Context: an optimization exercise on an open-source flow, tuned for small area. The choices shown serve that exercise and are no tape-out recipe. At most, simulation tests tie the RTL to the original design; equivalence was not proved. Some runs may be left out. An edit can pass the tests and still lose a function that they never use. No functional check of the RTL was part of run 9. The clock cells of runs 5 to 13 come from the design's own scripts or RTL, not from TritonCTS. The flow treats the clock pin as an ideal source. Dropping or thinning the clock tree relies on that and would not hold on a real chip.

**design.v**
```verilog
module i2c_drive(clk,rst_n,bit_ctrl,i2c_enable,i2c_rh_wl,i2c_addr,i2c_data_w,i2c_data_r,i2c_done,scl,sda_in,sda_out,sda_dir);
	input clk;
	input rst_n;
	input bit_ctrl;
	input i2c_enable;
	input i2c_rh_wl;
	input [15:0] i2c_addr;
	input [7:0] i2c_data_w;
	output reg [7:0] i2c_data_r;
	output reg i2c_done;
	output reg scl;
	input sda_in;		 
	output reg sda_out;	 
	output reg sda_dir;	 
	parameter idle=8'b0000_0001,send_addr=8'b0000_0010,addr_16=8'b0000_0100,addr_8=8'b0000_1000,
		data_wr=8'b0001_0000,addr_rd=8'b0010_0000,data_rd=8'b0100_0000,stop=8'b1000_0000;
	parameter slave_addr=7'b1010000;
	reg st_done;		 
	reg wr_flag;		 
	reg [6:0] cnt;		 
	reg [7:0] state;	 
	reg [7:0] next_state;	 
	reg [15:0] addr_t;	 
	reg [7:0] data_r;	 
	reg [7:0] data_wr_t;	 
	always @(posedge clk or negedge rst_n)
		begin
			if(!rst_n)
				state<=idle;
			else
				state<=next_state;
		end
	always @(*)
		begin
			case(state)
				idle:begin
					if(i2c_enable)
						next_state<=send_addr;
					else
						next_state<=idle;
					end
				send_addr:begin
					if(st_done)
						begin
							if(bit_ctrl==1'b1)
								next_state<=addr_16;
							else
								next_state<=addr_8;
						end
					else
						next_state<=send_addr;
					end
				addr_16:begin
					if(st_done)
						next_state<=addr_8;
					else
						next_state<=addr_16;
					end
				addr_8:begin
					if(st_done)
						begin
							if(wr_flag==1'b0)
								next_state<=data_wr;
							else
								next_state<=addr_rd;
						end
					else
						next_state<=addr_8;
					end
				data_wr:begin
					if(st_done)
						next_state<=stop;
					else
						next_state<=data_wr;
					end
				stop:begin
					if(st_done)
						next_state<=idle;
					else
						next_state<=stop;
					end
				addr_rd:begin
					if(st_done)
						next_state<=data_rd;
					else
						next_state<=addr_rd;
					end
				data_rd:begin
					if(st_done)
						next_state<=stop;
					else
						next_state<=data_rd;
					end
				default:next_state<=idle;
			endcase
		end
	always @(posedge clk or negedge rst_n)
		begin
			if(!rst_n)
				begin
					scl<=1'b1;
					sda_out<=1'b1;
					sda_dir<=1'b1;
					i2c_done<=1'b0;
					cnt<=7'd0;
					st_done<=1'b0;
					data_r<=8'd0;
					i2c_data_r<=8'd0;
					wr_flag<=1'b0;
					addr_t<=16'd0;
					data_wr_t<=8'd0;
				end
			else
				begin
					st_done<=1'b0;
					cnt<=cnt+1'b1;
					case(state)
						idle:begin
							scl<=1'b1;
							sda_out<=1'b1;
							sda_dir<=1'b1;
							i2c_done<=1'b0;
							cnt<=7'd0;
							if(i2c_enable)
								begin
									wr_flag<=i2c_rh_wl;
									addr_t<=i2c_addr;
									data_wr_t<=i2c_data_w;
								end
							end
						send_addr:begin
							case(cnt)
								7'd1:sda_out<=1'b0;
								7'd3:scl<=1'b0;
								7'd4:sda_out<=slave_addr[6];
								7'd5:scl<=1'b1;
								7'd7:scl<=1'b0;
								7'd8:sda_out<=slave_addr[5];
								7'd9:scl<=1'b1;
								7'd11:scl<=1'b0;
								7'd12:sda_out<=slave_addr[4];
								7'd13:scl<=1'b1;
								7'd15:scl<=1'b0;
								7'd16:sda_out<=slave_addr[3];
								7'd17:scl<=1'b1;
								7'd19:scl<=1'b0;
								7'd20:sda_out<=slave_addr[2];
								7'd21:scl<=1'b1;
								7'd23:scl<=1'b0;
								7'd24:sda_out<=slave_addr[1];
								7'd25:scl<=1'b1;
								7'd27:scl<=1'b0;
								7'd28:sda_out<=slave_addr[0];
								7'd29:scl<=1'b1;
								7'd31:scl<=1'b0;
								7'd32:sda_out<=1'b0;	 
								7'd33:scl<=1'b1;
								7'd35:scl<=1'b0;
								7'd36:begin
									sda_dir<=1'b0;	 
									sda_out<=1'b1;
									end
								7'd37:scl<=1'b1;
								7'd38:st_done<=1'b1;
								7'd39:begin
									scl<=1'b0;
									cnt<=7'd0;
									end
								default:;
							endcase
							end
						addr_16:begin
							case(cnt)
								7'd0:begin
									sda_dir<=1'b1;
									sda_out<=addr_t[15];
									end
								7'd1:scl<=1'b1;
								7'd3:scl<=1'b0;
								7'd4:sda_out<=addr_t[14];
								7'd5:scl<=1'b1;
								7'd7:scl<=1'b0;
								7'd8:sda_out<=addr_t[13];
								7'd9:scl<=1'b1;
								7'd11:scl<=1'b0;
								7'd12:sda_out<=addr_t[12];
								7'd13:scl<=1'b1;
								7'd15:scl<=1'b0;
								7'd16:sda_out<=addr_t[11];
								7'd17:scl<=1'b1;
								7'd19:scl<=1'b0;
								7'd20:sda_out<=addr_t[10];
								7'd21:scl<=1'b1;
								7'd23:scl<=1'b0;
								7'd24:sda_out<=addr_t[9];
								7'd25:scl<=1'b1;
								7'd27:scl<=1'b0;
								7'd28:sda_out<=addr_t[8];
								7'd29:scl<=1'b1;
								7'd31:scl<=1'b0;
								7'd32:begin
									sda_dir<=1'b0;	 
									sda_out<=1'b1;
									end
								7'd33:scl<=1'b1;
								7'd34:st_done<=1'b1;
								7'd35:begin
									scl<=1'b0;
									cnt<=7'd0;
									end
								default:;
							endcase
							end
						addr_8:begin
							case(cnt)
								7'd0:begin
									sda_dir<=1'b1;
									sda_out<=addr_t[7];
									end
								7'd1:scl<=1'b1;
								7'd3:scl<=1'b0;
								7'd4:sda_out<=addr_t[6];
								7'd5:scl<=1'b1;
								7'd7:scl<=1'b0;
								7'd8:sda_out<=addr_t[5];
								7'd9:scl<=1'b1;
								7'd11:scl<=1'b0;
								7'd12:sda_out<=addr_t[4];
								7'd13:scl<=1'b1;
								7'd15:scl<=1'b0;
								7'd16:sda_out<=addr_t[3];
								7'd17:scl<=1'b1;
								7'd19:scl<=1'b0;
								7'd20:sda_out<=addr_t[2];
								7'd21:scl<=1'b1;
								7'd23:scl<=1'b0;
								7'd24:sda_out<=addr_t[1];
								7'd25:scl<=1'b1;
								7'd27:scl<=1'b0;
								7'd28:sda_out<=addr_t[0];
								7'd29:scl<=1'b1;
								7'd31:scl<=1'b0;
								7'd32:begin
									sda_dir<=1'b0;	 
									sda_out<=1'b1;
									end
								7'd33:scl<=1'b1;
								7'd34:st_done<=1'b1;
								7'd35:begin
									scl<=1'b0;
									cnt<=7'd0;
									end
								default:;
							endcase
							end
						data_wr:begin
							case(cnt)
								7'd0:begin
									sda_out<=data_wr_t[7];
									sda_dir<=1'b1;
									end
								7'd1:scl<=1'b1;
								7'd3:scl<=1'b0;
								7'd4:sda_out<=data_wr_t[6];
								7'd5:scl<=1'b1;
								7'd7:scl<=1'b0;
								7'd8:sda_out<=data_wr_t[5];
								7'd9:scl<=1'b1;
								7'd11:scl<=1'b0;
								7'd12:sda_out<=data_wr_t[4];
								7'd13:scl<=1'b1;
								7'd15:scl<=1'b0;
								7'd16:sda_out<=data_wr_t[3];
								7'd17:scl<=1'b1;
								7'd19:scl<=1'b0;
								7'd20:sda_out<=data_wr_t[2];
								7'd21:scl<=1'b1;
								7'd23:scl<=1'b0;
								7'd24:sda_out<=data_wr_t[1];
								7'd25:scl<=1'b1;
								7'd27:scl<=1'b0;
								7'd28:sda_out<=data_wr_t[0];
								7'd29:scl<=1'b1;
								7'd31:scl<=1'b0;
								7'd32:begin
									sda_dir<=1'b0;	 
									sda_out<=1'b1;
									end
								7'd33:scl<=1'b1;
								7'd34:st_done<=1'b1;
								7'd35:begin
									scl<=1'b0;
									cnt<=7'd0;
									end
								default:;
							endcase
							end
						addr_rd:begin
							case(cnt)
								7'd0:begin
									sda_dir<=1'b1;
									sda_out<=1'b1;
									end
								7'd1:scl<=1'b1;
								7'd2:sda_out<=1'b0;	 
								7'd3:scl<=1'b0;
								7'd4:sda_out<=slave_addr[6];
								7'd5:scl<=1'b1;
								7'd7:scl<=1'b0;
								7'd8:sda_out<=slave_addr[5];
								7'd9:scl<=1'b1;
								7'd11:scl<=1'b0;
								7'd12:sda_out<=slave_addr[4];
								7'd13:scl<=1'b1;
								7'd15:scl<=1'b0;
								7'd16:sda_out<=slave_addr[3];
								7'd17:scl<=1'b1;
								7'd19:scl<=1'b0;
								7'd20:sda_out<=slave_addr[2];
								7'd21:scl<=1'b1;
								7'd23:scl<=1'b0;
								7'd24:sda_out<=slave_addr[1];
								7'd25:scl<=1'b1;
								7'd27:scl<=1'b0;
								7'd28:sda_out<=slave_addr[0];
								7'd29:scl<=1'b1;
								7'd31:scl<=1'b0;
								7'd32:sda_out<=1'b1;	 
								7'd33:scl<=1'b1;
								7'd35:scl<=1'b0;
								7'd36:begin
									sda_dir<=1'b0;	 
									sda_out<=1'b1;
									end
								7'd37:scl<=1'b1;
								7'd38:st_done<=1'b1;
								7'd39:begin
									scl<=1'b0;
									cnt<=7'd0;
									end
								default:;
							endcase
							end
						data_rd:begin
							case(cnt)
								7'd0:sda_dir<=1'b0;
								7'd1:begin
									data_r[7]<=sda_in;
									scl<=1'b1;
									end
								7'd3:scl<=1'b0;
								7'd5:begin
									data_r[6]<=sda_in;
									scl<=1'b1;
									end
								7'd7:scl<=1'b0;
								7'd9:begin
									data_r[5]<=sda_in;
									scl<=1'b1;
									end
								7'd11:scl<=1'b0;
								7'd13:begin
									data_r[4]<=sda_in;
									scl<=1'b1;
									end
								7'd15:scl<=1'b0;
								7'd17:begin
									data_r[3]<=sda_in;
									scl<=1'b1;
									end
								7'd19:scl<=1'b0;
								7'd21:begin
									data_r[2]<=sda_in;
									scl<=1'b1;
									end
								7'd23:scl<=1'b0;
								7'd25:begin
									data_r[1]<=sda_in;
									scl<=1'b1;
									end
								7'd27:scl<=1'b0;
								7'd29:begin
									data_r[0]<=sda_in;
									scl<=1'b1;
									end
								7'd31:scl<=1'b0;
								7'd32:begin
									sda_dir<=1'b1;		 
									sda_out<=1'b1;
									end
								7'd33:scl<=1'b1;
								7'd34:st_done<=1'b1;
								7'd35:begin
									scl<=1'b0;
									cnt<=7'd0;
									i2c_data_r<=data_r;
									end
								default:;
							endcase
							end
						stop:begin
							case(cnt)
								7'd0:begin
									sda_dir<=1'b1;
									sda_out<=1'b0;
									end
								7'd1:scl<=1'b1;
								7'd3:sda_out<=1'b1;
								7'd15:st_done<=1'b1;
								7'd16:begin
									cnt<=7'd0;
									i2c_done<=1'b1;
									end
								default:;
							endcase
							end
					endcase
				end
		end
endmodule
```
**run.sh**
```bash
#!/bin/bash
# synth_recipe.tcl (not shown) runs the flow's synth.tcl, then flattens the netlist and writes it again
# the make line also repeats each setting of config.mk as NAME=value (left out here)
make -C /OpenROAD-flow-scripts/flow DESIGN_CONFIG=/design/flow/config.mk WORK_HOME=/design/flow/orfs CLKGATE_MAP_FILE= SYNTH_SCRIPT=/design/flow/synth_recipe.tcl finish
```
**config.mk**
```make
export PLATFORM = sky130hd
export DESIGN_NAME = i2c_drive
export DESIGN_NICKNAME = i2c_drive
export VERILOG_FILES = /design/flow/design.v
export SDC_FILE = /design/flow/constraint.sdc
export NUM_CORES = 4
export LEC_CHECK = 0
export CAP_MARGIN = 20
export CORE_MARGIN = 2
export CORE_UTILIZATION = 40
export SLEW_MARGIN = 20
```
**constraint.sdc**
```tcl
create_clock -name core_clock -period 5.0 [get_ports {clk}]
set_input_delay 1.0000 -clock core_clock [delete_from_list [all_inputs] [get_ports {clk}]]
set_output_delay 1.0000 -clock core_clock [all_outputs]
set_load 0.01 [all_outputs]
```
==> impl_summary.log, run 1 <==
[metrics] largest family of logic cells by synthesized area: simple AND/OR/NAND/NOR gates
[metrics] setup total negative slack: 0 ns
[metrics] end of the critical path: sda_out$_DFFE_PN1P_
[metrics] Required @ worst endpoint: ~5.3 ns
[metrics] cell repeated most along the worst path: mux2_2
[metrics] nature of the critical path endpoint: flop
[metrics] clock latency reported for the late side of the worst-skew pair: 0.34 ns
[metrics] worst setup path startpoint: cnt[2]$_DFF_PN0_
[metrics] Routed Antenna Nets: 0
[metrics] Net count, final: 393
[metrics] Final Setup Violations: 0
[metrics] dominant cell type by area after synthesis: dfrtp_1
[metrics] setup slack after layout: 2.33 ns
[metrics] H-tree depth: 3
[metrics] routed wl met2: 3.69 mm
[metrics] Finished Core Util: 0.494
[metrics] worst path bufs/invs: 0
[metrics] post-CTS setup buffer count: 0
[metrics] number of I/O pins: 42
[metrics] type of element launching the critical path: flop
[metrics] Total Routing Usage GR: 0.176
[metrics] Tightest Hold Check Type: reg2reg
[metrics] timing-limited maximum frequency: between 0.3 and 0.4 GHz
[metrics] maximum number of pins on one net before global-route repair: 62
[metrics] share of layout cells above drive strength 1: 0.223
[metrics] sequential cell count: 61
[metrics] clock network area share: 0.0486
[metrics] mux cell area share after synthesis: 0.167
[metrics] number of buffer cells added on primary ports: between 40 and 50
[metrics] critical-path maximum fanout: 27
[metrics] Final non-clock buffer share: 0.101
[metrics] result of the run: complete, no violations
[metrics] area grow syn2layout: 18.8%
[metrics] start point of the worst min-delay path: addr_t[2]$_DFFE_PN0P_
[metrics] final WL: around 8 mm
[metrics] first-pass GRT wire length: 13.5 mm
[metrics] Synth Warn #: 1
[metrics] Post-CTS Hold Fix Bufs: 0
[metrics] DR WL met3: slightly below 300 um
[metrics] number of max-cap violations: 0
[metrics] reg2reg setup slack: roughly 2.3 ns
[metrics] non-filler cells, final: 469
[metrics] uppermost signal routing layer after detailed routing: met4
[metrics] total half-perimeter wirelength after legalization and detailed placement: 5.50 mm
[metrics] ranking of synthesized cells by instance count: 57 x dfrtp_1, 48 x mux2_2, 29 x nor2_1
[metrics] worst min-delay path endpoint: addr_t[2]$_DFFE_PN0P_
[metrics] Die Height: just under 100 um
**Run 1: placement density heat map**

Scale: 4 px per um. The die is cut into 10 by 10 equal tiles; white is low, dark blue is high, 0 to 100% covered.
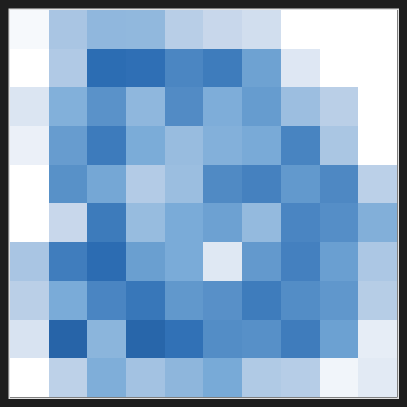
The fullest tile reaches 79%. The mean over all tiles is 42%. The densest ninth of the die: bottom centre. The emptiest ninth of the die: upper right. 4.0% of the tiles are over 75% full. 11% of the tiles are nearly empty.

**Run 1: clock network drawn from the DEF**

Scale: 4 px per um.
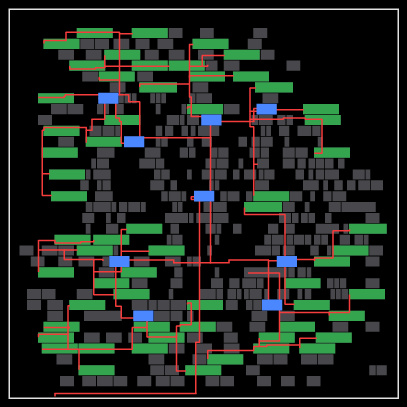
Key: cells driving clock nets = blue [count 9]; flip-flops = green [count 61]; clock wires = red [length 897 um]
Position of the flops: widely spread. There are 10 routed clock nets.

**Run 1: sequential cells coloured by netlist name**

Scale: 4 px per um.
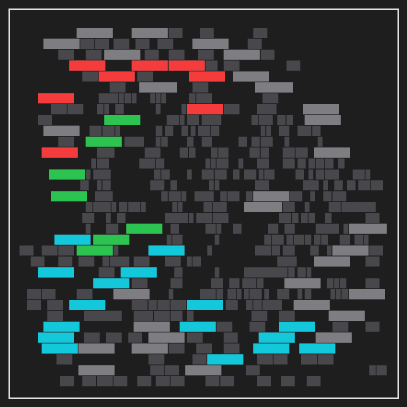
Key: addr_t = cyan [placed flops 16]; data_r = red [placed flops 8]; cnt = green [placed flops 7, where middle left]

**Run 1: track usage over the die**

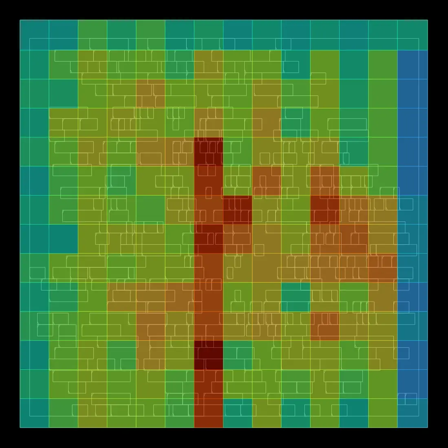
GR Layer Usage met1: 0.253
Most Used Layer, Global Route: met2
routing usage on met3: 0.0368

**Run 1: port wiring**

Scale: 6 px per um.
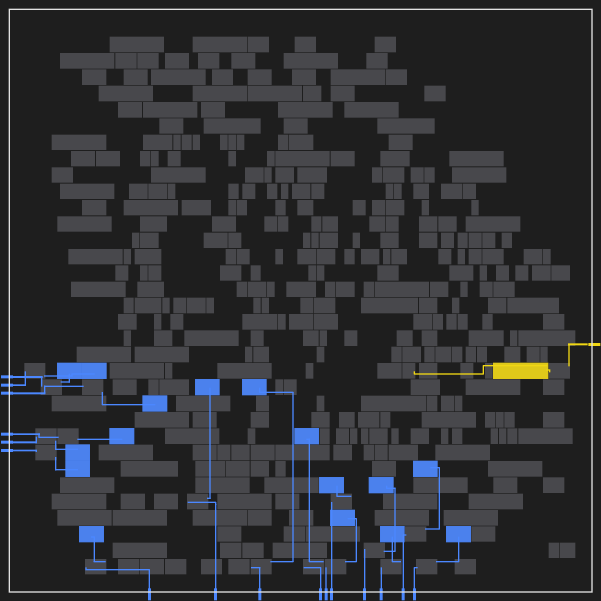

==> inputs of run 2 (changes only) <==
==> design.v (replaced) <==
module i2c_drive(clk,rst_n,bit_ctrl,i2c_enable,i2c_rh_wl,i2c_addr,i2c_data_w,i2c_data_r,i2c_done,scl,sda_in,sda_out,sda_dir);
	input clk;
	input rst_n;
	input bit_ctrl;
	input i2c_enable;
	input i2c_rh_wl;
	input [15:0] i2c_addr;
	input [7:0] i2c_data_w;
	output reg [7:0] i2c_data_r;
	output i2c_done;
	output scl;
	input sda_in;
	output sda_out;
	output sda_dir;
	localparam IDLE=3'd0, SA=3'd1, A16=3'd2, A8=3'd3, DW=3'd4, AR=3'd5, DR=3'd6, STOP=3'd7;
	reg [2:0] state;
	reg [3:0] slot;		 
	reg [1:0] g;		 
	reg wr_flag;		 
	reg [15:0] addr_t;
	reg [7:0] sh;		 
	wire qa = g==2'b00;	 
	wire qd = g==2'b10;	 
	wire s_idle = state==IDLE;
	wire s_sa   = state==SA;
	wire s_a16  = state==A16;
	wire s_a8   = state==A8;
	wire s_dw   = state==DW;
	wire s_ar   = state==AR;
	wire s_dr   = state==DR;
	wire s_stop = state==STOP;
	wire lng = s_sa | s_ar;
	wire [3:0] last = s_stop ? 4'd3 : lng ? 4'd9 : 4'd8;
	wire ph_end = qd & (slot==last);
	wire shift = ~slot[3] & ((qd & s_dw) | (qa & s_dr));
	always @(posedge clk) begin
		if (s_idle) begin
			addr_t <= i2c_addr;
			sh <= i2c_data_w;
			wr_flag <= i2c_rh_wl;
		end else if (shift)
			sh <= {sh[6:0], sda_in};
	end
	always @(posedge clk) begin
		if (s_idle)
			slot <= 4'd15;
		else if (ph_end)
			slot <= 4'd0;
		else if (qd)
			slot <= slot + 4'd1;
	end
	always @(posedge clk or negedge rst_n) begin
		if (!rst_n) begin
			state <= IDLE;
			g <= 2'b10;
		end else begin
			g <= s_idle ? 2'b10 : {g[0], ~g[1]};
			case (state)
				IDLE: if (i2c_enable) state <= SA;
				SA:   if (ph_end) state <= bit_ctrl ? A16 : A8;
				A16:  if (ph_end) state <= A8;
				A8:   if (ph_end) state <= wr_flag ? AR : DW;
				DW:   if (ph_end) state <= STOP;
				AR:   if (ph_end) state <= DR;
				DR:   if (ph_end) state <= STOP;
				STOP: if (ph_end) state <= IDLE;
			endcase
		end
	end
	always @(posedge clk or negedge rst_n) begin
		if (!rst_n)
			i2c_data_r <= 8'd0;
		else if (s_dr & slot[3] & g==2'b11)
			i2c_data_r <= sh;
	end
	assign i2c_done = s_idle & ~g[1];
	assign scl = g[0] | s_idle | (s_sa & (slot==4'd15 | (slot==4'd0 & ~qd))) | (s_stop & ~(slot==4'd0 & qa));
	assign sda_dir = s_dr ? slot[3] : ~(slot==last & (lng | s_a16 | s_a8 | s_dw));
	reg bitv;
	always @(*) begin
		case (state)
			SA:   bitv = slot==4'd0 ? qa : (slot[0] & (~slot[2] | slot[3]));
			AR:   bitv = slot==4'd0 ? ~g[1] : (slot[0] & (~slot[2] | slot[3])) | (slot[3] & ~slot[0]);
			A16:  bitv = addr_t[{1'b1, ~slot[2:0]}];
			A8:   bitv = addr_t[{1'b0, ~slot[2:0]}];
			DW:   bitv = sh[7];
			STOP: bitv = slot!=4'd0 | qd;
			default: bitv = 1'b1;
		endcase
	end
	assign sda_out = bitv;
endmodule
==> flow/run.sh (new file) <==
#!/bin/bash
set -euo pipefail
export BUFFER_PORTS_ARGS="-buffer_cell sky130_fd_sc_hd__buf_1"
export CTS_ARGS="-sink_clustering_enable -repair_clock_nets -dont_use_dummy_load"
bash standard.sh > flow_standard.log 2>&1
==> standard.sh (new file) <==
#!/bin/bash
# synth_recipe.tcl (not shown) runs the flow's synth.tcl, then flattens the netlist and writes it again
# the make line also repeats each setting of config.mk as NAME=value (left out here)
make -C /OpenROAD-flow-scripts/flow DESIGN_CONFIG=/design/flow/config.mk WORK_HOME=/design/flow/orfs CLKGATE_MAP_FILE= SYNTH_SCRIPT=/design/flow/synth_recipe.tcl "${@:-finish}"
removed: run.sh
**Run 2: port wiring**

Scale: 10 px per um.
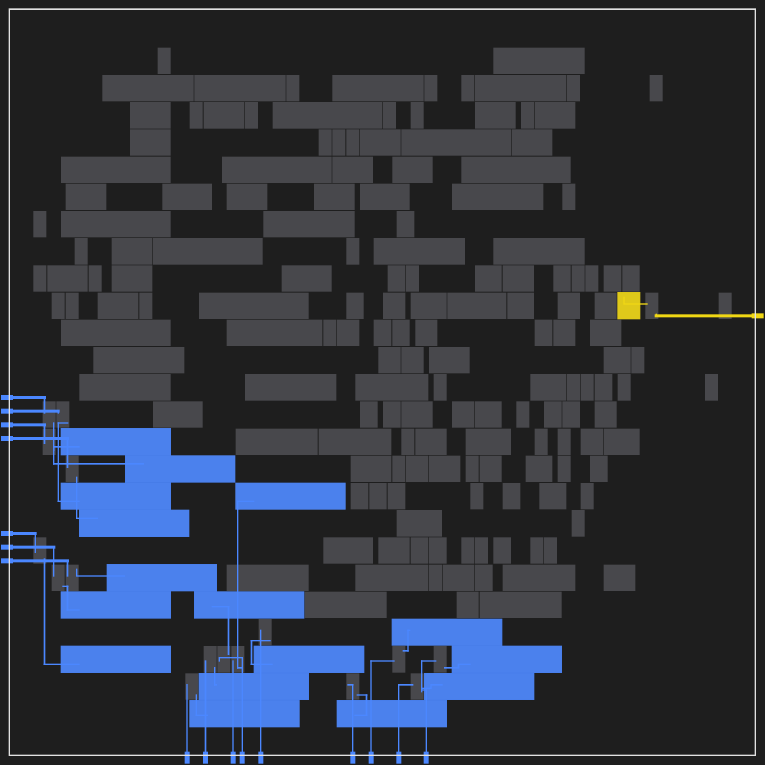
Key: i2c_done = yellow [direction output, edge right, end cells 1, buffers 1, wire 12.6 um]; i2c_addr = blue [direction input, edge 9 bottom, 7 left, end cells 16, buffers 16, wire 231 um]

**Run 2: track usage over the die**

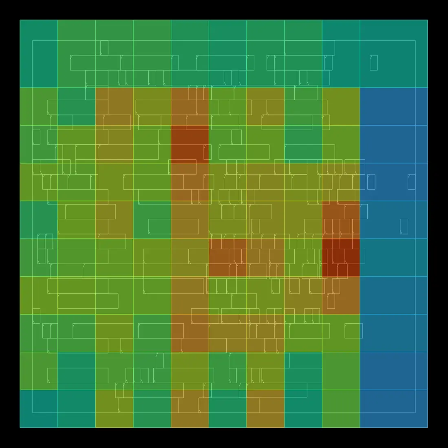
global-route met2 utilization: 0.231
GR Layer Usage met1: 0.208

==> impl_summary.log, run 2 <==
[metrics] mux cell area share after synthesis: 0.142
[metrics] total number of vias: approximately 1400
[metrics] Metal-1 WL: 1.65 mm
[metrics] worst setup path startpoint: slot[0]$_SDFFE_PP1P_
[metrics] number of sinks driven by the clock tree: 42
[metrics] reg2reg setup slack: ~2.6 ns
[metrics] share of layout cells above drive strength 1: 0.166
[metrics] ranking of synthesized cells by instance count: 25 x edfxtp_1, 17 x mux2_2, 12 x dfrtp_1, 12 x nand2_1
[metrics] maximum number of pins on one net before global-route repair: 34
[metrics] # fillers: around 460
[metrics] basic-gate share of the synthesized area counting and, or, nand and nor cells: 0.116
[metrics] start point of the worst min-delay path: sh[4]$_DFFE_PP_
[metrics] final non-filler cell area: 2250 um^2
[metrics] worst-case clock skew: between 0.015 and 0.02 ns
[metrics] worst min-delay path endpoint: i2c_data_r[4]$_DFFE_PN0P_
[metrics] cell family contributing the most delay on the critical path: flip-flops
[metrics] result of the run: complete, no violations
[metrics] worst relative slew slack: 0.526
[metrics] type of element launching the critical path: flop
[metrics] multi-input gates: 100
[metrics] dominant cell by count in the synthesized netlist: edfxtp_1
[metrics] Max Transition Viols Final: 0
[metrics] Max Buffers Root-to-Sink: 2
[metrics] worst path bufs/invs: 2
[metrics] Final Setup Violations: 0
[metrics] Max stage delay cell, worst path: dfxtp_1
[metrics] end of the critical path: sda_out
[metrics] part of the cycle the worst path needs: 0.660
[metrics] dominant cell type by area after synthesis: edfxtp_1
[metrics] crit path DAT: 2.30 ns
[metrics] number of max-cap violations: 0
[metrics] Final non-clock buffer share: 0.0719
[metrics] vias per std cell: 5.28
[metrics] transition time at the pin with the least slew margin: approximately 0.7 ns
[metrics] timing-limited maximum frequency: 0.303 GHz
[metrics] number of I/O pins: 42
[metrics] Yosys reg bits: 42
[metrics] clock tree root driver cell: clkbuf_8
[metrics] Required @ worst endpoint: 4.00 ns
[metrics] initial standard-cell utilization of the core: 0.418
[metrics] Total Routing Usage GR: 0.149
[metrics] routing usage on met3: 0.0339
[metrics] Tapcells: between 60 and 70
[metrics] H-tree depth: 2
[metrics] vias in the first global route: around 1300
[metrics] TritonCTS buffer count: 5
[metrics] Routed Antenna Nets: 0
[metrics] number of buffer cells added on primary ports: roughly 40
[metrics] inverter count: 4
[metrics] Finished Core Util: 0.472
[metrics] sequential element share of the synthesized area: 0.583
[metrics] sequential cell count: 42
[metrics] Remaining DRCs: 0
[metrics] clock latency reported for the late side of the worst-skew pair: 0.29 ns
[metrics] post-CTS setup buffer count: 0
[metrics] R2R Path End: sh[2]$_DFFE_PP_
[metrics] layout clock buffer count: 5
[metrics] nature of the critical path endpoint: output pin
[metrics] global placer's final weighted congestion: roughly 0.9
[metrics] largest family of logic cells by synthesized area: multiplexers
[metrics] cell row count: 25
[metrics] worst hold path depth: 1
[metrics] number of cells on the critical path: 8
[metrics] DR WL met3: 177 um
[metrics] critical-path maximum fanout: 15
[metrics] routed wl met2: 1.85 mm
[metrics] adder-cell share of the synthesized area: 0.0126
[metrics] setup total negative slack: 0 ns
[metrics] first-pass GRT wire length: slightly above 6 mm
[metrics] post-synthesis instance total: 158
[metrics] Post-CTS Hold Fix Bufs: 0
[metrics] Tightest Hold Check Type: reg2reg
[metrics] detail-routed net length per standard cell: ~14 um
[metrics] final WL: 3.73 mm
[metrics] total half-perimeter wirelength after legalization and detailed placement: 2.67 mm
[metrics] tightest hold margin: 0.503 ns
[metrics] area grow syn2layout: 13.1%
[metrics] Pre-antenna DRT Iters: 4
[metrics] share of flip-flops with an asynchronous set or reset after synthesis: 0.310
[metrics] setup slack after layout: 1.70 ns
[metrics] post-route minimum period: 3.30 ns
[metrics] RR Startpoint: state[2]$_DFFE_PN0P_
[metrics] Die Height: 74.5 um
[metrics] Synth Warn #: 1
[metrics] Post-Syn Area: 1990 um^2
[metrics] peak per-stage delay on the critical path: 0.70 ns
[metrics] Net count, final: 227
[metrics] Inserted Diodes: 0
[metrics] Most Used Layer, Global Route: met2
[metrics] non-filler cells, final: 260
[metrics] uppermost signal routing layer after detailed routing: met4
[metrics] clock network area share: 0.0306
**Run 2: placement density heat map**

Scale: 4 px per um. The die is cut into 7 by 7 equal tiles; white is low, dark blue is high, 0 to 100% covered.
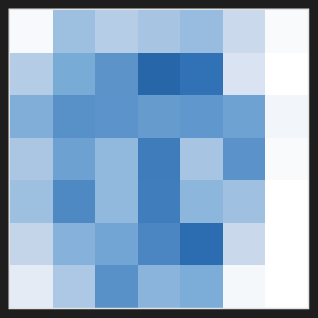
The fullest tile reaches 78%. The mean over all tiles is 39%. The emptiest ninth of the die: lower right. 4.1% of the tiles are over 75% full. 8.2% of the tiles are nearly empty.

**Run 2: sequential cells coloured by netlist name**

Scale: 6 px per um.
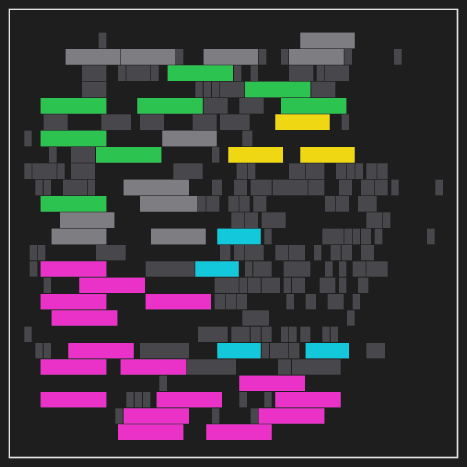
Storage cell area: 1160 um^2

==> inputs of run 3 (changes only) <==
==> run.sh (new file) <==
#!/bin/bash
# synth_recipe.tcl (not shown) runs the flow's synth.tcl, then flattens the netlist and writes it again
# the make line also repeats each setting of config.mk as NAME=value (left out here)
make -C /OpenROAD-flow-scripts/flow DESIGN_CONFIG=/design/flow/config.mk WORK_HOME=/design/flow/orfs CLKGATE_MAP_FILE= SYNTH_SCRIPT=/design/flow/synth_recipe.tcl finish
removed: flow/run.sh
removed: standard.sh
==> impl_summary.log, run 3 <==
[metrics] ranking of synthesized cells by instance count: 25 x edfxtp_1, 17 x mux2_2, 12 x dfrtp_1, 12 x nand2_1
[metrics] Synth Warn #: 1
[metrics] R2R Path End: sh[0]$_DFFE_PP_
[metrics] # fillers: 433
[metrics] critical-path maximum fanout: 15
[metrics] worst hold path depth: 1
[metrics] Tightest Hold Check Type: reg2reg
[metrics] vias in the first global route: 1412
[metrics] share of layout cells above drive strength 1: 0.173
[metrics] Net count, final: 227
[metrics] uppermost signal routing layer after detailed routing: met4
[metrics] first-pass GRT wire length: 6.63 mm
[metrics] non-filler cells, final: 263
[metrics] worst min-delay path endpoint: i2c_data_r[3]$_DFFE_PN0P_
[metrics] area grow syn2layout: 29.2%
[metrics] multi-input gates: 100
[metrics] peak per-stage delay on the critical path: 0.70 ns
[metrics] Max Buffers Root-to-Sink: 2
[metrics] Die Height: 74.5 um
[metrics] antenna violations before repair: 0
[metrics] clock latency reported for the late side of the worst-skew pair: 0.28 ns
[metrics] worst path bufs/invs: 2
[metrics] max FFs per register: 16
[metrics] worst setup path startpoint: slot[0]$_SDFFE_PP1P_
[metrics] adder-cell share of the synthesized area: 0.0126
[metrics] Pre-antenna DRT Iters: 4
[metrics] number of I/O pins: 42
[metrics] Storage cell area: 1160 um^2
[metrics] share of cell area taken by flip-flops and latches: 0.451
[metrics] result of the run: complete, no violations
[metrics] largest family of logic cells by synthesized area: multiplexers
[metrics] tightest hold margin: 0.509 ns
[metrics] DR WL met3: around 200 um
[metrics] Final Setup Violations: 0
[metrics] number of max-cap violations: 0
[metrics] maximum number of pins on one net before global-route repair: 34
[metrics] post-CTS setup buffer count: 0
[metrics] H-tree depth: 2
[metrics] end of the critical path: sda_out
[metrics] vias per std cell: about 5.3
[metrics] reg2reg setup slack: 2.57 ns
[metrics] final non-filler cell area: 2570 um^2
[metrics] final WL: 3.99 mm
[metrics] worst relative slew slack: 0.511
[metrics] transition time at the pin with the least slew margin: 0.731 ns
[metrics] cell row count: 25
[metrics] total number of vias: ~1400
[metrics] part of the cycle the worst path needs: 0.730
[metrics] number of cells on the critical path: 8
[metrics] GR Layer Usage met1: 0.218
[metrics] Required @ worst endpoint: 4.00 ns
[metrics] global placer's final weighted congestion: about 0.85
[metrics] Crit Path Class: reg2out
[metrics] inverter count: 4
[metrics] sequential cell count: 42
[metrics] nature of the critical path endpoint: output pin
[metrics] Yosys reg bits: 42
[metrics] sequential element share of the synthesized area: 0.583
[metrics] pre-CTS setup slack: around 1.7 ns
[metrics] most used flip-flop cell after synthesis: edfxtp_1
[metrics] Total Routing Usage GR: 0.159
[metrics] RR Startpoint: state[1]$_DFFE_PN0P_
[metrics] timing-limited maximum frequency: ~0.27 GHz
[metrics] Most Used Layer, Global Route: met2
[metrics] number of nets in the synthesized netlist: 190
[metrics] setup total negative slack: 0 ns
[metrics] crit path DAT: around 2.7 ns
[metrics] Remaining DRCs: 0
[metrics] post-synthesis instance total: approximately 160
[metrics] Post-CTS Hold Fix Bufs: 0
[metrics] mux cell area share after synthesis: 0.142
[metrics] TritonCTS buffer count: 5
[metrics] basic-gate share of the synthesized area counting and, or, nand and nor cells: 0.116
[metrics] dominant cell by count in the synthesized netlist: edfxtp_1
[metrics] Post-Syn Area: 1990 um^2
[metrics] dominant cell type by area after synthesis: edfxtp_1
[metrics] share of flip-flops with an asynchronous set or reset after synthesis: 0.310
[metrics] global-route met2 utilization: 0.240
[metrics] layout clock buffer count: 5
[metrics] Tapcells: 67
[metrics] number of buffer cells added on primary ports: 41
[metrics] setup slack after layout: 1.35 ns
[metrics] routing usage on met3: 0.0434
[metrics] Inserted Diodes: 0
[metrics] cell family contributing the most delay on the critical path: flip-flops
[metrics] start point of the worst min-delay path: sh[3]$_DFFE_PP_
[metrics] clock network area share: 0.0517
[metrics] worst-case clock skew: 0.00165 ns
[metrics] detail-routed net length per standard cell: 15.2 um
[metrics] number of sinks driven by the clock tree: 42
[metrics] Routed Antenna Nets: 0
[metrics] Final non-clock buffer share: 0.163
[metrics] Max stage delay cell, worst path: dfxtp_1
[metrics] clock tree root driver cell: clkbuf_8
[metrics] Metal-1 WL: 1.74 mm
[metrics] total half-perimeter wirelength after legalization and detailed placement: 2.83 mm
[metrics] routed wl met2: 1.99 mm
[metrics] post-route minimum period: 3.65 ns
**Run 3: placement density heat map**

Scale: 4 px per um. The die is cut into 7 by 7 equal tiles; white is low, dark blue is high, 0 to 100% covered.
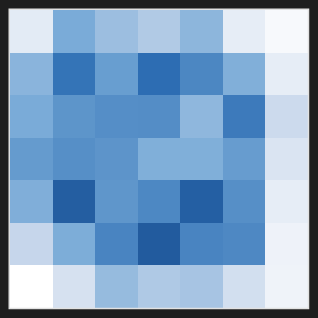
Placeable Area: 4750 um^2
initial standard-cell utilization of the core: 0.418
Finished Core Util: 0.540

**Run 3: sequential cells coloured by netlist name**

Scale: 6 px per um.
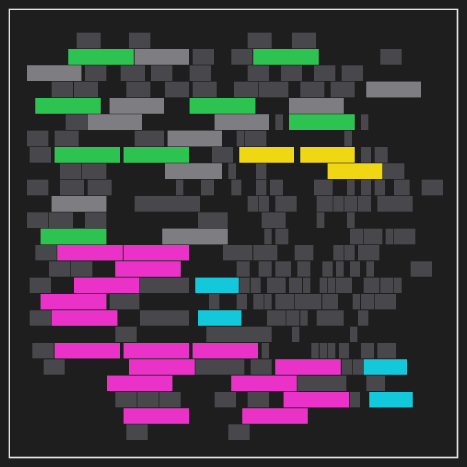
Key: addr_t = magenta [placed flops 16]; sh = green [placed flops 8]; slot = cyan [placed flops 4]; state = yellow [placed flops 3]

**Run 3: clock network drawn from the DEF**

Scale: 6 px per um.
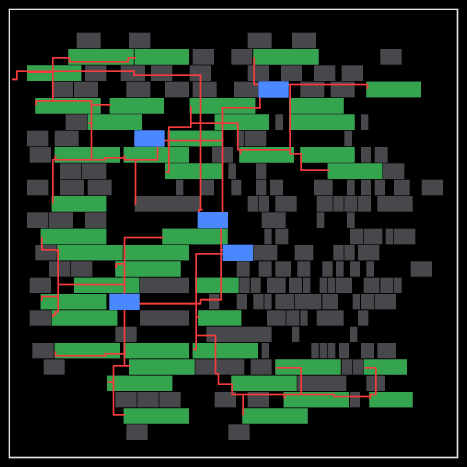
Key: cells driving clock nets = blue [count 5]; clock wires = red [length 476 um]; flip-flops = green [count 42]
There are 6 routed clock nets.

**Run 3: port wiring**

Scale: 10 px per um.
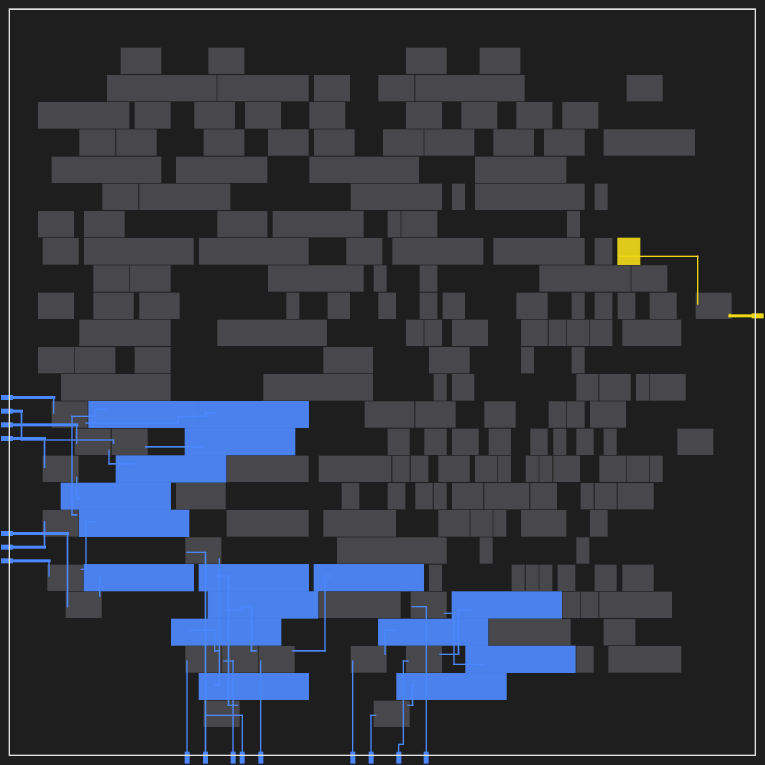
Key: i2c_done = yellow [direction output, edge right, end cells 1, buffers 1, wire 14.8 um]; i2c_addr = blue [direction input, edge 9 bottom, 7 left, end cells 16, buffers 16, wire 275 um]

==> inputs of run 4 (changes only) <==
==> flow/run.sh (new file) <==
#!/bin/bash
# The standard layout with three changes:
#  - Yosys's technology mapping (abc) uses an area-oriented script
#    (flow/abc_area_map.script) in place of ORFS's delay-oriented one;
#  - ports are buffered with the smallest buffer (buf_1);
#  - the clock tree has no dummy loads.
# Registers come from the standard synthesis unchanged (abc maps only the
# combinational logic).
set -euo pipefail
here=$(pwd)
rm -rf "$here/orfs_scripts"
cp -r "$FLOW_HOME/scripts" "$here/orfs_scripts"
cp "$here/flow/abc_area_map.script" "$here/orfs_scripts/abc_speed.script"
cp "$here/flow/abc_area_map.script" "$here/orfs_scripts/abc_area.script"
export SCRIPTS_DIR="$here/orfs_scripts"
export BUFFER_PORTS_ARGS="-buffer_cell sky130_fd_sc_hd__buf_1"
export CTS_ARGS="-sink_clustering_enable -repair_clock_nets -dont_use_dummy_load"
bash standard.sh > "$here/flow_standard.log" 2>&1
==> flow/abc_area_map.script (new file) <==
strash
dch -f
map -a
strash
dch -f
map -a
==> standard.sh (new file) <==
#!/bin/bash
# synth_recipe.tcl (not shown) runs the flow's synth.tcl, then flattens the netlist and writes it again
# the make line also repeats each setting of config.mk as NAME=value (left out here)
make -C /OpenROAD-flow-scripts/flow DESIGN_CONFIG=/design/flow/config.mk WORK_HOME=/design/flow/orfs CLKGATE_MAP_FILE= SYNTH_SCRIPT=/design/flow/synth_recipe.tcl "${@:-finish}"
removed: run.sh
**Run 4: clock network drawn from the DEF**

Scale: 6 px per um.
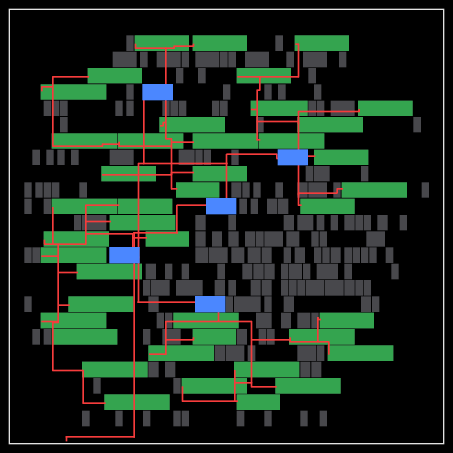
Key: flip-flops = green [count 42]; clock wires = red [length 492 um]; cells driving clock nets = blue [count 5]
There are 6 routed clock nets.

**Run 4: sequential cells coloured by netlist name**

Scale: 6 px per um.
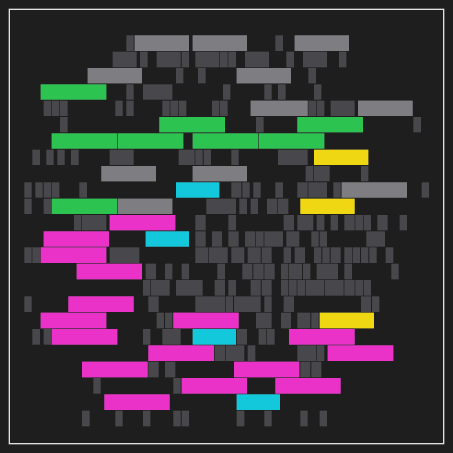
Key: addr_t = magenta [placed flops 16]; slot = cyan [placed flops 4]; state = yellow [placed flops 3]; sh = green [placed flops 8]
Another 11 sequential cells are not coloured.

**Run 4: port wiring**

Scale: 10 px per um.
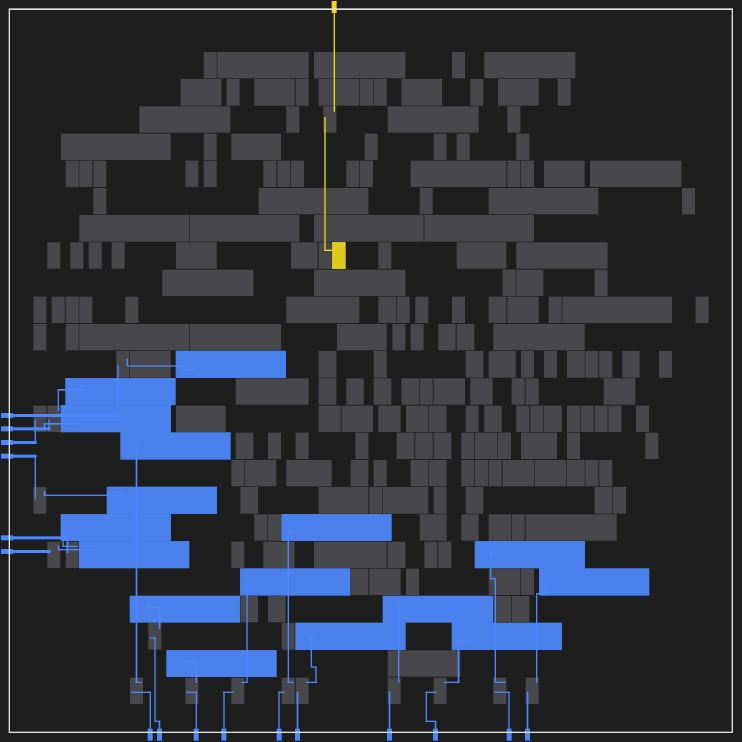
number of buffer cells added on primary ports: 41
number of I/O pins: 42

**Run 4: track usage over the die**

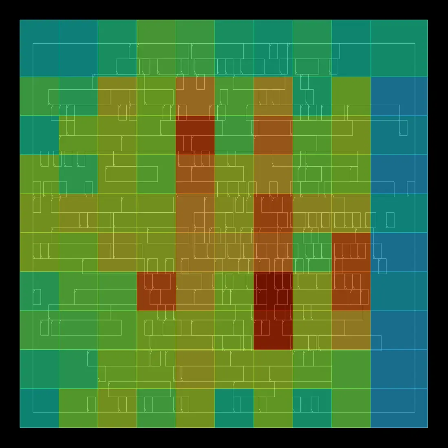
GR Layer Usage met1: 0.222
routing usage on met3: 0.0458

==> impl_summary.log, run 4 <==
[metrics] start point of the worst min-delay path: i2c_data_r[5]$_DFFE_PN0P_
[metrics] setup total negative slack: 0 ns
[metrics] Metal-1 WL: 1.79 mm
[metrics] cell repeated most along the worst path: nand2_1
[metrics] clock latency reported for the late side of the worst-skew pair: 0.28 ns
[metrics] Pre-antenna DRT Iters: 4
[metrics] RR Startpoint: slot[0]$_SDFFE_PP1P_
[metrics] dominant cell by count in the synthesized netlist: nand2_1
[metrics] largest family of logic cells by synthesized area: simple AND/OR/NAND/NOR gates
[metrics] dominant cell type by area after synthesis: edfxtp_1
[metrics] Post-Syn Area: 1860 um^2
[metrics] max FFs per register: 16
[metrics] setup slack after layout: 1.62 ns
[metrics] clock tree root driver cell: clkbuf_8
[metrics] worst setup path startpoint: slot[0]$_SDFFE_PP1P_
[metrics] most used flip-flop cell after synthesis: edfxtp_1
[metrics] Yosys reg bits: 42
[metrics] total number of vias: 1475
[metrics] Max Transition Viols Final: 0
[metrics] multi-input gates: 119
[metrics] pre-CTS setup slack: 1.93 ns
[metrics] adder-cell share of the synthesized area: 0.0135
[metrics] uppermost signal routing layer after detailed routing: met4
[metrics] Tightest Hold Check Type: reg2reg
[metrics] maximum number of pins on one net before global-route repair: 32
[metrics] detail-routed net length per standard cell: around 14 um
[metrics] critical-path maximum fanout: 13
[metrics] post-route minimum period: about 3.4 ns
[metrics] Most Used Layer, Global Route: met2
[metrics] result of the run: complete, no violations
[metrics] part of the cycle the worst path needs: 0.676
[metrics] Routed Antenna Nets: 0
[metrics] Finished Core Util: 0.490
[metrics] global-route met2 utilization: 0.251
[metrics] worst min-delay path endpoint: i2c_data_r[5]$_DFFE_PN0P_
[metrics] tightest hold margin: around 0.51 ns
[metrics] Placeable Area: 4410 um^2
[metrics] post-synthesis instance total: approximately 180
[metrics] area grow syn2layout: 16.3%
[metrics] inverter count: 15
[metrics] peak per-stage delay on the critical path: just over 0.6 ns
[metrics] final WL: 3.91 mm
[metrics] sequential element share of the synthesized area: 0.623
[metrics] worst path bufs/invs: 2
[metrics] Max Buffers Root-to-Sink: 2
[metrics] crit path DAT: 2.38 ns
[metrics] number of cells on the critical path: 9
[metrics] Inserted Diodes: 0
[metrics] Synth Warn #: 1
[metrics] R2R Path End: state[2]$_DFFE_PN0P_
[metrics] global placer's final weighted congestion: 0.846
[metrics] Post-CTS Hold Fix Bufs: 0
[metrics] type of element launching the critical path: flop
[metrics] nature of the critical path endpoint: output pin
[metrics] vias per std cell: 5.34
[metrics] routed wl met2: 1.85 mm
[metrics] share of flip-flops with an asynchronous set or reset after synthesis: 0.310
[metrics] Crit Path Class: reg2out
[metrics] Die Height: slightly above 70 um
[metrics] worst relative slew slack: 0.474
[metrics] # fillers: around 430
==> inputs of run 5 (changes only) <==
==> flow/run.sh (replaced) <==
#!/bin/bash
# The standard layout (standard.sh) with these changes:
#  - Yosys's technology mapping (abc) uses an area-oriented script
#    (flow/abc_area_map.script) in place of ORFS's delay-oriented one; the
#    registers come from the standard synthesis unchanged, abc maps only the
#    combinational logic;
#  - ports are buffered with the smallest buffer (buf_1);
#  - the clock tree is built by flow/manual_cts.tcl: the clock port drives one
#    root buffer, which drives one leaf buffer per cluster of registers.
# ORFS's scripts are copied here and patched; each tool's log stays in
# orfs/logs, and make's output in flow_standard.log.
set -euo pipefail
here=$(pwd)
rm -rf "$here/orfs_scripts"
cp -r "$FLOW_HOME/scripts" "$here/orfs_scripts"
cp "$here/flow/abc_area_map.script" "$here/orfs_scripts/abc_speed.script"
cp "$here/flow/abc_area_map.script" "$here/orfs_scripts/abc_area.script"
python3 - "$here/orfs_scripts/cts.tcl" "$here/flow/manual_cts.tcl" <<'PY'
import sys
p, m = sys.argv[1], sys.argv[2]
s = open(p).read()
old = "log_cmd clock_tree_synthesis {*}$cts_args"
assert old in s
s = s.replace(old, "source %s\nmanual_clock_tree sky130_fd_sc_hd__clkbuf_1 sky130_fd_sc_hd__clkbuf_8 3\ndetailed_placement" % m)
open(p, "w").write(s)
PY
export SCRIPTS_DIR="$here/orfs_scripts"
export BUFFER_PORTS_ARGS="-buffer_cell sky130_fd_sc_hd__buf_1"
bash standard.sh > "$here/flow_standard.log" 2>&1
==> flow/abc_area_map.script (replaced) <==
strash
&get -n
&deepsyn -T 20
&put
dch -f
amap
==> flow/manual_cts.tcl (new file) <==
# A two-level clock tree: the clock port drives one root buffer, which drives
# one leaf buffer per cluster of registers (k-means on the clock pins'
# locations); each leaf buffer sits at its cluster's centre.
proc mcts_connect { block master name in_net sinks x y } {
  set buf [odb::dbInst_create $block $master $name]
  set net [odb::dbNet_create $block "clknet_$name"]
  $net setSigType CLOCK
  foreach it $sinks {
    $it disconnect
    $it connect $net
  }
  [$buf findITerm A] connect $in_net
  [$buf findITerm X] connect $net
  $buf setLocation [expr { int($x) }] [expr { int($y) }]
  $buf setPlacementStatus PLACED
}

proc manual_clock_tree { root_name leaf_name k } {
  set block [ord::get_db_block]
  set db [ord::get_db]
  set port_net [[$block findBTerm clk] getNet]
  $port_net setSigType CLOCK
  set sinks {}
  set xs {}
  set ys {}
  foreach it [$port_net getITerms] {
    lappend sinks $it
    set loc [[$it getInst] getLocation]
    lappend xs [lindex $loc 0]
    lappend ys [lindex $loc 1]
  }
  set n [llength $sinks]
  # k-means, seeded with evenly spaced sinks sorted by x
  set order [lsort -integer -indices $xs]
  set cx {}
  set cy {}
  for { set c 0 } { $c < $k } { incr c } {
    set i [lindex $order [expr { int(($c + 0.5) * $n / $k) }]]
    lappend cx [lindex $xs $i]
    lappend cy [lindex $ys $i]
  }
  for { set iter 0 } { $iter < 50 } { incr iter } {
    set asg {}
    for { set i 0 } { $i < $n } { incr i } {
      set best 0
      set bd 1e30
      for { set c 0 } { $c < $k } { incr c } {
        set d [expr { abs([lindex $xs $i] - [lindex $cx $c]) + abs([lindex $ys $i] - [lindex $cy $c]) }]
        if { $d < $bd } { set bd $d; set best $c }
      }
      lappend asg $best
    }
    set ncx {}
    set ncy {}
    for { set c 0 } { $c < $k } { incr c } {
      set sx 0.0; set sy 0.0; set m 0
      for { set i 0 } { $i < $n } { incr i } {
        if { [lindex $asg $i] == $c } {
          set sx [expr { $sx + [lindex $xs $i] }]
          set sy [expr { $sy + [lindex $ys $i] }]
          incr m
        }
      }
      if { $m > 0 } {
        lappend ncx [expr { $sx / $m }]
        lappend ncy [expr { $sy / $m }]
      } else {
        lappend ncx [lindex $cx $c]
        lappend ncy [lindex $cy $c]
      }
    }
    set cx $ncx
    set cy $ncy
  }
  set root_net_sinks {}
  set leaf_master [$db findMaster $leaf_name]
  set rx 0.0; set ry 0.0
  for { set c 0 } { $c < $k } { incr c } {
    set cs {}
    for { set i 0 } { $i < $n } { incr i } {
      if { [lindex $asg $i] == $c } { lappend cs [lindex $sinks $i] }
    }
    if { [llength $cs] == 0 } { continue }
    # the leaf buffer's input starts on the port net; it moves to the root's net below
    mcts_connect $block $leaf_master "clkbuf_1_${c}_clk" $port_net $cs [lindex $cx $c] [lindex $cy $c]
    lappend root_net_sinks [[$block findInst "clkbuf_1_${c}_clk"] findITerm A]
    set rx [expr { $rx + [lindex $cx $c] }]
    set ry [expr { $ry + [lindex $cy $c] }]
    puts "manual clock tree: leaf $c $leaf_name drives [llength $cs] sinks"
  }
  set kk [llength $root_net_sinks]
  mcts_connect $block [$db findMaster $root_name] "clkbuf_0_clk" $port_net $root_net_sinks [expr { $rx / $kk }] [expr { $ry / $kk }]
  puts "manual clock tree: root $root_name drives $kk leaves"
}
--- a/config.mk
+++ b/config.mk
@@ -5,7 +5,7 @@
 export SDC_FILE = /design/flow/constraint.sdc
 export NUM_CORES = 4
 export LEC_CHECK = 0
-export CAP_MARGIN = 20
+export CAP_MARGIN = 0
 export CORE_MARGIN = 2
 export CORE_UTILIZATION = 40
-export SLEW_MARGIN = 20
+export SLEW_MARGIN = 0
**Run 5: track usage over the die**

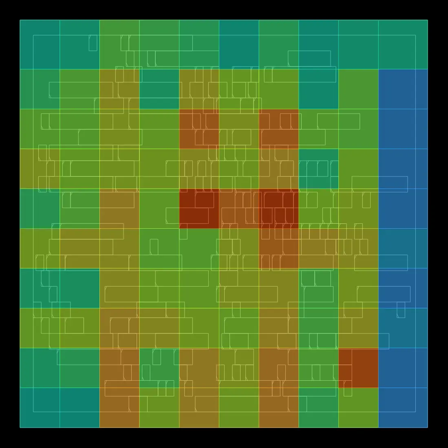
detail-routed net length per standard cell: 15.8 um
global-route met2 utilization: 0.267
Finished Core Util: 0.476
routing usage on met3: 0.0185
Total Routing Usage GR: 0.159

**Run 5: sequential cells coloured by netlist name**

Scale: 6 px per um.
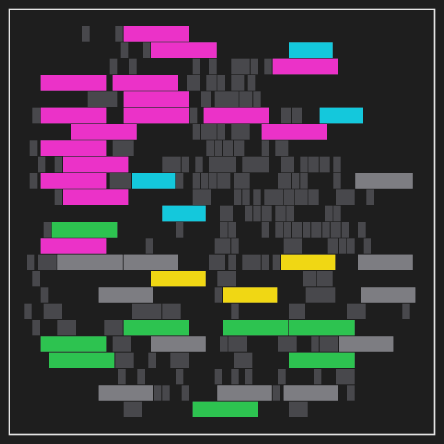
Key: state = yellow [placed flops 3]; addr_t = magenta [placed flops 16]; slot = cyan [placed flops 4]; sh = green [placed flops 8]
Another 11 sequential cells are not coloured.

**Run 5: placement density heat map**

Scale: 6 px per um. The die is cut into 7 by 7 equal tiles; white is low, dark blue is high, 0 to 100% covered.
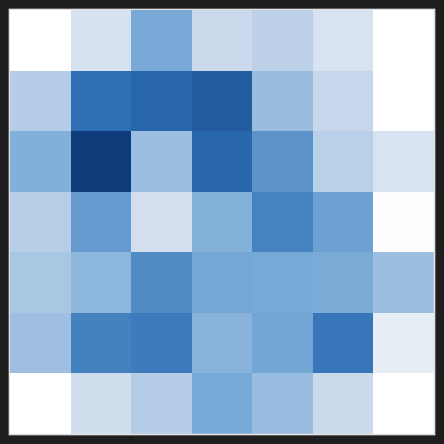
The emptiest ninth of the die: upper right. The mean over all tiles is 40%. 8.2% of the tiles are over 75% full. The fullest tile reaches 95%.

**Run 5: clock network drawn from the DEF**

Scale: 6 px per um.
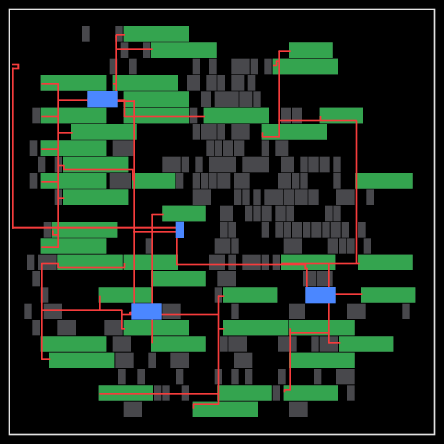
clock latency reported for the late side of the worst-skew pair: 0.49 ns

==> impl_summary.log, run 5 <==
[metrics] peak per-stage delay on the critical path: 0.50 ns
[metrics] critical-path maximum fanout: 29
[metrics] Storage cell area: ~1200 um^2
[metrics] setup total negative slack: 0 ns
[metrics] timing-limited maximum frequency: around 0.27 GHz
[metrics] max FFs per register: 16
[metrics] most used flip-flop cell after synthesis: edfxtp_1
[metrics] mux cell area share after synthesis: 0
[metrics] multi-input gates: 88
[metrics] uppermost signal routing layer after detailed routing: met4
[metrics] worst relative slew slack: 0.140
[metrics] cell family contributing the most delay on the critical path: buffers and inverters
[metrics] antenna violations before repair: 0
[metrics] dominant cell type by area after synthesis: edfxtp_1
[metrics] share of flip-flops with an asynchronous set or reset after synthesis: 0.310
[metrics] Required @ worst endpoint: 4.00 ns
[metrics] post-route minimum period: 3.69 ns
[metrics] worst min-delay path endpoint: i2c_data_r[7]$_DFFE_PN0P_
[metrics] share of cell area taken by flip-flops and latches: 0.563
[metrics] Tapcells: 52
[metrics] inverter count: 18
[metrics] RR Startpoint: state[1]$_DFFE_PN0P_
[metrics] Post-Syn Area: 1780 um^2
[metrics] GR Layer Usage met1: 0.226
[metrics] Crit Path Class: reg2out
[metrics] number of I/O pins: 42
[metrics] dominant cell by count in the synthesized netlist: edfxtp_1
[metrics] R2R Path End: sh[6]$_DFFE_PP_
[metrics] largest family of logic cells by synthesized area: compound AO/OA/AOI/OAI gates
[metrics] share of layout cells above drive strength 1: 0.0359
[metrics] final WL: 3.91 mm
[metrics] post-CTS setup buffer count: 0
[metrics] worst hold path depth: 1
[metrics] Synth Warn #: 1
[metrics] Most Used Layer, Global Route: met2
[metrics] maximum number of pins on one net before global-route repair: 30
[metrics] final non-filler cell area: 2060 um^2
[metrics] Net count, final: approximately 230
[metrics] number of max-cap violations: 0
[metrics] number of cells on the critical path: 9
[metrics] Inserted Diodes: 0
[metrics] sequential cell count: 42
[metrics] area grow syn2layout: 15.9%
[metrics] Routed Antenna Nets: 0
[metrics] Metal-1 WL: 1.74 mm
[metrics] number of buffer cells added on primary ports: 41
[metrics] ranking of synthesized cells by instance count: 25 x edfxtp_1, 19 x nor2_1, 18 x clkinv_1
[metrics] tightest hold margin: slightly above 0.5 ns
[metrics] Pre-antenna DRT Iters: 4
[metrics] number of nets in the synthesized netlist: 180
[metrics] # fillers: 430
[metrics] cell row count: 24
[metrics] DR WL met3: 211 um
[metrics] type of element launching the critical path: flop
[metrics] setup slack after layout: 1.31 ns
[metrics] worst setup path startpoint: state[1]$_DFFE_PN0P_
[metrics] adder-cell share of the synthesized area: 0.0141
[metrics] Placeable Area: between 4000 and 5000 um^2
[metrics] commonest cells after routing, fill and taps aside: 41 x buf_1, 25 x edfxtp_1, 18 x clkinv_1, 18 x nor2_1, 12 x dfrtp_1
[metrics] worst-case clock skew: 0.0115 ns
[metrics] non-filler cells, final: 247
[metrics] routed wl met2: 1.88 mm
[metrics] crit path DAT: about 2.7 ns
[metrics] result of the run: complete, no violations
[metrics] end of the critical path: scl
[metrics] reg2reg setup slack: around 2.3 ns
[metrics] first-pass GRT wire length: 6.57 mm
[metrics] post-synthesis instance total: 148
[metrics] initial standard-cell utilization of the core: 0.411
[metrics] sequential element share of the synthesized area: 0.652
[metrics] part of the cycle the worst path needs: 0.738
[metrics] Die Height: 70.6 um
[metrics] Tightest Hold Check Type: reg2reg
[metrics] Max Transition Viols Final: 0
[metrics] transition time at the pin with the least slew margin: 1.28 ns
==> inputs of run 6 (changes only) <==
--- a/config.mk
+++ b/config.mk
@@ -7,5 +7,5 @@
 export LEC_CHECK = 0
 export CAP_MARGIN = 0
 export CORE_MARGIN = 2
-export CORE_UTILIZATION = 40
+export CORE_UTILIZATION = 65
 export SLEW_MARGIN = 0
==> impl_summary.log, run 6 <==
[metrics] number of max-cap violations: 0
[metrics] sequential element share of the synthesized area: 0.652
[metrics] ranking of synthesized cells by instance count: 25 x edfxtp_1, 19 x nor2_1, 18 x clkinv_1
[metrics] post-CTS setup buffer count: 0
[metrics] share of flip-flops with an asynchronous set or reset after synthesis: 0.310
[metrics] uppermost signal routing layer after detailed routing: met4
[metrics] first-pass GRT wire length: 6.33 mm
[metrics] global placer's final weighted congestion: 0.950
[metrics] R2R Path End: sh[2]$_DFFE_PP_
[metrics] nature of the critical path endpoint: output pin
[metrics] Routed Antenna Nets: 0
[metrics] reg2reg setup slack: 2.32 ns
[metrics] cell family contributing the most delay on the critical path: buffers and inverters
[metrics] setup slack after layout: 1.38 ns
[metrics] Storage cell area: between 1000 and 1500 um^2
[metrics] number of I/O pins: 42
[metrics] detail-routed net length per standard cell: about 16 um
[metrics] Post-Syn Area: 1780 um^2
[metrics] dominant cell type by area after synthesis: edfxtp_1
[metrics] start point of the worst min-delay path: i2c_data_r[3]$_DFFE_PN0P_
[metrics] worst hold path depth: 1
[metrics] Total Routing Usage GR: 0.246
[metrics] mux cell area share after synthesis: 0
[metrics] max FFs per register: 16
[metrics] Die Height: ~56 um
[metrics] area grow syn2layout: 14.3%
[metrics] setup total negative slack: 0 ns
[metrics] Pre-antenna DRT Iters: 4
[metrics] commonest cells after routing, fill and taps aside: 41 x buf_1, 25 x edfxtp_1, 18 x clkinv_1, 18 x nor2_1, 12 x dfrtp_1
[metrics] Yosys reg bits: 42
[metrics] Required @ worst endpoint: 4.00 ns
[metrics] adder-cell share of the synthesized area: 0.0141
[metrics] Synth Warn #: 1
[metrics] pre-CTS setup slack: 1.93 ns
[metrics] Max Transition Viols Final: 0
[metrics] basic-gate share of the synthesized area counting and, or, nand and nor cells: 0.0923
[metrics] Remaining DRCs: 0
[metrics] dominant cell by count in the synthesized netlist: edfxtp_1
[metrics] maximum number of pins on one net before global-route repair: 30
[metrics] end of the critical path: scl
[metrics] Crit Path Class: reg2out
[metrics] multi-input gates: 88
[metrics] routing usage on met3: 0.0323
[metrics] vias per std cell: 6.35
[metrics] Tightest Hold Check Type: reg2reg
[metrics] largest family of logic cells by synthesized area: compound AO/OA/AOI/OAI gates
[metrics] critical-path maximum fanout: 29
[metrics] timing-limited maximum frequency: 0.276 GHz
[metrics] result of the run: complete, no violations
[metrics] total half-perimeter wirelength after legalization and detailed placement: 2.77 mm
[metrics] worst setup path startpoint: state[1]$_DFFE_PN0P_
[metrics] most used flip-flop cell after synthesis: edfxtp_1
[metrics] non-filler cells, final: 225
[metrics] share of layout cells above drive strength 1: 0.0359
[metrics] DR WL met3: 308 um
[metrics] final non-filler cell area: 2030 um^2
[metrics] Inserted Diodes: 0
[metrics] worst path bufs/invs: 4
[metrics] # fillers: 167
[metrics] antenna violations before repair: 0
[metrics] Tapcells: 30
[metrics] number of cells on the critical path: 9
[metrics] Final Setup Violations: 0
[metrics] crit path DAT: roughly 2.6 ns
[metrics] Net count, final: 229
[metrics] cell row count: 18
**Run 6: clock network drawn from the DEF**

Scale: 8 px per um.
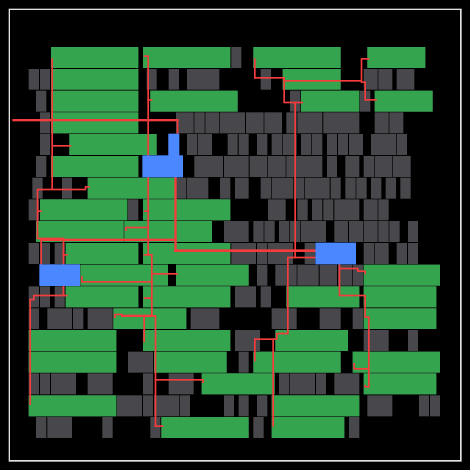
clock latency reported for the late side of the worst-skew pair: 0.46 ns
worst-case clock skew: 0.0144 ns

**Run 6: sequential cells coloured by netlist name**

Scale: 8 px per um.
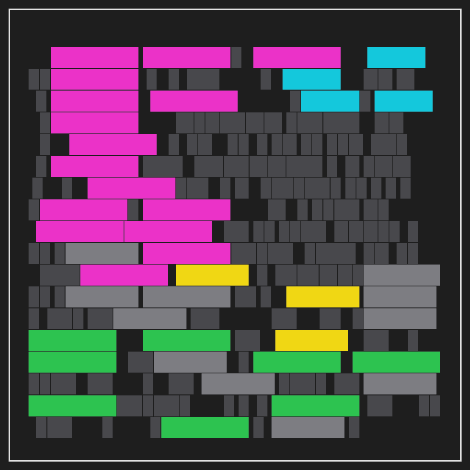
Key: sh = green [placed flops 8]; addr_t = magenta [placed flops 16]; state = yellow [placed flops 3]; slot = cyan [placed flops 4, where upper right]

**Run 6: track usage over the die**

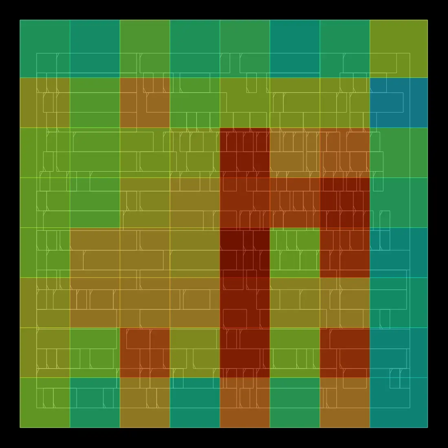
global-route met2 utilization: 0.429
GR Layer Usage met1: 0.322

**Run 6: placement density heat map**

Scale: 6 px per um. The die is cut into 11 by 11 equal tiles; white is low, dark blue is high, 0 to 100% covered.
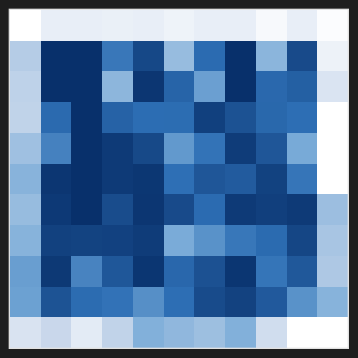
initial standard-cell utilization of the core: 0.704
Finished Core Util: 0.805
Placeable Area: 2520 um^2

==> inputs of run 7 (changes only) <==
--- a/config.mk
+++ b/config.mk
@@ -5,7 +5,7 @@
 export SDC_FILE = /design/flow/constraint.sdc
 export NUM_CORES = 4
 export LEC_CHECK = 0
-export CAP_MARGIN = 0
+export CAP_MARGIN = 20
 export CORE_MARGIN = 2
-export CORE_UTILIZATION = 65
-export SLEW_MARGIN = 0
+export CORE_UTILIZATION = 40
+export SLEW_MARGIN = 20
==> impl_summary.log, run 7 <==
[metrics] post-CTS setup buffer count: 0
[metrics] DR WL met3: 205 um
[metrics] part of the cycle the worst path needs: 0.734
[metrics] vias in the first global route: roughly 1400
[metrics] nature of the critical path endpoint: output pin
[metrics] worst-case clock skew: 0.0114 ns
[metrics] Net count, final: roughly 230
[metrics] Finished Core Util: 0.476
[metrics] commonest cells after routing, fill and taps aside: 41 x buf_1, 25 x edfxtp_1, 18 x clkinv_1, 18 x nor2_1, 12 x dfrtp_1
[metrics] GR Layer Usage met1: 0.226
[metrics] reg2reg setup slack: 2.37 ns
[metrics] tightest hold margin: 0.519 ns
[metrics] share of layout cells above drive strength 1: 0.0359
[metrics] first-pass GRT wire length: roughly 6.6 mm
[metrics] detail-routed net length per standard cell: ~16 um
[metrics] Yosys reg bits: 42
[metrics] result of the run: complete, no violations
[metrics] sequential element share of the synthesized area: 0.652
[metrics] multi-input gates: 88
[metrics] inverter count: 18
[metrics] Inserted Diodes: 0
[metrics] R2R Path End: sh[6]$_DFFE_PP_
[metrics] sequential cell count: between 40 and 50
[metrics] crit path DAT: 2.67 ns
[metrics] antenna violations before repair: 0
[metrics] final WL: 3.90 mm
[metrics] cell family contributing the most delay on the critical path: buffers and inverters
[metrics] critical-path maximum fanout: 29
[metrics] # fillers: 430
[metrics] number of I/O pins: 42
[metrics] Max Transition Viols Final: 0
[metrics] Most Used Layer, Global Route: met2
[metrics] global placer's final weighted congestion: 0.944
[metrics] post-synthesis instance total: roughly 150
[metrics] Post-CTS Hold Fix Bufs: 0
[metrics] RR Startpoint: state[1]$_DFFE_PN0P_
[metrics] Pre-antenna DRT Iters: 4
[metrics] Routed Antenna Nets: 0
[metrics] largest family of logic cells by synthesized area: compound AO/OA/AOI/OAI gates
[metrics] dominant cell by count in the synthesized netlist: edfxtp_1
[metrics] timing-limited maximum frequency: 0.272 GHz
[metrics] mux cell area share after synthesis: 0
[metrics] post-route minimum period: 3.67 ns
**Run 7: port wiring**

Scale: 10 px per um.
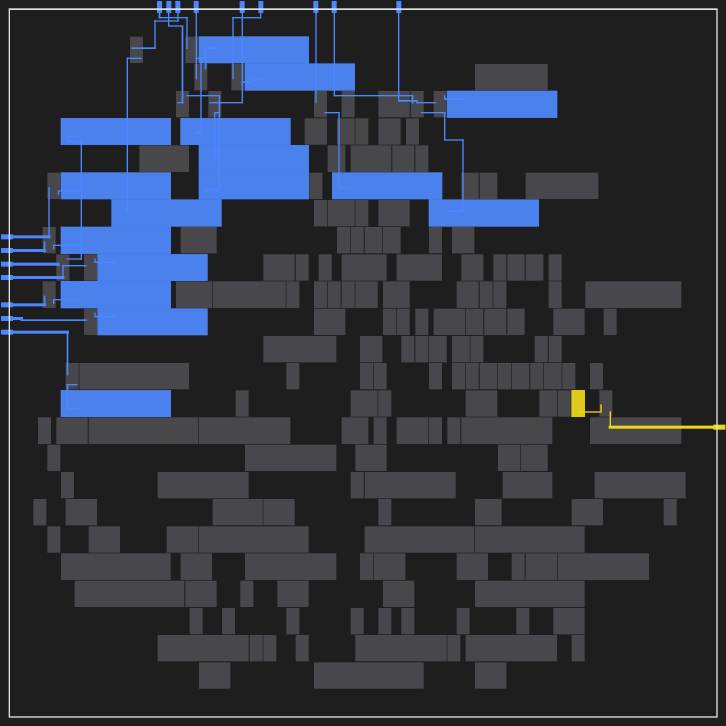
Key: i2c_done = yellow [direction output, edge right, end cells 1, buffers 1, wire 14.9 um]; i2c_addr = blue [direction input, edge 9 top, 7 left, end cells 16, buffers 16, wire 251 um]

==> inputs of run 8 (changes only) <==
--- a/flow/run.sh
+++ b/flow/run.sh
@@ -21,7 +21,7 @@
 s = open(p).read()
 old = "log_cmd clock_tree_synthesis {*}$cts_args"
 assert old in s
-s = s.replace(old, "source %s\nmanual_clock_tree sky130_fd_sc_hd__clkbuf_1 sky130_fd_sc_hd__clkbuf_8 3\ndetailed_placement" % m)
+s = s.replace(old, "source %s\nmanual_clock_tree sky130_fd_sc_hd__clkbuf_1 sky130_fd_sc_hd__buf_6 3\ndetailed_placement" % m)
 open(p, "w").write(s)
 PY
 export SCRIPTS_DIR="$here/orfs_scripts"
--- a/config.mk
+++ b/config.mk
@@ -7,5 +7,5 @@
 export LEC_CHECK = 0
 export CAP_MARGIN = 20
 export CORE_MARGIN = 2
-export CORE_UTILIZATION = 40
+export CORE_UTILIZATION = 65
 export SLEW_MARGIN = 20
==> impl_summary.log, run 8 <==
[metrics] result of the run: complete, no violations
[metrics] dominant cell by count in the synthesized netlist: edfxtp_1
[metrics] start point of the worst min-delay path: i2c_data_r[3]$_DFFE_PN0P_
[metrics] most used flip-flop cell after synthesis: edfxtp_1
[metrics] Required @ worst endpoint: around 4 ns
[metrics] global-route met2 utilization: 0.429
[metrics] non-filler cells, final: 225
[metrics] largest family of logic cells by synthesized area: compound AO/OA/AOI/OAI gates
[metrics] Routed Antenna Nets: 0
[metrics] GR Layer Usage met1: 0.322
[metrics] first-pass GRT wire length: around 6.3 mm
[metrics] worst min-delay path endpoint: i2c_data_r[3]$_DFFE_PN0P_
[metrics] Net count, final: around 230
[metrics] Remaining DRCs: 0
[metrics] global placer's final weighted congestion: about 0.95
[metrics] initial standard-cell utilization of the core: 0.704
[metrics] part of the cycle the worst path needs: 0.717
[metrics] Storage cell area: 1160 um^2
[metrics] post-synthesis instance total: 148
[metrics] number of nets in the synthesized netlist: 180
[metrics] Die Height: 56.3 um
[metrics] mux cell area share after synthesis: 0
[metrics] DR WL met3: 274 um
[metrics] Tightest Hold Check Type: reg2reg
[metrics] Tapcells: 30
[metrics] routing usage on met3: 0.0323
[metrics] cell row count: 18
[metrics] sequential cell count: 42
[metrics] ranking of synthesized cells by instance count: 25 x edfxtp_1, 19 x nor2_1, 18 x clkinv_1
[metrics] worst path bufs/invs: 4
[metrics] pre-CTS setup slack: between 1.5 and 2 ns
[metrics] sequential element share of the synthesized area: 0.652
[metrics] Yosys reg bits: 42
[metrics] routed wl met2: 1.84 mm
[metrics] Synth Warn #: 1
[metrics] end of the critical path: scl
[metrics] worst relative slew slack: 0.470
[metrics] number of cells on the critical path: 9
[metrics] dominant cell type by area after synthesis: edfxtp_1
[metrics] Most Used Layer, Global Route: met2
[metrics] post-route minimum period: 3.58 ns
[metrics] share of flip-flops with an asynchronous set or reset after synthesis: 0.310
[metrics] Metal-1 WL: 1.46 mm
[metrics] share of layout cells above drive strength 1: 0.0359
[metrics] R2R Path End: sh[2]$_DFFE_PP_
[metrics] # fillers: approximately 170
[metrics] setup total negative slack: 0 ns
[metrics] nature of the critical path endpoint: output pin
[metrics] antenna violations before repair: 0
[metrics] final non-filler cell area: 2020 um^2
[metrics] timing-limited maximum frequency: approximately 0.28 GHz
[metrics] vias per std cell: 6.33
[metrics] Pre-antenna DRT Iters: 4
[metrics] total number of vias: 1425
**Run 8: sequential cells coloured by netlist name**

Scale: 8 px per um.
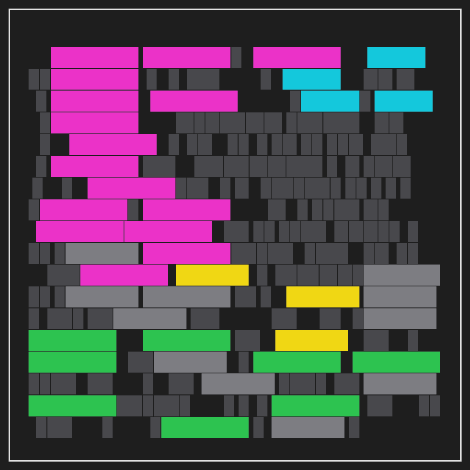
Key: slot = cyan [placed flops 4, where upper right]; state = yellow [placed flops 3]; sh = green [placed flops 8]; addr_t = magenta [placed flops 16]

**Run 8: placement density heat map**

Scale: 6 px per um. The die is cut into 11 by 11 equal tiles; white is low, dark blue is high, 0 to 100% covered.
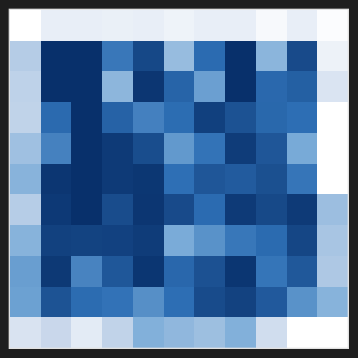
The emptiest ninth of the die: upper right. 5.8% of the tiles are nearly empty. 50% of the tiles are over 75% full. The mean over all tiles is 63%. The fullest tile reaches 100%.

**Run 8: track usage over the die**

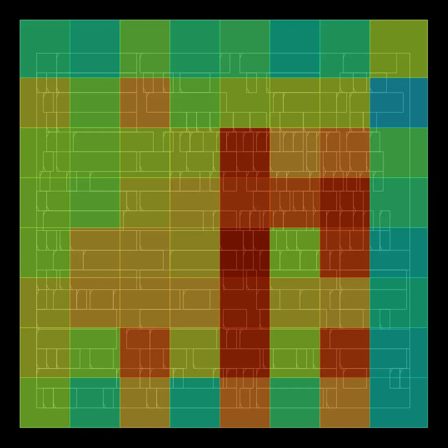
Finished Core Util: 0.802
Total Routing Usage GR: 0.246
detail-routed net length per standard cell: 16.3 um

**Run 8: port wiring**

Scale: 12 px per um.
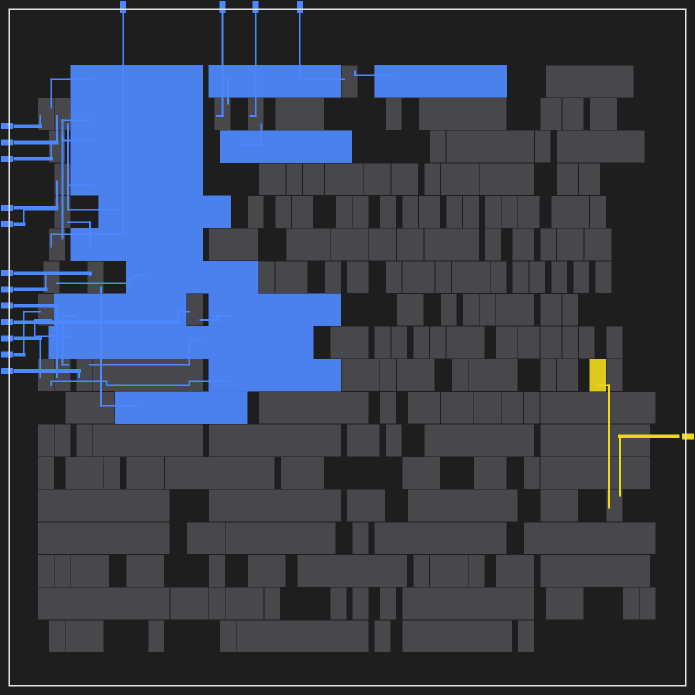
Key: i2c_addr = blue [direction input, edge 12 left, 4 top, end cells 16, buffers 16, wire 239 um]; i2c_done = yellow [direction output, edge right, end cells 1, buffers 1, wire 20.9 um]

**Run 8: clock network drawn from the DEF**

Scale: 8 px per um.
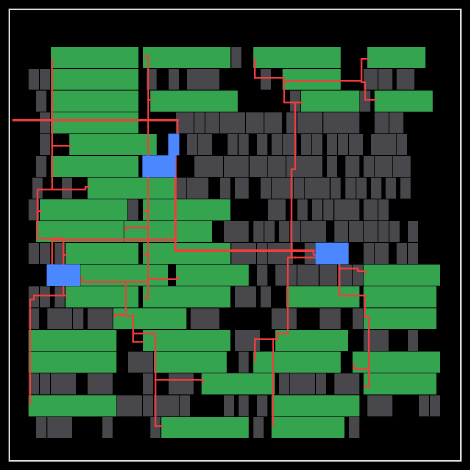

==> inputs of run 9 (changes only) <==
--- a/design.v
+++ b/design.v
@@ -33,13 +33,11 @@
 	wire [3:0] last = s_stop ? 4'd3 : lng ? 4'd9 : 4'd8;
 	wire ph_end = qd & (slot==last);
 	wire shift = ~slot[3] & ((qd & s_dw) | (qa & s_dr));
+	wire hold = ~s_idle & ~shift;
 	always @(posedge clk) begin
-		if (s_idle) begin
-			addr_t <= i2c_addr;
-			sh <= i2c_data_w;
-			wr_flag <= i2c_rh_wl;
-		end else if (shift)
-			sh <= {sh[6:0], sda_in};
+		addr_t <= ({16{s_idle}} & i2c_addr) | ({16{~s_idle}} & addr_t);
+		wr_flag <= (s_idle & i2c_rh_wl) | (~s_idle & wr_flag);
+		sh <= ({8{s_idle}} & i2c_data_w) | ({8{shift}} & {sh[6:0], sda_in}) | ({8{hold}} & sh);
 	end
 	always @(posedge clk) begin
 		if (s_idle)
**Run 9: clock network drawn from the DEF**

Scale: 8 px per um.
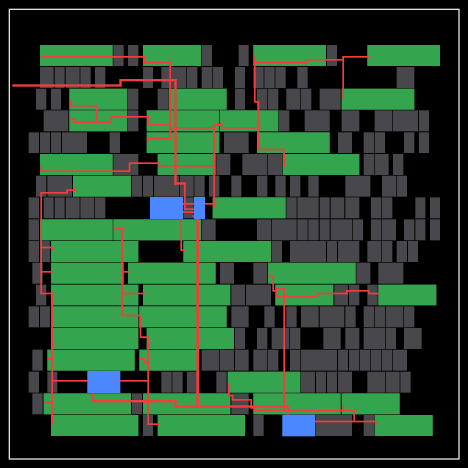
Key: flip-flops = green [count 42]; cells driving clock nets = blue [count 4]; clock wires = red [length 395 um]
Position of the flops: widely spread.

**Run 9: track usage over the die**

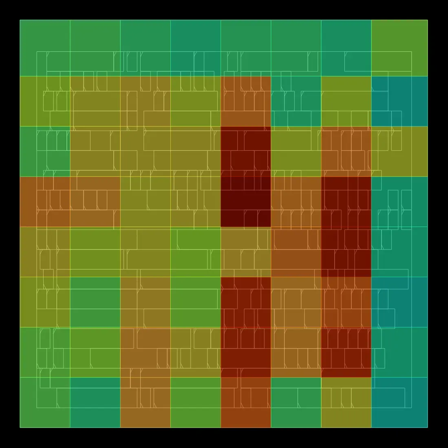
GR Layer Usage met1: 0.376
Finished Core Util: 0.798

**Run 9: sequential cells coloured by netlist name**

Scale: 8 px per um.
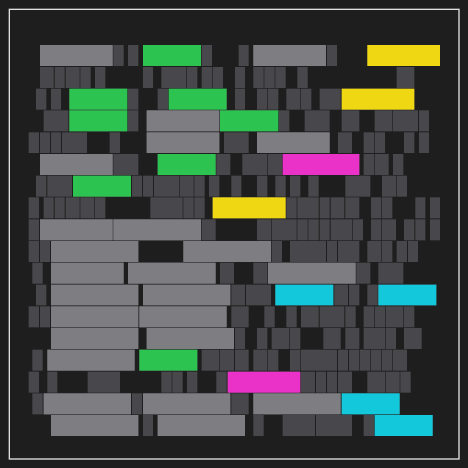
share of cell area taken by flip-flops and latches: 0.535
Storage cell area: 1080 um^2

**Run 9: placement density heat map**

Scale: 6 px per um. The die is cut into 11 by 11 equal tiles; white is low, dark blue is high, 0 to 100% covered.
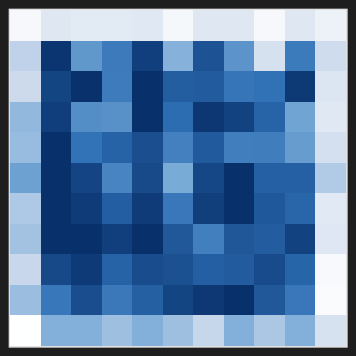
The mean over all tiles is 63%. 47% of the tiles are over 75% full. The densest ninth of the die: centre. The emptiest ninth of the die: upper right. The fullest tile reaches 100%.

==> impl_summary.log, run 9 <==
[metrics] cell repeated most along the worst path: nand2_1
[metrics] inverter count: 21
[metrics] most used flip-flop cell after synthesis: edfxtp_1
[metrics] result of the run: complete, no violations
[metrics] sequential element share of the synthesized area: 0.612
[metrics] crit path DAT: 2.32 ns
[metrics] dominant cell by count in the synthesized netlist: nor2_1
[metrics] global placer's final weighted congestion: 0.991
[metrics] uppermost signal routing layer after detailed routing: met4
[metrics] worst setup path startpoint: state[2]$_DFFE_PN0P_
[metrics] part of the cycle the worst path needs: 0.664
[metrics] post-CTS setup buffer count: 0
[metrics] Max stage delay cell, worst path: dfrtp_1
[metrics] Die Height: approximately 56 um
[metrics] adder-cell share of the synthesized area: 0.0142
[metrics] multi-input gates: 115
[metrics] largest family of logic cells by synthesized area: compound AO/OA/AOI/OAI gates
[metrics] Inserted Diodes: 0
[metrics] ranking of synthesized cells by instance count: 30 x nor2_1, 23 x nand2_1, 21 x clkinv_1
[metrics] timing-limited maximum frequency: 0.301 GHz
[metrics] worst relative slew slack: 0.456
[metrics] clock latency reported for the late side of the worst-skew pair: approximately 0.45 ns
[metrics] cell row count: 18
[metrics] total number of vias: between 1500 and 2000
[metrics] commonest cells after routing, fill and taps aside: 41 x buf_1, 29 x nor2_1, 23 x nand2_1
[metrics] post-synthesis instance total: 178
[metrics] number of max-cap violations: 0
[metrics] number of cells on the critical path: 9
[metrics] non-filler cells, final: 255
[metrics] number of buffer cells added on primary ports: 41
[metrics] Remaining DRCs: 0
[metrics] Post-Syn Area: 1760 um^2
[metrics] worst path bufs/invs: 4
[metrics] Crit Path Class: reg2out
[metrics] dominant cell type by area after synthesis: edfxtp_1
[metrics] final non-filler cell area: ~2000 um^2
[metrics] detail-routed net length per standard cell: approximately 16 um
[metrics] total half-perimeter wirelength after legalization and detailed placement: 3.00 mm
[metrics] post-route minimum period: 3.32 ns
[metrics] routing usage on met3: 0.0209
[metrics] Routed Antenna Nets: 0
[metrics] initial standard-cell utilization of the core: 0.697
[metrics] start point of the worst min-delay path: sh[0]$_DFF_P_
[metrics] Tapcells: 30
[metrics] basic-gate share of the synthesized area counting and, or, nand and nor cells: 0.153
[metrics] Metal-1 WL: between 1.5 and 2 mm
[metrics] reg2reg setup slack: 2.46 ns
[metrics] transition time at the pin with the least slew margin: 0.815 ns
==> inputs of run 10 (changes only) <==
--- a/design.v
+++ b/design.v
@@ -17,8 +17,7 @@
 	reg [3:0] slot;		 
 	reg [1:0] g;		 
 	reg wr_flag;		 
-	reg [15:0] addr_t;
-	reg [7:0] sh;		 
+	reg [23:0] sh;		 
 	wire qa = g==2'b00;	 
 	wire qd = g==2'b10;	 
 	wire s_idle = state==IDLE;
@@ -32,12 +31,13 @@
 	wire lng = s_sa | s_ar;
 	wire [3:0] last = s_stop ? 4'd3 : lng ? 4'd9 : 4'd8;
 	wire ph_end = qd & (slot==last);
-	wire shift = ~slot[3] & ((qd & s_dw) | (qa & s_dr));
+	wire shift = ~slot[3] & ((qd & (s_a16 | s_a8 | s_dw | (s_sa & ~bit_ctrl))) | (qa & s_dr));
+	always @(posedge clk)
+		if (s_idle)
+			wr_flag <= i2c_rh_wl;
 	wire hold = ~s_idle & ~shift;
 	always @(posedge clk) begin
-		addr_t <= ({16{s_idle}} & i2c_addr) | ({16{~s_idle}} & addr_t);
-		wr_flag <= (s_idle & i2c_rh_wl) | (~s_idle & wr_flag);
-		sh <= ({8{s_idle}} & i2c_data_w) | ({8{shift}} & {sh[6:0], sda_in}) | ({8{hold}} & sh);
+		sh <= ({24{s_idle}} & {i2c_addr, i2c_data_w}) | ({24{shift}} & {sh[22:0], sda_in}) | ({24{hold}} & sh);
 	end
 	always @(posedge clk) begin
 		if (s_idle)
@@ -69,7 +69,7 @@
 		if (!rst_n)
 			i2c_data_r <= 8'd0;
 		else if (s_dr & slot[3] & g==2'b11)
-			i2c_data_r <= sh;
+			i2c_data_r <= sh[7:0];
 	end
 	assign i2c_done = s_idle & ~g[1];
 	assign scl = g[0] | s_idle | (s_sa & (slot==4'd15 | (slot==4'd0 & ~qd))) | (s_stop & ~(slot==4'd0 & qa));
@@ -79,9 +79,7 @@
 		case (state)
 			SA:   bitv = slot==4'd0 ? qa : (slot[0] & (~slot[2] | slot[3]));
 			AR:   bitv = slot==4'd0 ? ~g[1] : (slot[0] & (~slot[2] | slot[3])) | (slot[3] & ~slot[0]);
-			A16:  bitv = addr_t[{1'b1, ~slot[2:0]}];
-			A8:   bitv = addr_t[{1'b0, ~slot[2:0]}];
-			DW:   bitv = sh[7];
+			A16, A8, DW: bitv = sh[23];
 			STOP: bitv = slot!=4'd0 | qd;
 			default: bitv = 1'b1;
 		endcase
--- a/flow/run.sh
+++ b/flow/run.sh
@@ -21,7 +21,7 @@
 s = open(p).read()
 old = "log_cmd clock_tree_synthesis {*}$cts_args"
 assert old in s
-s = s.replace(old, "source %s\nmanual_clock_tree sky130_fd_sc_hd__clkbuf_1 sky130_fd_sc_hd__buf_6 3\ndetailed_placement" % m)
+s = s.replace(old, "source %s\nmanual_clock_tree sky130_fd_sc_hd__clkbuf_1 sky130_fd_sc_hd__clkbuf_8 3\ndetailed_placement" % m)
 open(p, "w").write(s)
 PY
 export SCRIPTS_DIR="$here/orfs_scripts"
--- a/config.mk
+++ b/config.mk
@@ -7,5 +7,5 @@
 export LEC_CHECK = 0
 export CAP_MARGIN = 20
 export CORE_MARGIN = 2
-export CORE_UTILIZATION = 65
+export CORE_UTILIZATION = 40
 export SLEW_MARGIN = 20
**Run 10: clock network drawn from the DEF**

Scale: 6 px per um.
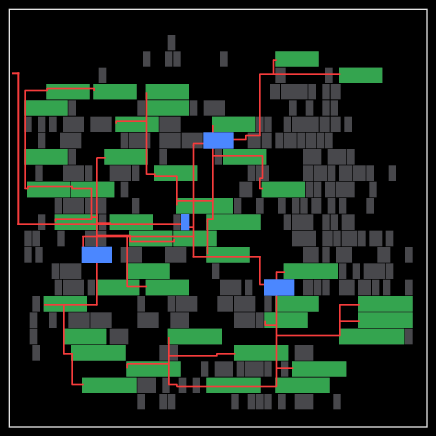
Key: flip-flops = green [count 42]; cells driving clock nets = blue [count 4]; clock wires = red [length 450 um]
There are 5 routed clock nets.

**Run 10: track usage over the die**

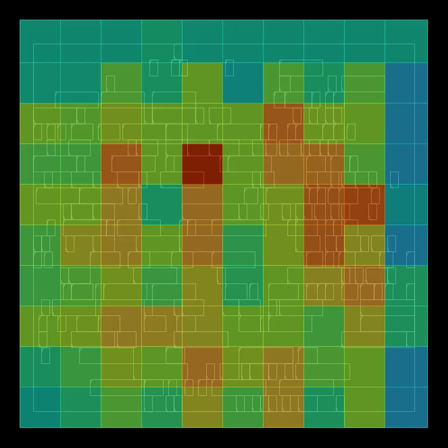
global-route met2 utilization: 0.272
Finished Core Util: 0.491
GR Layer Usage met1: 0.204

==> impl_summary.log, run 10 <==
[metrics] result of the run: complete, no violations
[metrics] most used flip-flop cell after synthesis: dfxtp_1
[metrics] Metal-1 WL: 1.71 mm
[metrics] Remaining DRCs: 0
[metrics] Tapcells: 50
[metrics] Tightest Hold Check Type: reg2reg
[metrics] Pre-antenna DRT Iters: 5
[metrics] mux cell area share after synthesis: 0
[metrics] worst min-delay path endpoint: sh[20]$_DFF_P_
[metrics] Storage cell area: between 900 and 1000 um^2
[metrics] end of the critical path: sda_dir
[metrics] R2R Path End: sh[21]$_DFF_P_
[metrics] area enclosed by the die boundary: between 4000 and 5000 um^2
[metrics] vias per std cell: 5.50
[metrics] peak per-stage delay on the critical path: 0.43 ns
[metrics] Max Transition Viols Final: 0
[metrics] Inserted Diodes: 0
[metrics] total half-perimeter wirelength after legalization and detailed placement: 2.73 mm
[metrics] non-filler cells, final: approximately 270
[metrics] share of flip-flops with an asynchronous set or reset after synthesis: 0.310
[metrics] post-CTS setup buffer count: 0
[metrics] final WL: ~3.7 mm
[metrics] total number of vias: 1502
[metrics] maximum number of pins on one net before global-route repair: 31
[metrics] routing usage on met3: 0.0174
[metrics] basic-gate share of the synthesized area counting and, or, nand and nor cells: 0.0864
[metrics] number of max-cap violations: 0
[metrics] Total Routing Usage GR: 0.152
[metrics] area grow syn2layout: 16.6%
[metrics] Die Height: 69.4 um
[metrics] largest registers in the final layout: sh: 24 flops, i2c_data_r: 8 flops, slot: 4 flops
[metrics] transition time at the pin with the least slew margin: 0.834 ns
[metrics] Required @ worst endpoint: ~4 ns
[metrics] setup slack after layout: 1.63 ns
[metrics] DR WL met3: 189 um
[metrics] ranking of synthesized cells by instance count: 43 x clkinv_1, 28 x dfxtp_1, 24 x a222oi_1
[metrics] remaining global-route overflow: 0
[metrics] worst-case clock skew: 0.0207 ns
[metrics] part of the cycle the worst path needs: 0.674
[metrics] worst path bufs/invs: 4
[metrics] Post-CTS Hold Fix Bufs: 0
[metrics] Yosys reg bits: between 40 and 50
[metrics] adder-cell share of the synthesized area: 0.0146
[metrics] inverter count: 43
[metrics] nature of the critical path endpoint: output pin
[metrics] share of layout cells above drive strength 1: 0.0359
[metrics] post-synthesis instance total: ~180
[metrics] max FFs per register: 24
[metrics] Crit Path Class: reg2out
[metrics] setup total negative slack: 0 ns
[metrics] timing-limited maximum frequency: 0.297 GHz
[metrics] critical-path maximum fanout: 30
[metrics] cell family contributing the most delay on the critical path: buffers and inverters
[metrics] Synth Warn #: 1
[metrics] largest family of logic cells by synthesized area: compound AO/OA/AOI/OAI gates
[metrics] worst hold path depth: 2
[metrics] number of I/O pins: 42
[metrics] detail-routed net length per standard cell: 13.7 um
[metrics] antenna violations before repair: 0
[metrics] Final Setup Violations: 0
[metrics] post-route minimum period: 3.37 ns
[metrics] final non-filler cell area: 1990 um^2
[metrics] tightest hold margin: 0.468 ns
[metrics] routed wl met2: approximately 1.8 mm
[metrics] Largest cell class: sequential cells
[metrics] vias in the first global route: 1449
[metrics] global placer's final weighted congestion: 0.816
[metrics] Most Used Layer, Global Route: met2
[metrics] Post-Syn Area: 1710 um^2
[metrics] type of element launching the critical path: flop
[metrics] share of cell area taken by flip-flops and latches: 0.460
[metrics] uppermost signal routing layer after detailed routing: met4
[metrics] sequential cell count: between 40 and 50
[metrics] start point of the worst min-delay path: sh[19]$_DFF_P_
[metrics] crit path DAT: 2.37 ns
[metrics] number of buffer cells added on primary ports: 41
[metrics] cell row count: 23
[metrics] Max stage delay cell, worst path: dfrtp_1
[metrics] worst setup path startpoint: state[2]$_DFFE_PN0P_
[metrics] dominant cell by count in the synthesized netlist: clkinv_1
[metrics] reg2reg setup slack: approximately 1.9 ns
[metrics] pre-CTS setup slack: approximately 1.6 ns
[metrics] number of nets in the synthesized netlist: between 200 and 250
[metrics] Routed Antenna Nets: 0
[metrics] first-pass GRT wire length: around 6.4 mm
[metrics] sequential element share of the synthesized area: 0.537
[metrics] worst relative slew slack: 0.444
[metrics] commonest cells after routing, fill and taps aside: 43 x clkinv_1, 41 x buf_1, 28 x dfxtp_1
[metrics] clock-pin slew of the registers on the worst-case setup and hold paths: 0.08 ns
[metrics] clock latency reported for the late side of the worst-skew pair: 0.45 ns
[metrics] dominant cell type by area after synthesis: dfxtp_1
[metrics] number of cells on the critical path: 9
**Run 10: port wiring**

Scale: 10 px per um.
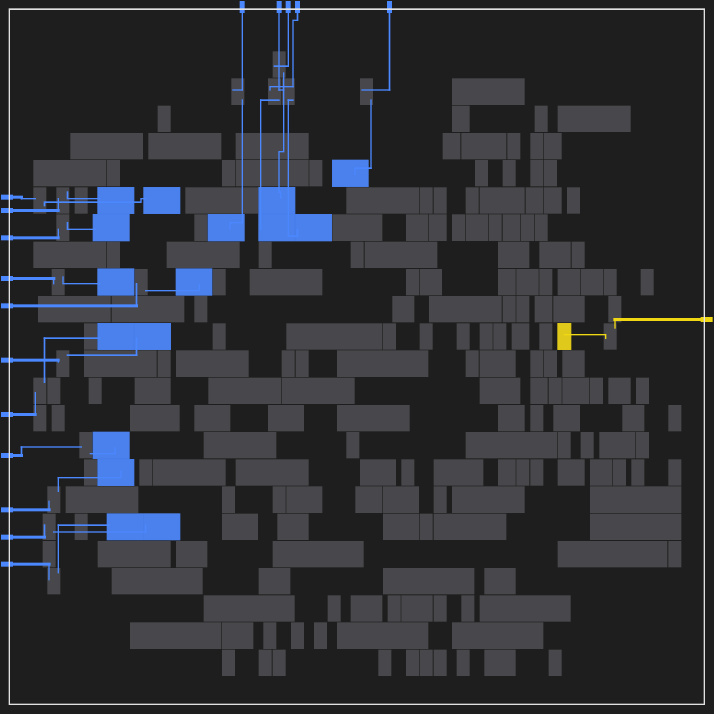
Key: i2c_addr = blue [direction input, edge 11 left, 5 top, end cells 16, buffers 16, wire 250 um]; i2c_done = yellow [direction output, edge right, end cells 1, buffers 1, wire 13.8 um]

**Run 10: placement density heat map**

Scale: 6 px per um. The die is cut into 7 by 7 equal tiles; white is low, dark blue is high, 0 to 100% covered.
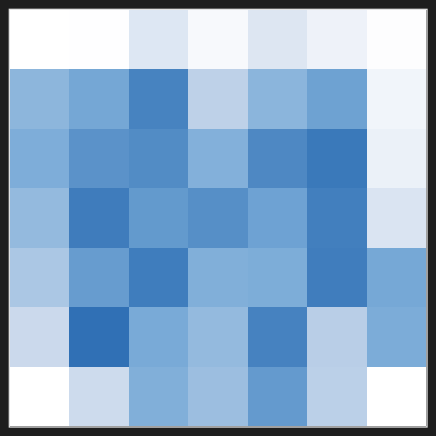
initial standard-cell utilization of the core: 0.421
Placeable Area: 4060 um^2

**Run 10: sequential cells coloured by netlist name**

Scale: 6 px per um.
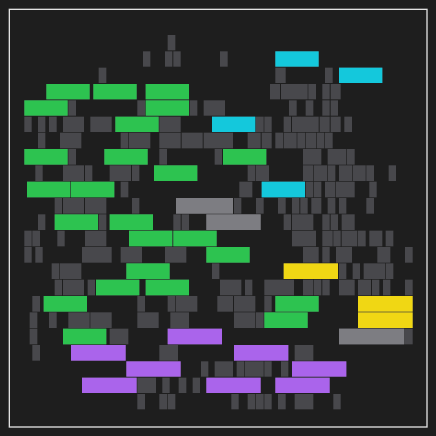

==> inputs of run 11 (changes only) <==
--- a/flow/run.sh
+++ b/flow/run.sh
@@ -21,7 +21,7 @@
 s = open(p).read()
 old = "log_cmd clock_tree_synthesis {*}$cts_args"
 assert old in s
-s = s.replace(old, "source %s\nmanual_clock_tree sky130_fd_sc_hd__clkbuf_1 sky130_fd_sc_hd__clkbuf_8 3\ndetailed_placement" % m)
+s = s.replace(old, "source %s\nmanual_clock_tree sky130_fd_sc_hd__clkbuf_1 sky130_fd_sc_hd__buf_4 5\ndetailed_placement" % m)
 open(p, "w").write(s)
 PY
 export SCRIPTS_DIR="$here/orfs_scripts"
**Run 11: sequential cells coloured by netlist name**

Scale: 6 px per um.
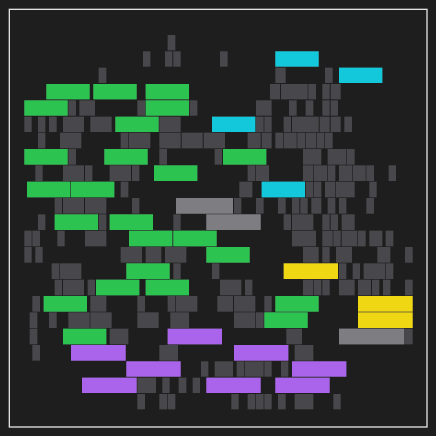
Key: sh = green [placed flops 24]; state = yellow [placed flops 3]; slot = cyan [placed flops 4]; i2c_data_r = purple [placed flops 8]
Another 3 sequential cells are not coloured.

**Run 11: placement density heat map**

Scale: 6 px per um. The die is cut into 7 by 7 equal tiles; white is low, dark blue is high, 0 to 100% covered.
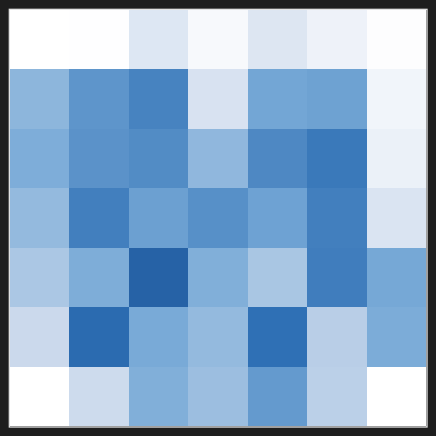
The fullest tile reaches 80%. The emptiest ninth of the die: upper right. The mean over all tiles is 40%.

==> impl_summary.log, run 11 <==
[metrics] result of the run: complete, no violations
[metrics] cell row count: 23
[metrics] worst relative slew slack: 0.431
[metrics] max FFs per register: 24
[metrics] Yosys reg bits: 42
[metrics] adder-cell share of the synthesized area: 0.0146
[metrics] worst setup path startpoint: g[1]$_DFF_PN1_
[metrics] sequential cell count: 42
[metrics] routed wl met2: 1.77 mm
[metrics] crit path DAT: 2.42 ns
[metrics] timing-limited maximum frequency: 0.293 GHz
[metrics] type of element launching the critical path: flop
[metrics] post-synthesis instance total: ~180
[metrics] first-pass GRT wire length: 6.38 mm
[metrics] number of buffer cells added on primary ports: 41
[metrics] final WL: ~3.7 mm
[metrics] post-CTS setup buffer count: 0
[metrics] Tapcells: 50
[metrics] post-route minimum period: 3.42 ns
[metrics] vias in the first global route: 1432
[metrics] DR WL met3: 265 um
[metrics] cell repeated most along the worst path: clkinv_1
[metrics] share of layout cells above drive strength 1: 0.0444
[metrics] share of cell area taken by flip-flops and latches: 0.461
[metrics] Pre-antenna DRT Iters: 5
[metrics] vias per std cell: 5.51
[metrics] area enclosed by the die boundary: around 4800 um^2
[metrics] Reg2Reg Depth: 11
[metrics] total number of vias: 1515
[metrics] end of the critical path: scl
[metrics] global-route met2 utilization: 0.264
[metrics] non-filler cells, final: 275
[metrics] Post-Syn Area: around 1700 um^2
[metrics] sequential element share of the synthesized area: 0.537
[metrics] initial standard-cell utilization of the core: 0.421
[metrics] start point of the worst min-delay path: sh[10]$_DFF_P_
[metrics] number of cells on the critical path: 8
[metrics] Finished Core Util: 0.490
[metrics] reg2reg setup slack: between 1.5 and 2 ns
[metrics] # fillers: about 420
[metrics] Storage cell area: 917 um^2
[metrics] clock latency reported for the late side of the worst-skew pair: 0.49 ns
[metrics] number of max-cap violations: 0
[metrics] global placer's final weighted congestion: 0.816
[metrics] setup slack after layout: 1.58 ns
[metrics] Metal-1 WL: 1.64 mm
[metrics] uppermost signal routing layer after detailed routing: met4
[metrics] area grow syn2layout: 16.4%
[metrics] most used flip-flop cell after synthesis: dfxtp_1
[metrics] share of flip-flops with an asynchronous set or reset after synthesis: 0.310
[metrics] commonest cells after routing, fill and taps aside: 43 x clkinv_1, 41 x buf_1, 28 x dfxtp_1
[metrics] number of I/O pins: 42
[metrics] Final Setup Violations: 0
[metrics] worst min-delay path endpoint: sh[11]$_DFF_P_
[metrics] Inserted Diodes: 0
[metrics] transition time at the pin with the least slew margin: 0.854 ns
[metrics] critical-path maximum fanout: 6
[metrics] Synth Warn #: 1
[metrics] Net count, final: 259
[metrics] final non-filler cell area: 1990 um^2
[metrics] basic-gate share of the synthesized area counting and, or, nand and nor cells: 0.0864
[metrics] worst hold path depth: 2
[metrics] Max stage delay cell, worst path: dfstp_2
[metrics] Tightest Hold Check Type: reg2reg
[metrics] setup total negative slack: 0 ns
[metrics] dominant cell by count in the synthesized netlist: clkinv_1
[metrics] tightest hold margin: 0.468 ns
[metrics] remaining global-route overflow: 0
[metrics] nature of the critical path endpoint: output pin
[metrics] worst-case clock skew: around 0.022 ns
[metrics] Largest cell class: sequential cells
[metrics] dominant cell type by area after synthesis: dfxtp_1
[metrics] Post-Synth XOR/XNOR Area: 0
[metrics] ranking of synthesized cells by instance count: 43 x clkinv_1, 28 x dfxtp_1, 24 x a222oi_1
[metrics] number of nets in the synthesized netlist: 208
[metrics] cell family contributing the most delay on the critical path: flip-flops
[metrics] part of the cycle the worst path needs: 0.683
[metrics] RR Startpoint: state[1]$_DFFE_PN0P_
[metrics] total half-perimeter wirelength after legalization and detailed placement: between 2 and 3 mm
[metrics] Max Transition Viols Final: 0
[metrics] Total Routing Usage GR: 0.152
[metrics] R2R Path End: sh[13]$_DFF_P_
[metrics] number of enable-type register cells in the synthesized netlist: 1
[metrics] Crit Path Class: reg2out
[metrics] worst path bufs/invs: 4
[metrics] pre-CTS setup slack: between 1.5 and 2 ns
[metrics] routing usage on met3: 0.0233
[metrics] clock-pin slew of the registers on the worst-case setup and hold paths: 0.09 ns
[metrics] Required @ worst endpoint: 4.00 ns
[metrics] Die Height: ~69 um
[metrics] Placeable Area: 4060 um^2
[metrics] detail-routed net length per standard cell: 13.5 um
[metrics] register name with the most flops: sh
[metrics] GR Layer Usage met1: 0.205
[metrics] mux cell area share after synthesis: 0
[metrics] maximum number of pins on one net before global-route repair: 31
[metrics] peak per-stage delay on the critical path: 0.60 ns
[metrics] Most Used Layer, Global Route: met2
[metrics] Post-CTS Hold Fix Bufs: 0
**Run 11: port wiring**

Scale: 10 px per um.
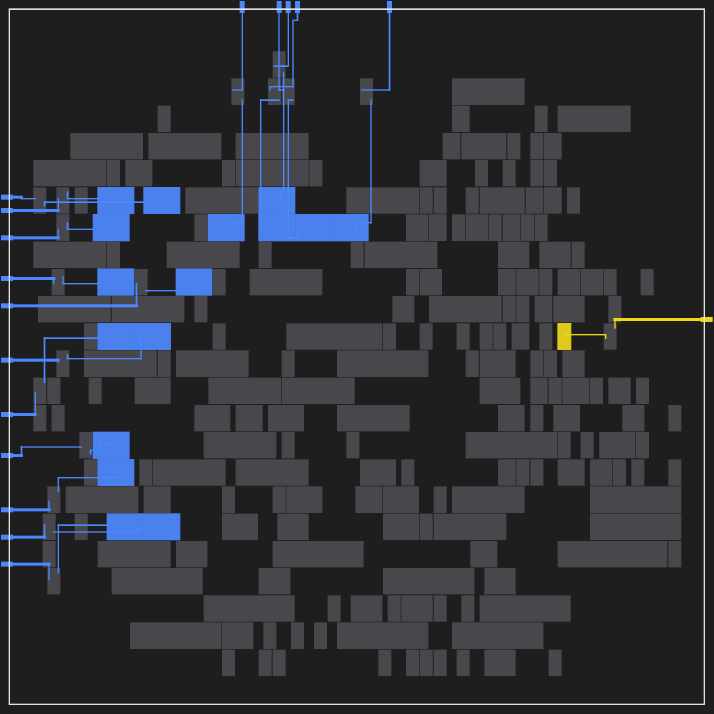
Key: i2c_done = yellow [direction output, edge right, end cells 1, buffers 1, wire 13.8 um]; i2c_addr = blue [direction input, edge 11 left, 5 top, end cells 16, buffers 16, wire 259 um]

**Run 11: clock network drawn from the DEF**

Scale: 6 px per um.
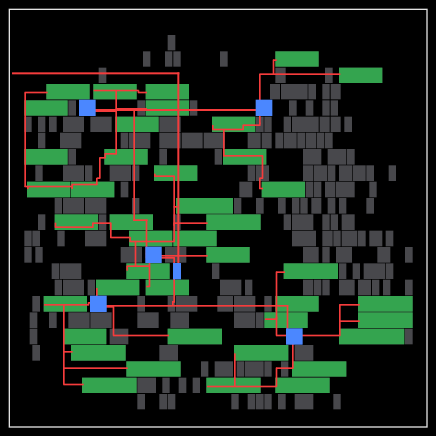
Key: clock wires = red [length 479 um]; flip-flops = green [count 42]; cells driving clock nets = blue [count 6]
There are 7 routed clock nets.

==> inputs of run 12 (changes only) <==
--- a/design.v
+++ b/design.v
@@ -47,12 +47,14 @@
 		else if (qd)
 			slot <= slot + 4'd1;
 	end
+	always @(posedge clk)
+		g[0] <= ~s_idle & ~g[1];
 	always @(posedge clk or negedge rst_n) begin
 		if (!rst_n) begin
 			state <= IDLE;
-			g <= 2'b10;
+			g[1] <= 1'b1;
 		end else begin
-			g <= s_idle ? 2'b10 : {g[0], ~g[1]};
+			g[1] <= s_idle | g[0];
 			case (state)
 				IDLE: if (i2c_enable) state <= SA;
 				SA:   if (ph_end) state <= bit_ctrl ? A16 : A8;
**Run 12: track usage over the die**

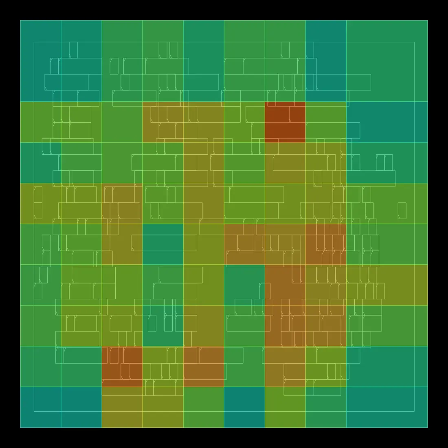
detail-routed net length per standard cell: 14.1 um
GR Layer Usage met1: 0.223

**Run 12: sequential cells coloured by netlist name**

Scale: 6 px per um.
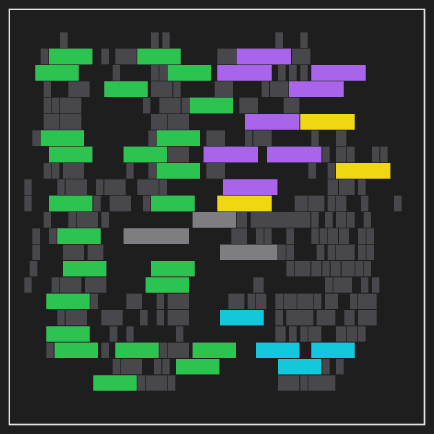
share of cell area taken by flip-flops and latches: 0.461
Finished Core Util: 0.491

**Run 12: clock network drawn from the DEF**

Scale: 6 px per um.
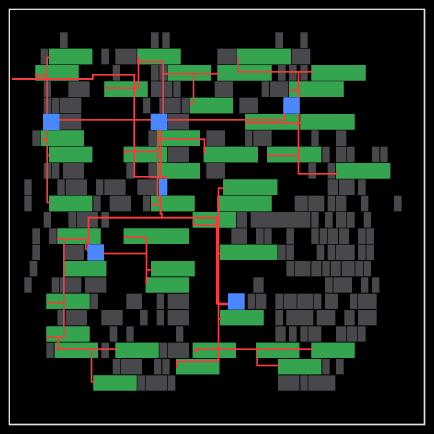
worst-case clock skew: 0.0328 ns
clock latency reported for the late side of the worst-skew pair: 0.49 ns

**Run 12: port wiring**

Scale: 10 px per um.
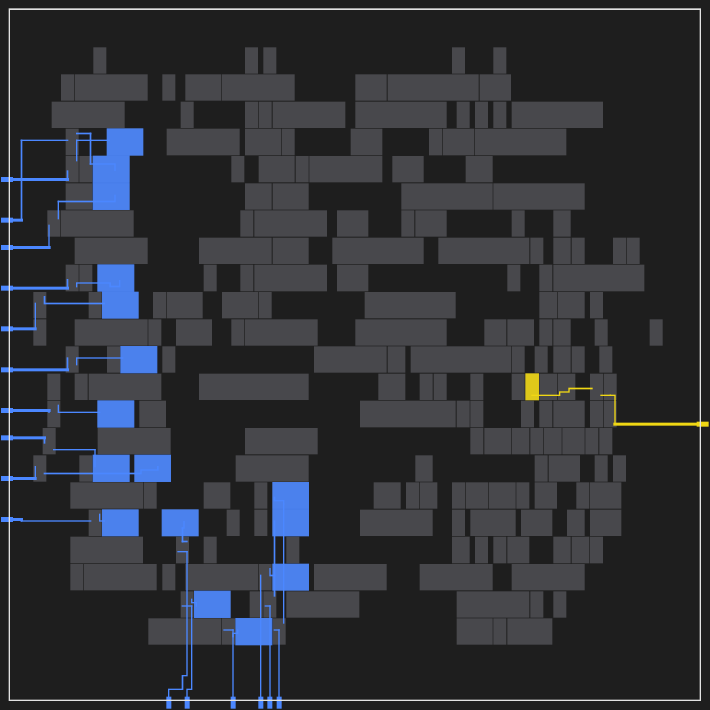
Key: i2c_addr = blue [direction input, edge 10 left, 6 bottom, end cells 16, buffers 16, wire 213 um]; i2c_done = yellow [direction output, edge right, end cells 1, buffers 1, wire 19.0 um]

==> impl_summary.log, run 12 <==
[metrics] routed wl met2: 1.77 mm
[metrics] timing-limited maximum frequency: between 0.2 and 0.25 GHz
[metrics] post-synthesis instance total: 171
[metrics] Placeable Area: 4030 um^2
[metrics] Required @ worst endpoint: approximately 4 ns
[metrics] routing usage on met3: 0.0308
[metrics] number of nets in the synthesized netlist: around 200
[metrics] sequential cell count: between 40 and 50
[metrics] clock-pin slew of the registers on the worst-case setup and hold paths: around 0.090 ns
[metrics] critical-path maximum fanout: 8
[metrics] Max Transition Viols Final: 0
[metrics] Final Setup Violations: 0
[metrics] uppermost signal routing layer after detailed routing: met4
[metrics] cell row count: 23
[metrics] # fillers: a little over 400
[metrics] mux cell area share after synthesis: 0
[metrics] share of flip-flops with an asynchronous set or reset after synthesis: 0.286
[metrics] post-CTS setup buffer count: 0
[metrics] final WL: 3.81 mm
[metrics] worst setup path startpoint: state[2]$_DFFE_PN0P_
[metrics] initial standard-cell utilization of the core: 0.419
[metrics] basic-gate share of the synthesized area counting and, or, nand and nor cells: 0.0845
[metrics] Total Routing Usage GR: 0.164
[metrics] total number of vias: 1500
[metrics] Crit Path Class: reg2out
[metrics] number of enable-type register cells in the synthesized netlist: 1
[metrics] inverter count: 38
[metrics] cell repeated most along the worst path: clkinv_1
[metrics] Reg2Reg Depth: 11
[metrics] number of buffer cells added on primary ports: 41
[metrics] setup total negative slack: 0 ns
[metrics] register name with the most flops: sh
[metrics] Pre-antenna DRT Iters: 5
[metrics] dominant cell by count in the synthesized netlist: clkinv_1
[metrics] Post-Syn Area: 1690 um^2
[metrics] commonest cells after routing, fill and taps aside: 41 x buf_1, 38 x clkinv_1, 29 x dfxtp_1
[metrics] non-filler cells, final: 270
[metrics] largest registers in the final layout: sh: 24 flops, i2c_data_r: 8 flops, slot: 4 flops
[metrics] crit path DAT: around 3.1 ns
[metrics] Storage cell area: 912 um^2
[metrics] end of the critical path: sda_dir
[metrics] max FFs per register: 24
[metrics] Yosys reg bits: 42
[metrics] final non-filler cell area: 1980 um^2
[metrics] DR WL met3: roughly 300 um
[metrics] number of cells on the critical path: 9
[metrics] largest family of logic cells by synthesized area: compound AO/OA/AOI/OAI gates
[metrics] Metal-1 WL: 1.70 mm
[metrics] result of the run: complete, no violations
[metrics] setup slack after layout: approximately 0.91 ns
[metrics] post-route minimum period: 4.09 ns
[metrics] sequential element share of the synthesized area: 0.540
[metrics] cell family contributing the most delay on the critical path: compound AO/OA/AOI/OAI gates
[metrics] global placer's final weighted congestion: 0.849
[metrics] multi-input gates: 91
[metrics] number of max-cap violations: 0
[metrics] tightest hold margin: 0.445 ns
[metrics] Max stage delay cell, worst path: a2111oi_0
[metrics] Tapcells: 50
[metrics] global-route met2 utilization: 0.279
[metrics] worst relative slew slack: 0.334
[metrics] worst path bufs/invs: 4
[metrics] type of element launching the critical path: flop
[metrics] adder-cell share of the synthesized area: 0.0148
[metrics] R2R Path End: state[1]$_DFFE_PN0P_
[metrics] Synth Warn #: 1
[metrics] Net count, final: about 250
[metrics] remaining global-route overflow: 0
[metrics] area grow syn2layout: 17.3%
[metrics] start point of the worst min-delay path: sh[12]$_DFF_P_
[metrics] Post-CTS Hold Fix Bufs: 0
[metrics] Inserted Diodes: 0
[metrics] first-pass GRT wire length: 6.16 mm
[metrics] Die Height: roughly 70 um
[metrics] nature of the critical path endpoint: output pin
[metrics] vias in the first global route: 1354
[metrics] Post-Synth XOR/XNOR Area: 0
[metrics] share of layout cells above drive strength 1: 0.0409
[metrics] Routed Antenna Nets: 0
[metrics] Most Used Layer, Global Route: met2
[metrics] ranking of synthesized cells by instance count: 38 x clkinv_1, 29 x dfxtp_1, 24 x a222oi_1
[metrics] Remaining DRCs: 0
[metrics] worst hold path depth: 2
[metrics] pre-CTS setup slack: 1.47 ns
[metrics] area enclosed by the die boundary: about 4800 um^2
[metrics] number of I/O pins: 42
[metrics] vias per std cell: 5.56
[metrics] RR Startpoint: state[2]$_DFFE_PN0P_
[metrics] Largest cell class: sequential cells
[metrics] transition time at the pin with the least slew margin: 0.974 ns
[metrics] worst min-delay path endpoint: sh[13]$_DFF_P_
[metrics] Tightest Hold Check Type: reg2reg
[metrics] most used flip-flop cell after synthesis: dfxtp_1
[metrics] maximum number of pins on one net before global-route repair: 32
==> inputs of run 13 (changes only) <==
--- a/design.v
+++ b/design.v
@@ -29,8 +29,9 @@
 	wire s_dr   = state==DR;
 	wire s_stop = state==STOP;
 	wire lng = s_sa | s_ar;
-	wire [3:0] last = s_stop ? 4'd3 : lng ? 4'd9 : 4'd8;
-	wire ph_end = qd & (slot==last);
+	wire at9 = slot[3] & ~slot[1] & slot[0];	 
+	wire at_last = s_stop ? (slot[1] & slot[0]) : lng ? at9 : slot[3];
+	wire ph_end = qd & at_last;
 	wire shift = ~slot[3] & ((qd & (s_a16 | s_a8 | s_dw | (s_sa & ~bit_ctrl))) | (qa & s_dr));
 	always @(posedge clk)
 		if (s_idle)
@@ -74,15 +75,17 @@
 			i2c_data_r <= sh[7:0];
 	end
 	assign i2c_done = s_idle & ~g[1];
-	assign scl = g[0] | s_idle | (s_sa & (slot==4'd15 | (slot==4'd0 & ~qd))) | (s_stop & ~(slot==4'd0 & qa));
-	assign sda_dir = s_dr ? slot[3] : ~(slot==last & (lng | s_a16 | s_a8 | s_dw));
+	assign scl = g[0] | s_idle
+		| (s_sa & ((slot[3] & slot[1]) | (slot==4'd0 & ~qd)))
+		| (s_stop & (slot[1] | slot[0] | ~qa));
+	assign sda_dir = s_dr ? slot[3] : ~(at_last & ~s_idle & ~s_stop);
 	reg bitv;
 	always @(*) begin
 		case (state)
 			SA:   bitv = slot==4'd0 ? qa : (slot[0] & (~slot[2] | slot[3]));
-			AR:   bitv = slot==4'd0 ? ~g[1] : (slot[0] & (~slot[2] | slot[3])) | (slot[3] & ~slot[0]);
+			AR:   bitv = slot==4'd0 ? ~g[1] : (slot[3] | (slot[0] & ~slot[2]));
 			A16, A8, DW: bitv = sh[23];
-			STOP: bitv = slot!=4'd0 | qd;
+			STOP: bitv = slot[1] | slot[0] | qd;
 			default: bitv = 1'b1;
 		endcase
 	end
**Run 13: sequential cells coloured by netlist name**

Scale: 6 px per um.
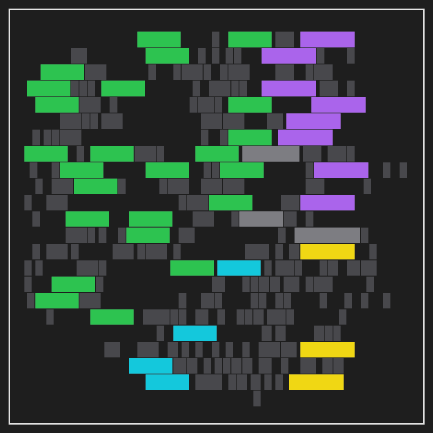
Key: sh = green [placed flops 24]; slot = cyan [placed flops 4, where bottom centre]; state = yellow [placed flops 3]; i2c_data_r = purple [placed flops 8]
Another 3 sequential cells are not coloured.

**Run 13: placement density heat map**

Scale: 6 px per um. The die is cut into 7 by 7 equal tiles; white is low, dark blue is high, 0 to 100% covered.
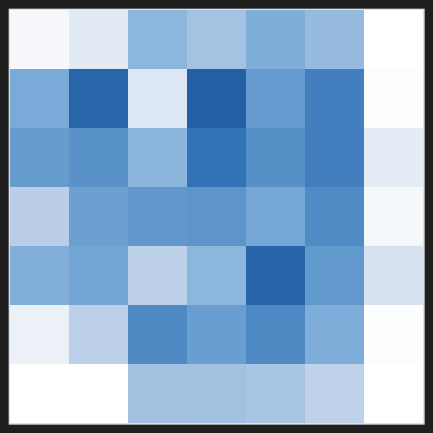
initial standard-cell utilization of the core: 0.417
Finished Core Util: 0.486
Placeable Area: 4030 um^2

==> impl_summary.log, run 13 <==
[metrics] share of flip-flops with an asynchronous set or reset after synthesis: 0.286
[metrics] type of element launching the critical path: flop
[metrics] tightest hold margin: around 0.44 ns
[metrics] first-pass GRT wire length: 6.22 mm
[metrics] Net count, final: 254
[metrics] post-CTS setup buffer count: 0
[metrics] commonest cells after routing, fill and taps aside: 41 x buf_1, 39 x clkinv_1, 29 x dfxtp_1
[metrics] Post-CTS Hold Fix Bufs: 0
[metrics] peak per-stage delay on the critical path: around 0.47 ns
[metrics] cell family contributing the most delay on the critical path: buffers and inverters
[metrics] Storage cell area: 912 um^2
[metrics] reg2reg setup slack: 1.83 ns
[metrics] uppermost signal routing layer after detailed routing: met4
[metrics] Yosys reg bits: 42
[metrics] largest registers in the final layout: sh: 24 flops, i2c_data_r: 8 flops, slot: 4 flops
[metrics] multi-input gates: 90
[metrics] most used flip-flop cell after synthesis: dfxtp_1
[metrics] area grow syn2layout: 16.4%
[metrics] R2R Path End: sh[20]$_DFF_P_
[metrics] # fillers: 416
[metrics] number of buffer cells added on primary ports: 41
[metrics] maximum number of pins on one net before global-route repair: 31
[metrics] cell row count: 23
[metrics] clock-pin slew of the registers on the worst-case setup and hold paths: 0.09 ns
[metrics] adder-cell share of the synthesized area: 0.0149
[metrics] Post-Syn Area: 1680 um^2
[metrics] critical-path maximum fanout: 30
[metrics] pre-CTS setup slack: 1.72 ns
[metrics] post-route minimum period: 3.54 ns
[metrics] detail-routed net length per standard cell: 14.9 um
[metrics] vias in the first global route: ~1400
[metrics] worst path bufs/invs: 4
[metrics] Die Height: between 60 and 70 um
[metrics] global placer's final weighted congestion: 0.894
[metrics] part of the cycle the worst path needs: 0.708
[metrics] area enclosed by the die boundary: approximately 4700 um^2
[metrics] remaining global-route overflow: 0
[metrics] transition time at the pin with the least slew margin: 0.813 ns
[metrics] dominant cell type by area after synthesis: dfxtp_1
[metrics] antenna violations before repair: 0
[metrics] worst setup path startpoint: state[1]$_DFFE_PN0P_
[metrics] total half-perimeter wirelength after legalization and detailed placement: 2.97 mm
[metrics] sequential cell count: 42
[metrics] total number of vias: 1551
[metrics] Tightest Hold Check Type: in2async
[metrics] Final Setup Violations: 0
[metrics] register name with the most flops: sh
[metrics] Max stage delay cell, worst path: dfrtp_1
[metrics] max FFs per register: 24
[metrics] crit path DAT: around 2.5 ns
[metrics] inverter count: 39
[metrics] setup total negative slack: 0 ns
[metrics] result of the run: complete, no violations
[metrics] Max Transition Viols Final: 0
[metrics] dominant cell by count in the synthesized netlist: clkinv_1
[metrics] Remaining DRCs: 0
[metrics] Crit Path Class: reg2out
[metrics] ranking of synthesized cells by instance count: 39 x clkinv_1, 29 x dfxtp_1, 24 x a222oi_1
[metrics] number of max-cap violations: 0
[metrics] vias per std cell: 5.74
[metrics] clock latency reported for the late side of the worst-skew pair: 0.55 ns
[metrics] worst relative slew slack: 0.458
[metrics] timing-limited maximum frequency: approximately 0.28 GHz
[metrics] routed wl met2: 1.86 mm
[metrics] Pre-antenna DRT Iters: 7
[metrics] Tapcells: 50
[metrics] number of I/O pins: 42
**Run 13: clock network drawn from the DEF**

Scale: 6 px per um.
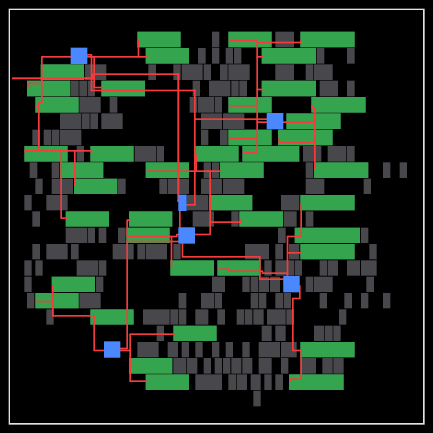
Key: clock wires = red [length 471 um]; flip-flops = green [count 42]; cells driving clock nets = blue [count 6]
Position of the flops: widely spread.

**Run 13: track usage over the die**

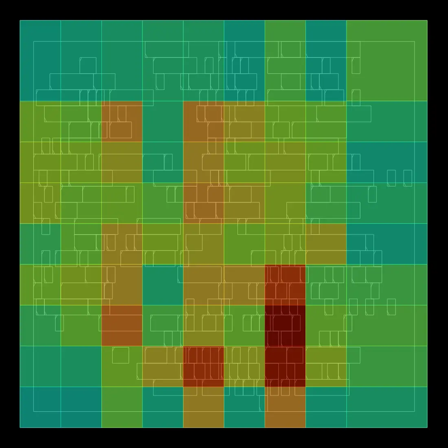
Total Routing Usage GR: 0.165
global-route met2 utilization: 0.274
GR Layer Usage met1: 0.221


==> screenshots <==
Port wiring.
Plate I
Scale: 12 px per um.
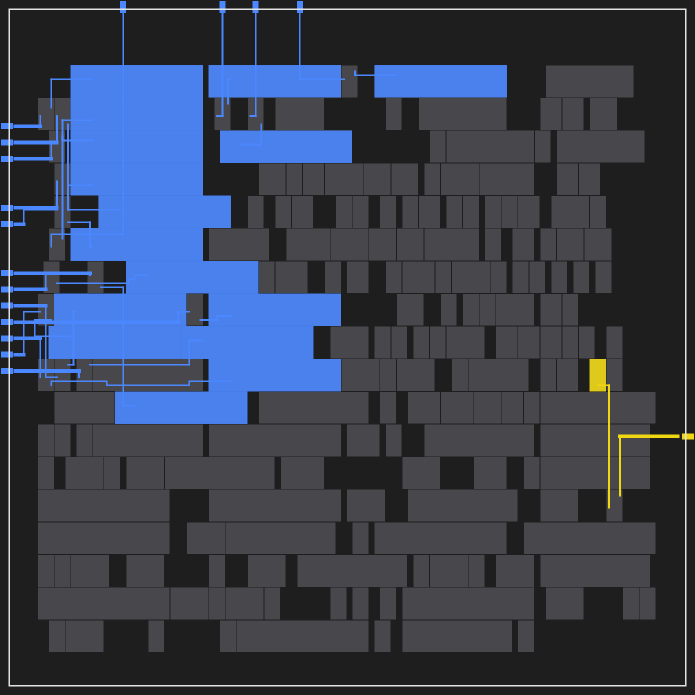
Plate II
Scale: 10 px per um.
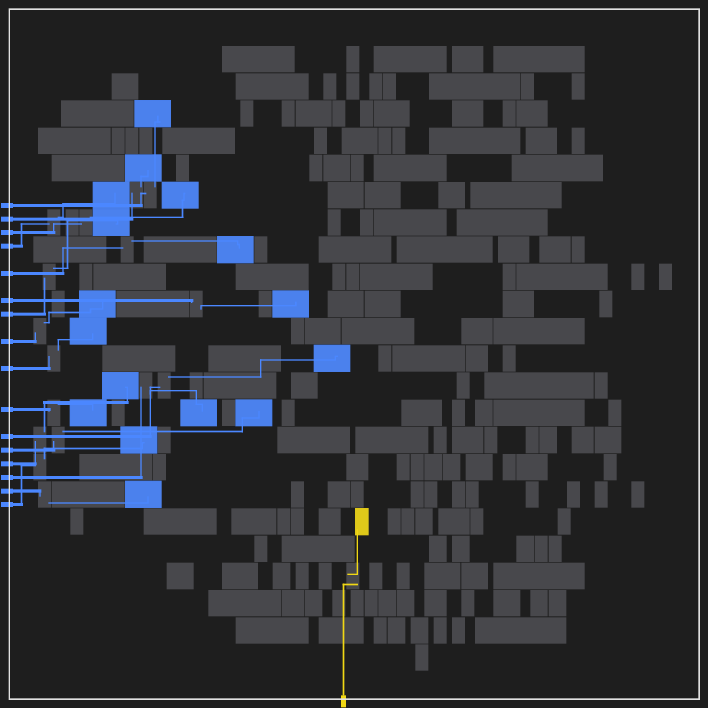
Plate III
Scale: 12 px per um.
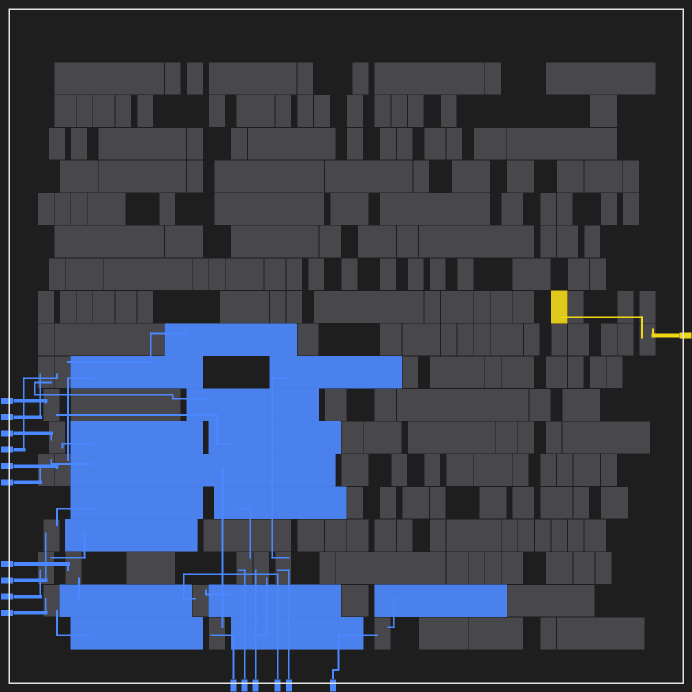
For run 13, see Plate II.
For run 6, see Plate I.
For run 9, see Plate III.
Of these, largest die: Plate II

afterwards: timing with drivers on the ports:
No port has a modelled driver above. Below, the same layouts with a new extraction and two added sets of constraints.
Step 1 sets driving cells, clkbuf_16 on the clock port and buf_2 on the other inputs (assumed; they add their load-dependent delay and slew).
Step 2 moves the port delays by t, midway between the first and last clock arrival at a register: inputs arrive t later, outputs are due t later. That takes back most of the time a late clock gives input paths.
Slacks: no drivers / after step 1 / after step 2; pairs: no drivers / after step 1.
run | t, ns | setup slack, ns | latest minus earliest clock arrival (ns)
run 1 | 0.369 | 2.328 / 2.328 / 2.328 | 0.012 / 0.012
run 2 | 0.303 | 1.701 / 1.678 / 1.981 | 0.018 / 0.017
run 3 | 0.311 | 1.350 / 1.324 / 1.635 | 0.003 / 0.002
run 4 | 0.306 | 1.620 / 1.593 / 1.899 | 0.010 / 0.010
run 5 | 0.510 | 1.310 / 1.288 / 1.798 | 0.012 / 0.012
run 6 | 0.474 | 1.378 / 1.362 / 1.836 | 0.014 / 0.014
run 7 | 0.510 | 1.330 / 1.308 / 1.818 | 0.012 / 0.012
run 8 | 0.441 | 1.417 / 1.400 / 1.841 | 0.016 / 0.016
run 9 | 0.448 | 1.681 / 1.659 / 2.106 | 0.043 / 0.043
run 10 | 0.459 | 1.631 / 1.609 / 1.563 | 0.021 / 0.021
run 11 | 0.510 | 1.584 / 1.558 / 1.561 | 0.022 / 0.021
run 12 | 0.495 | 0.913 / 0.891 / 1.386 | 0.033 / 0.033
run 13 | 0.555 | 1.460 / 1.436 / 1.688 | 0.029 / 0.030
After both steps every run listed still meets setup and hold. For run 10, which loses most, drivers alone change the setup slack by -0.022 ns; drivers and shift together by -0.068 ns.
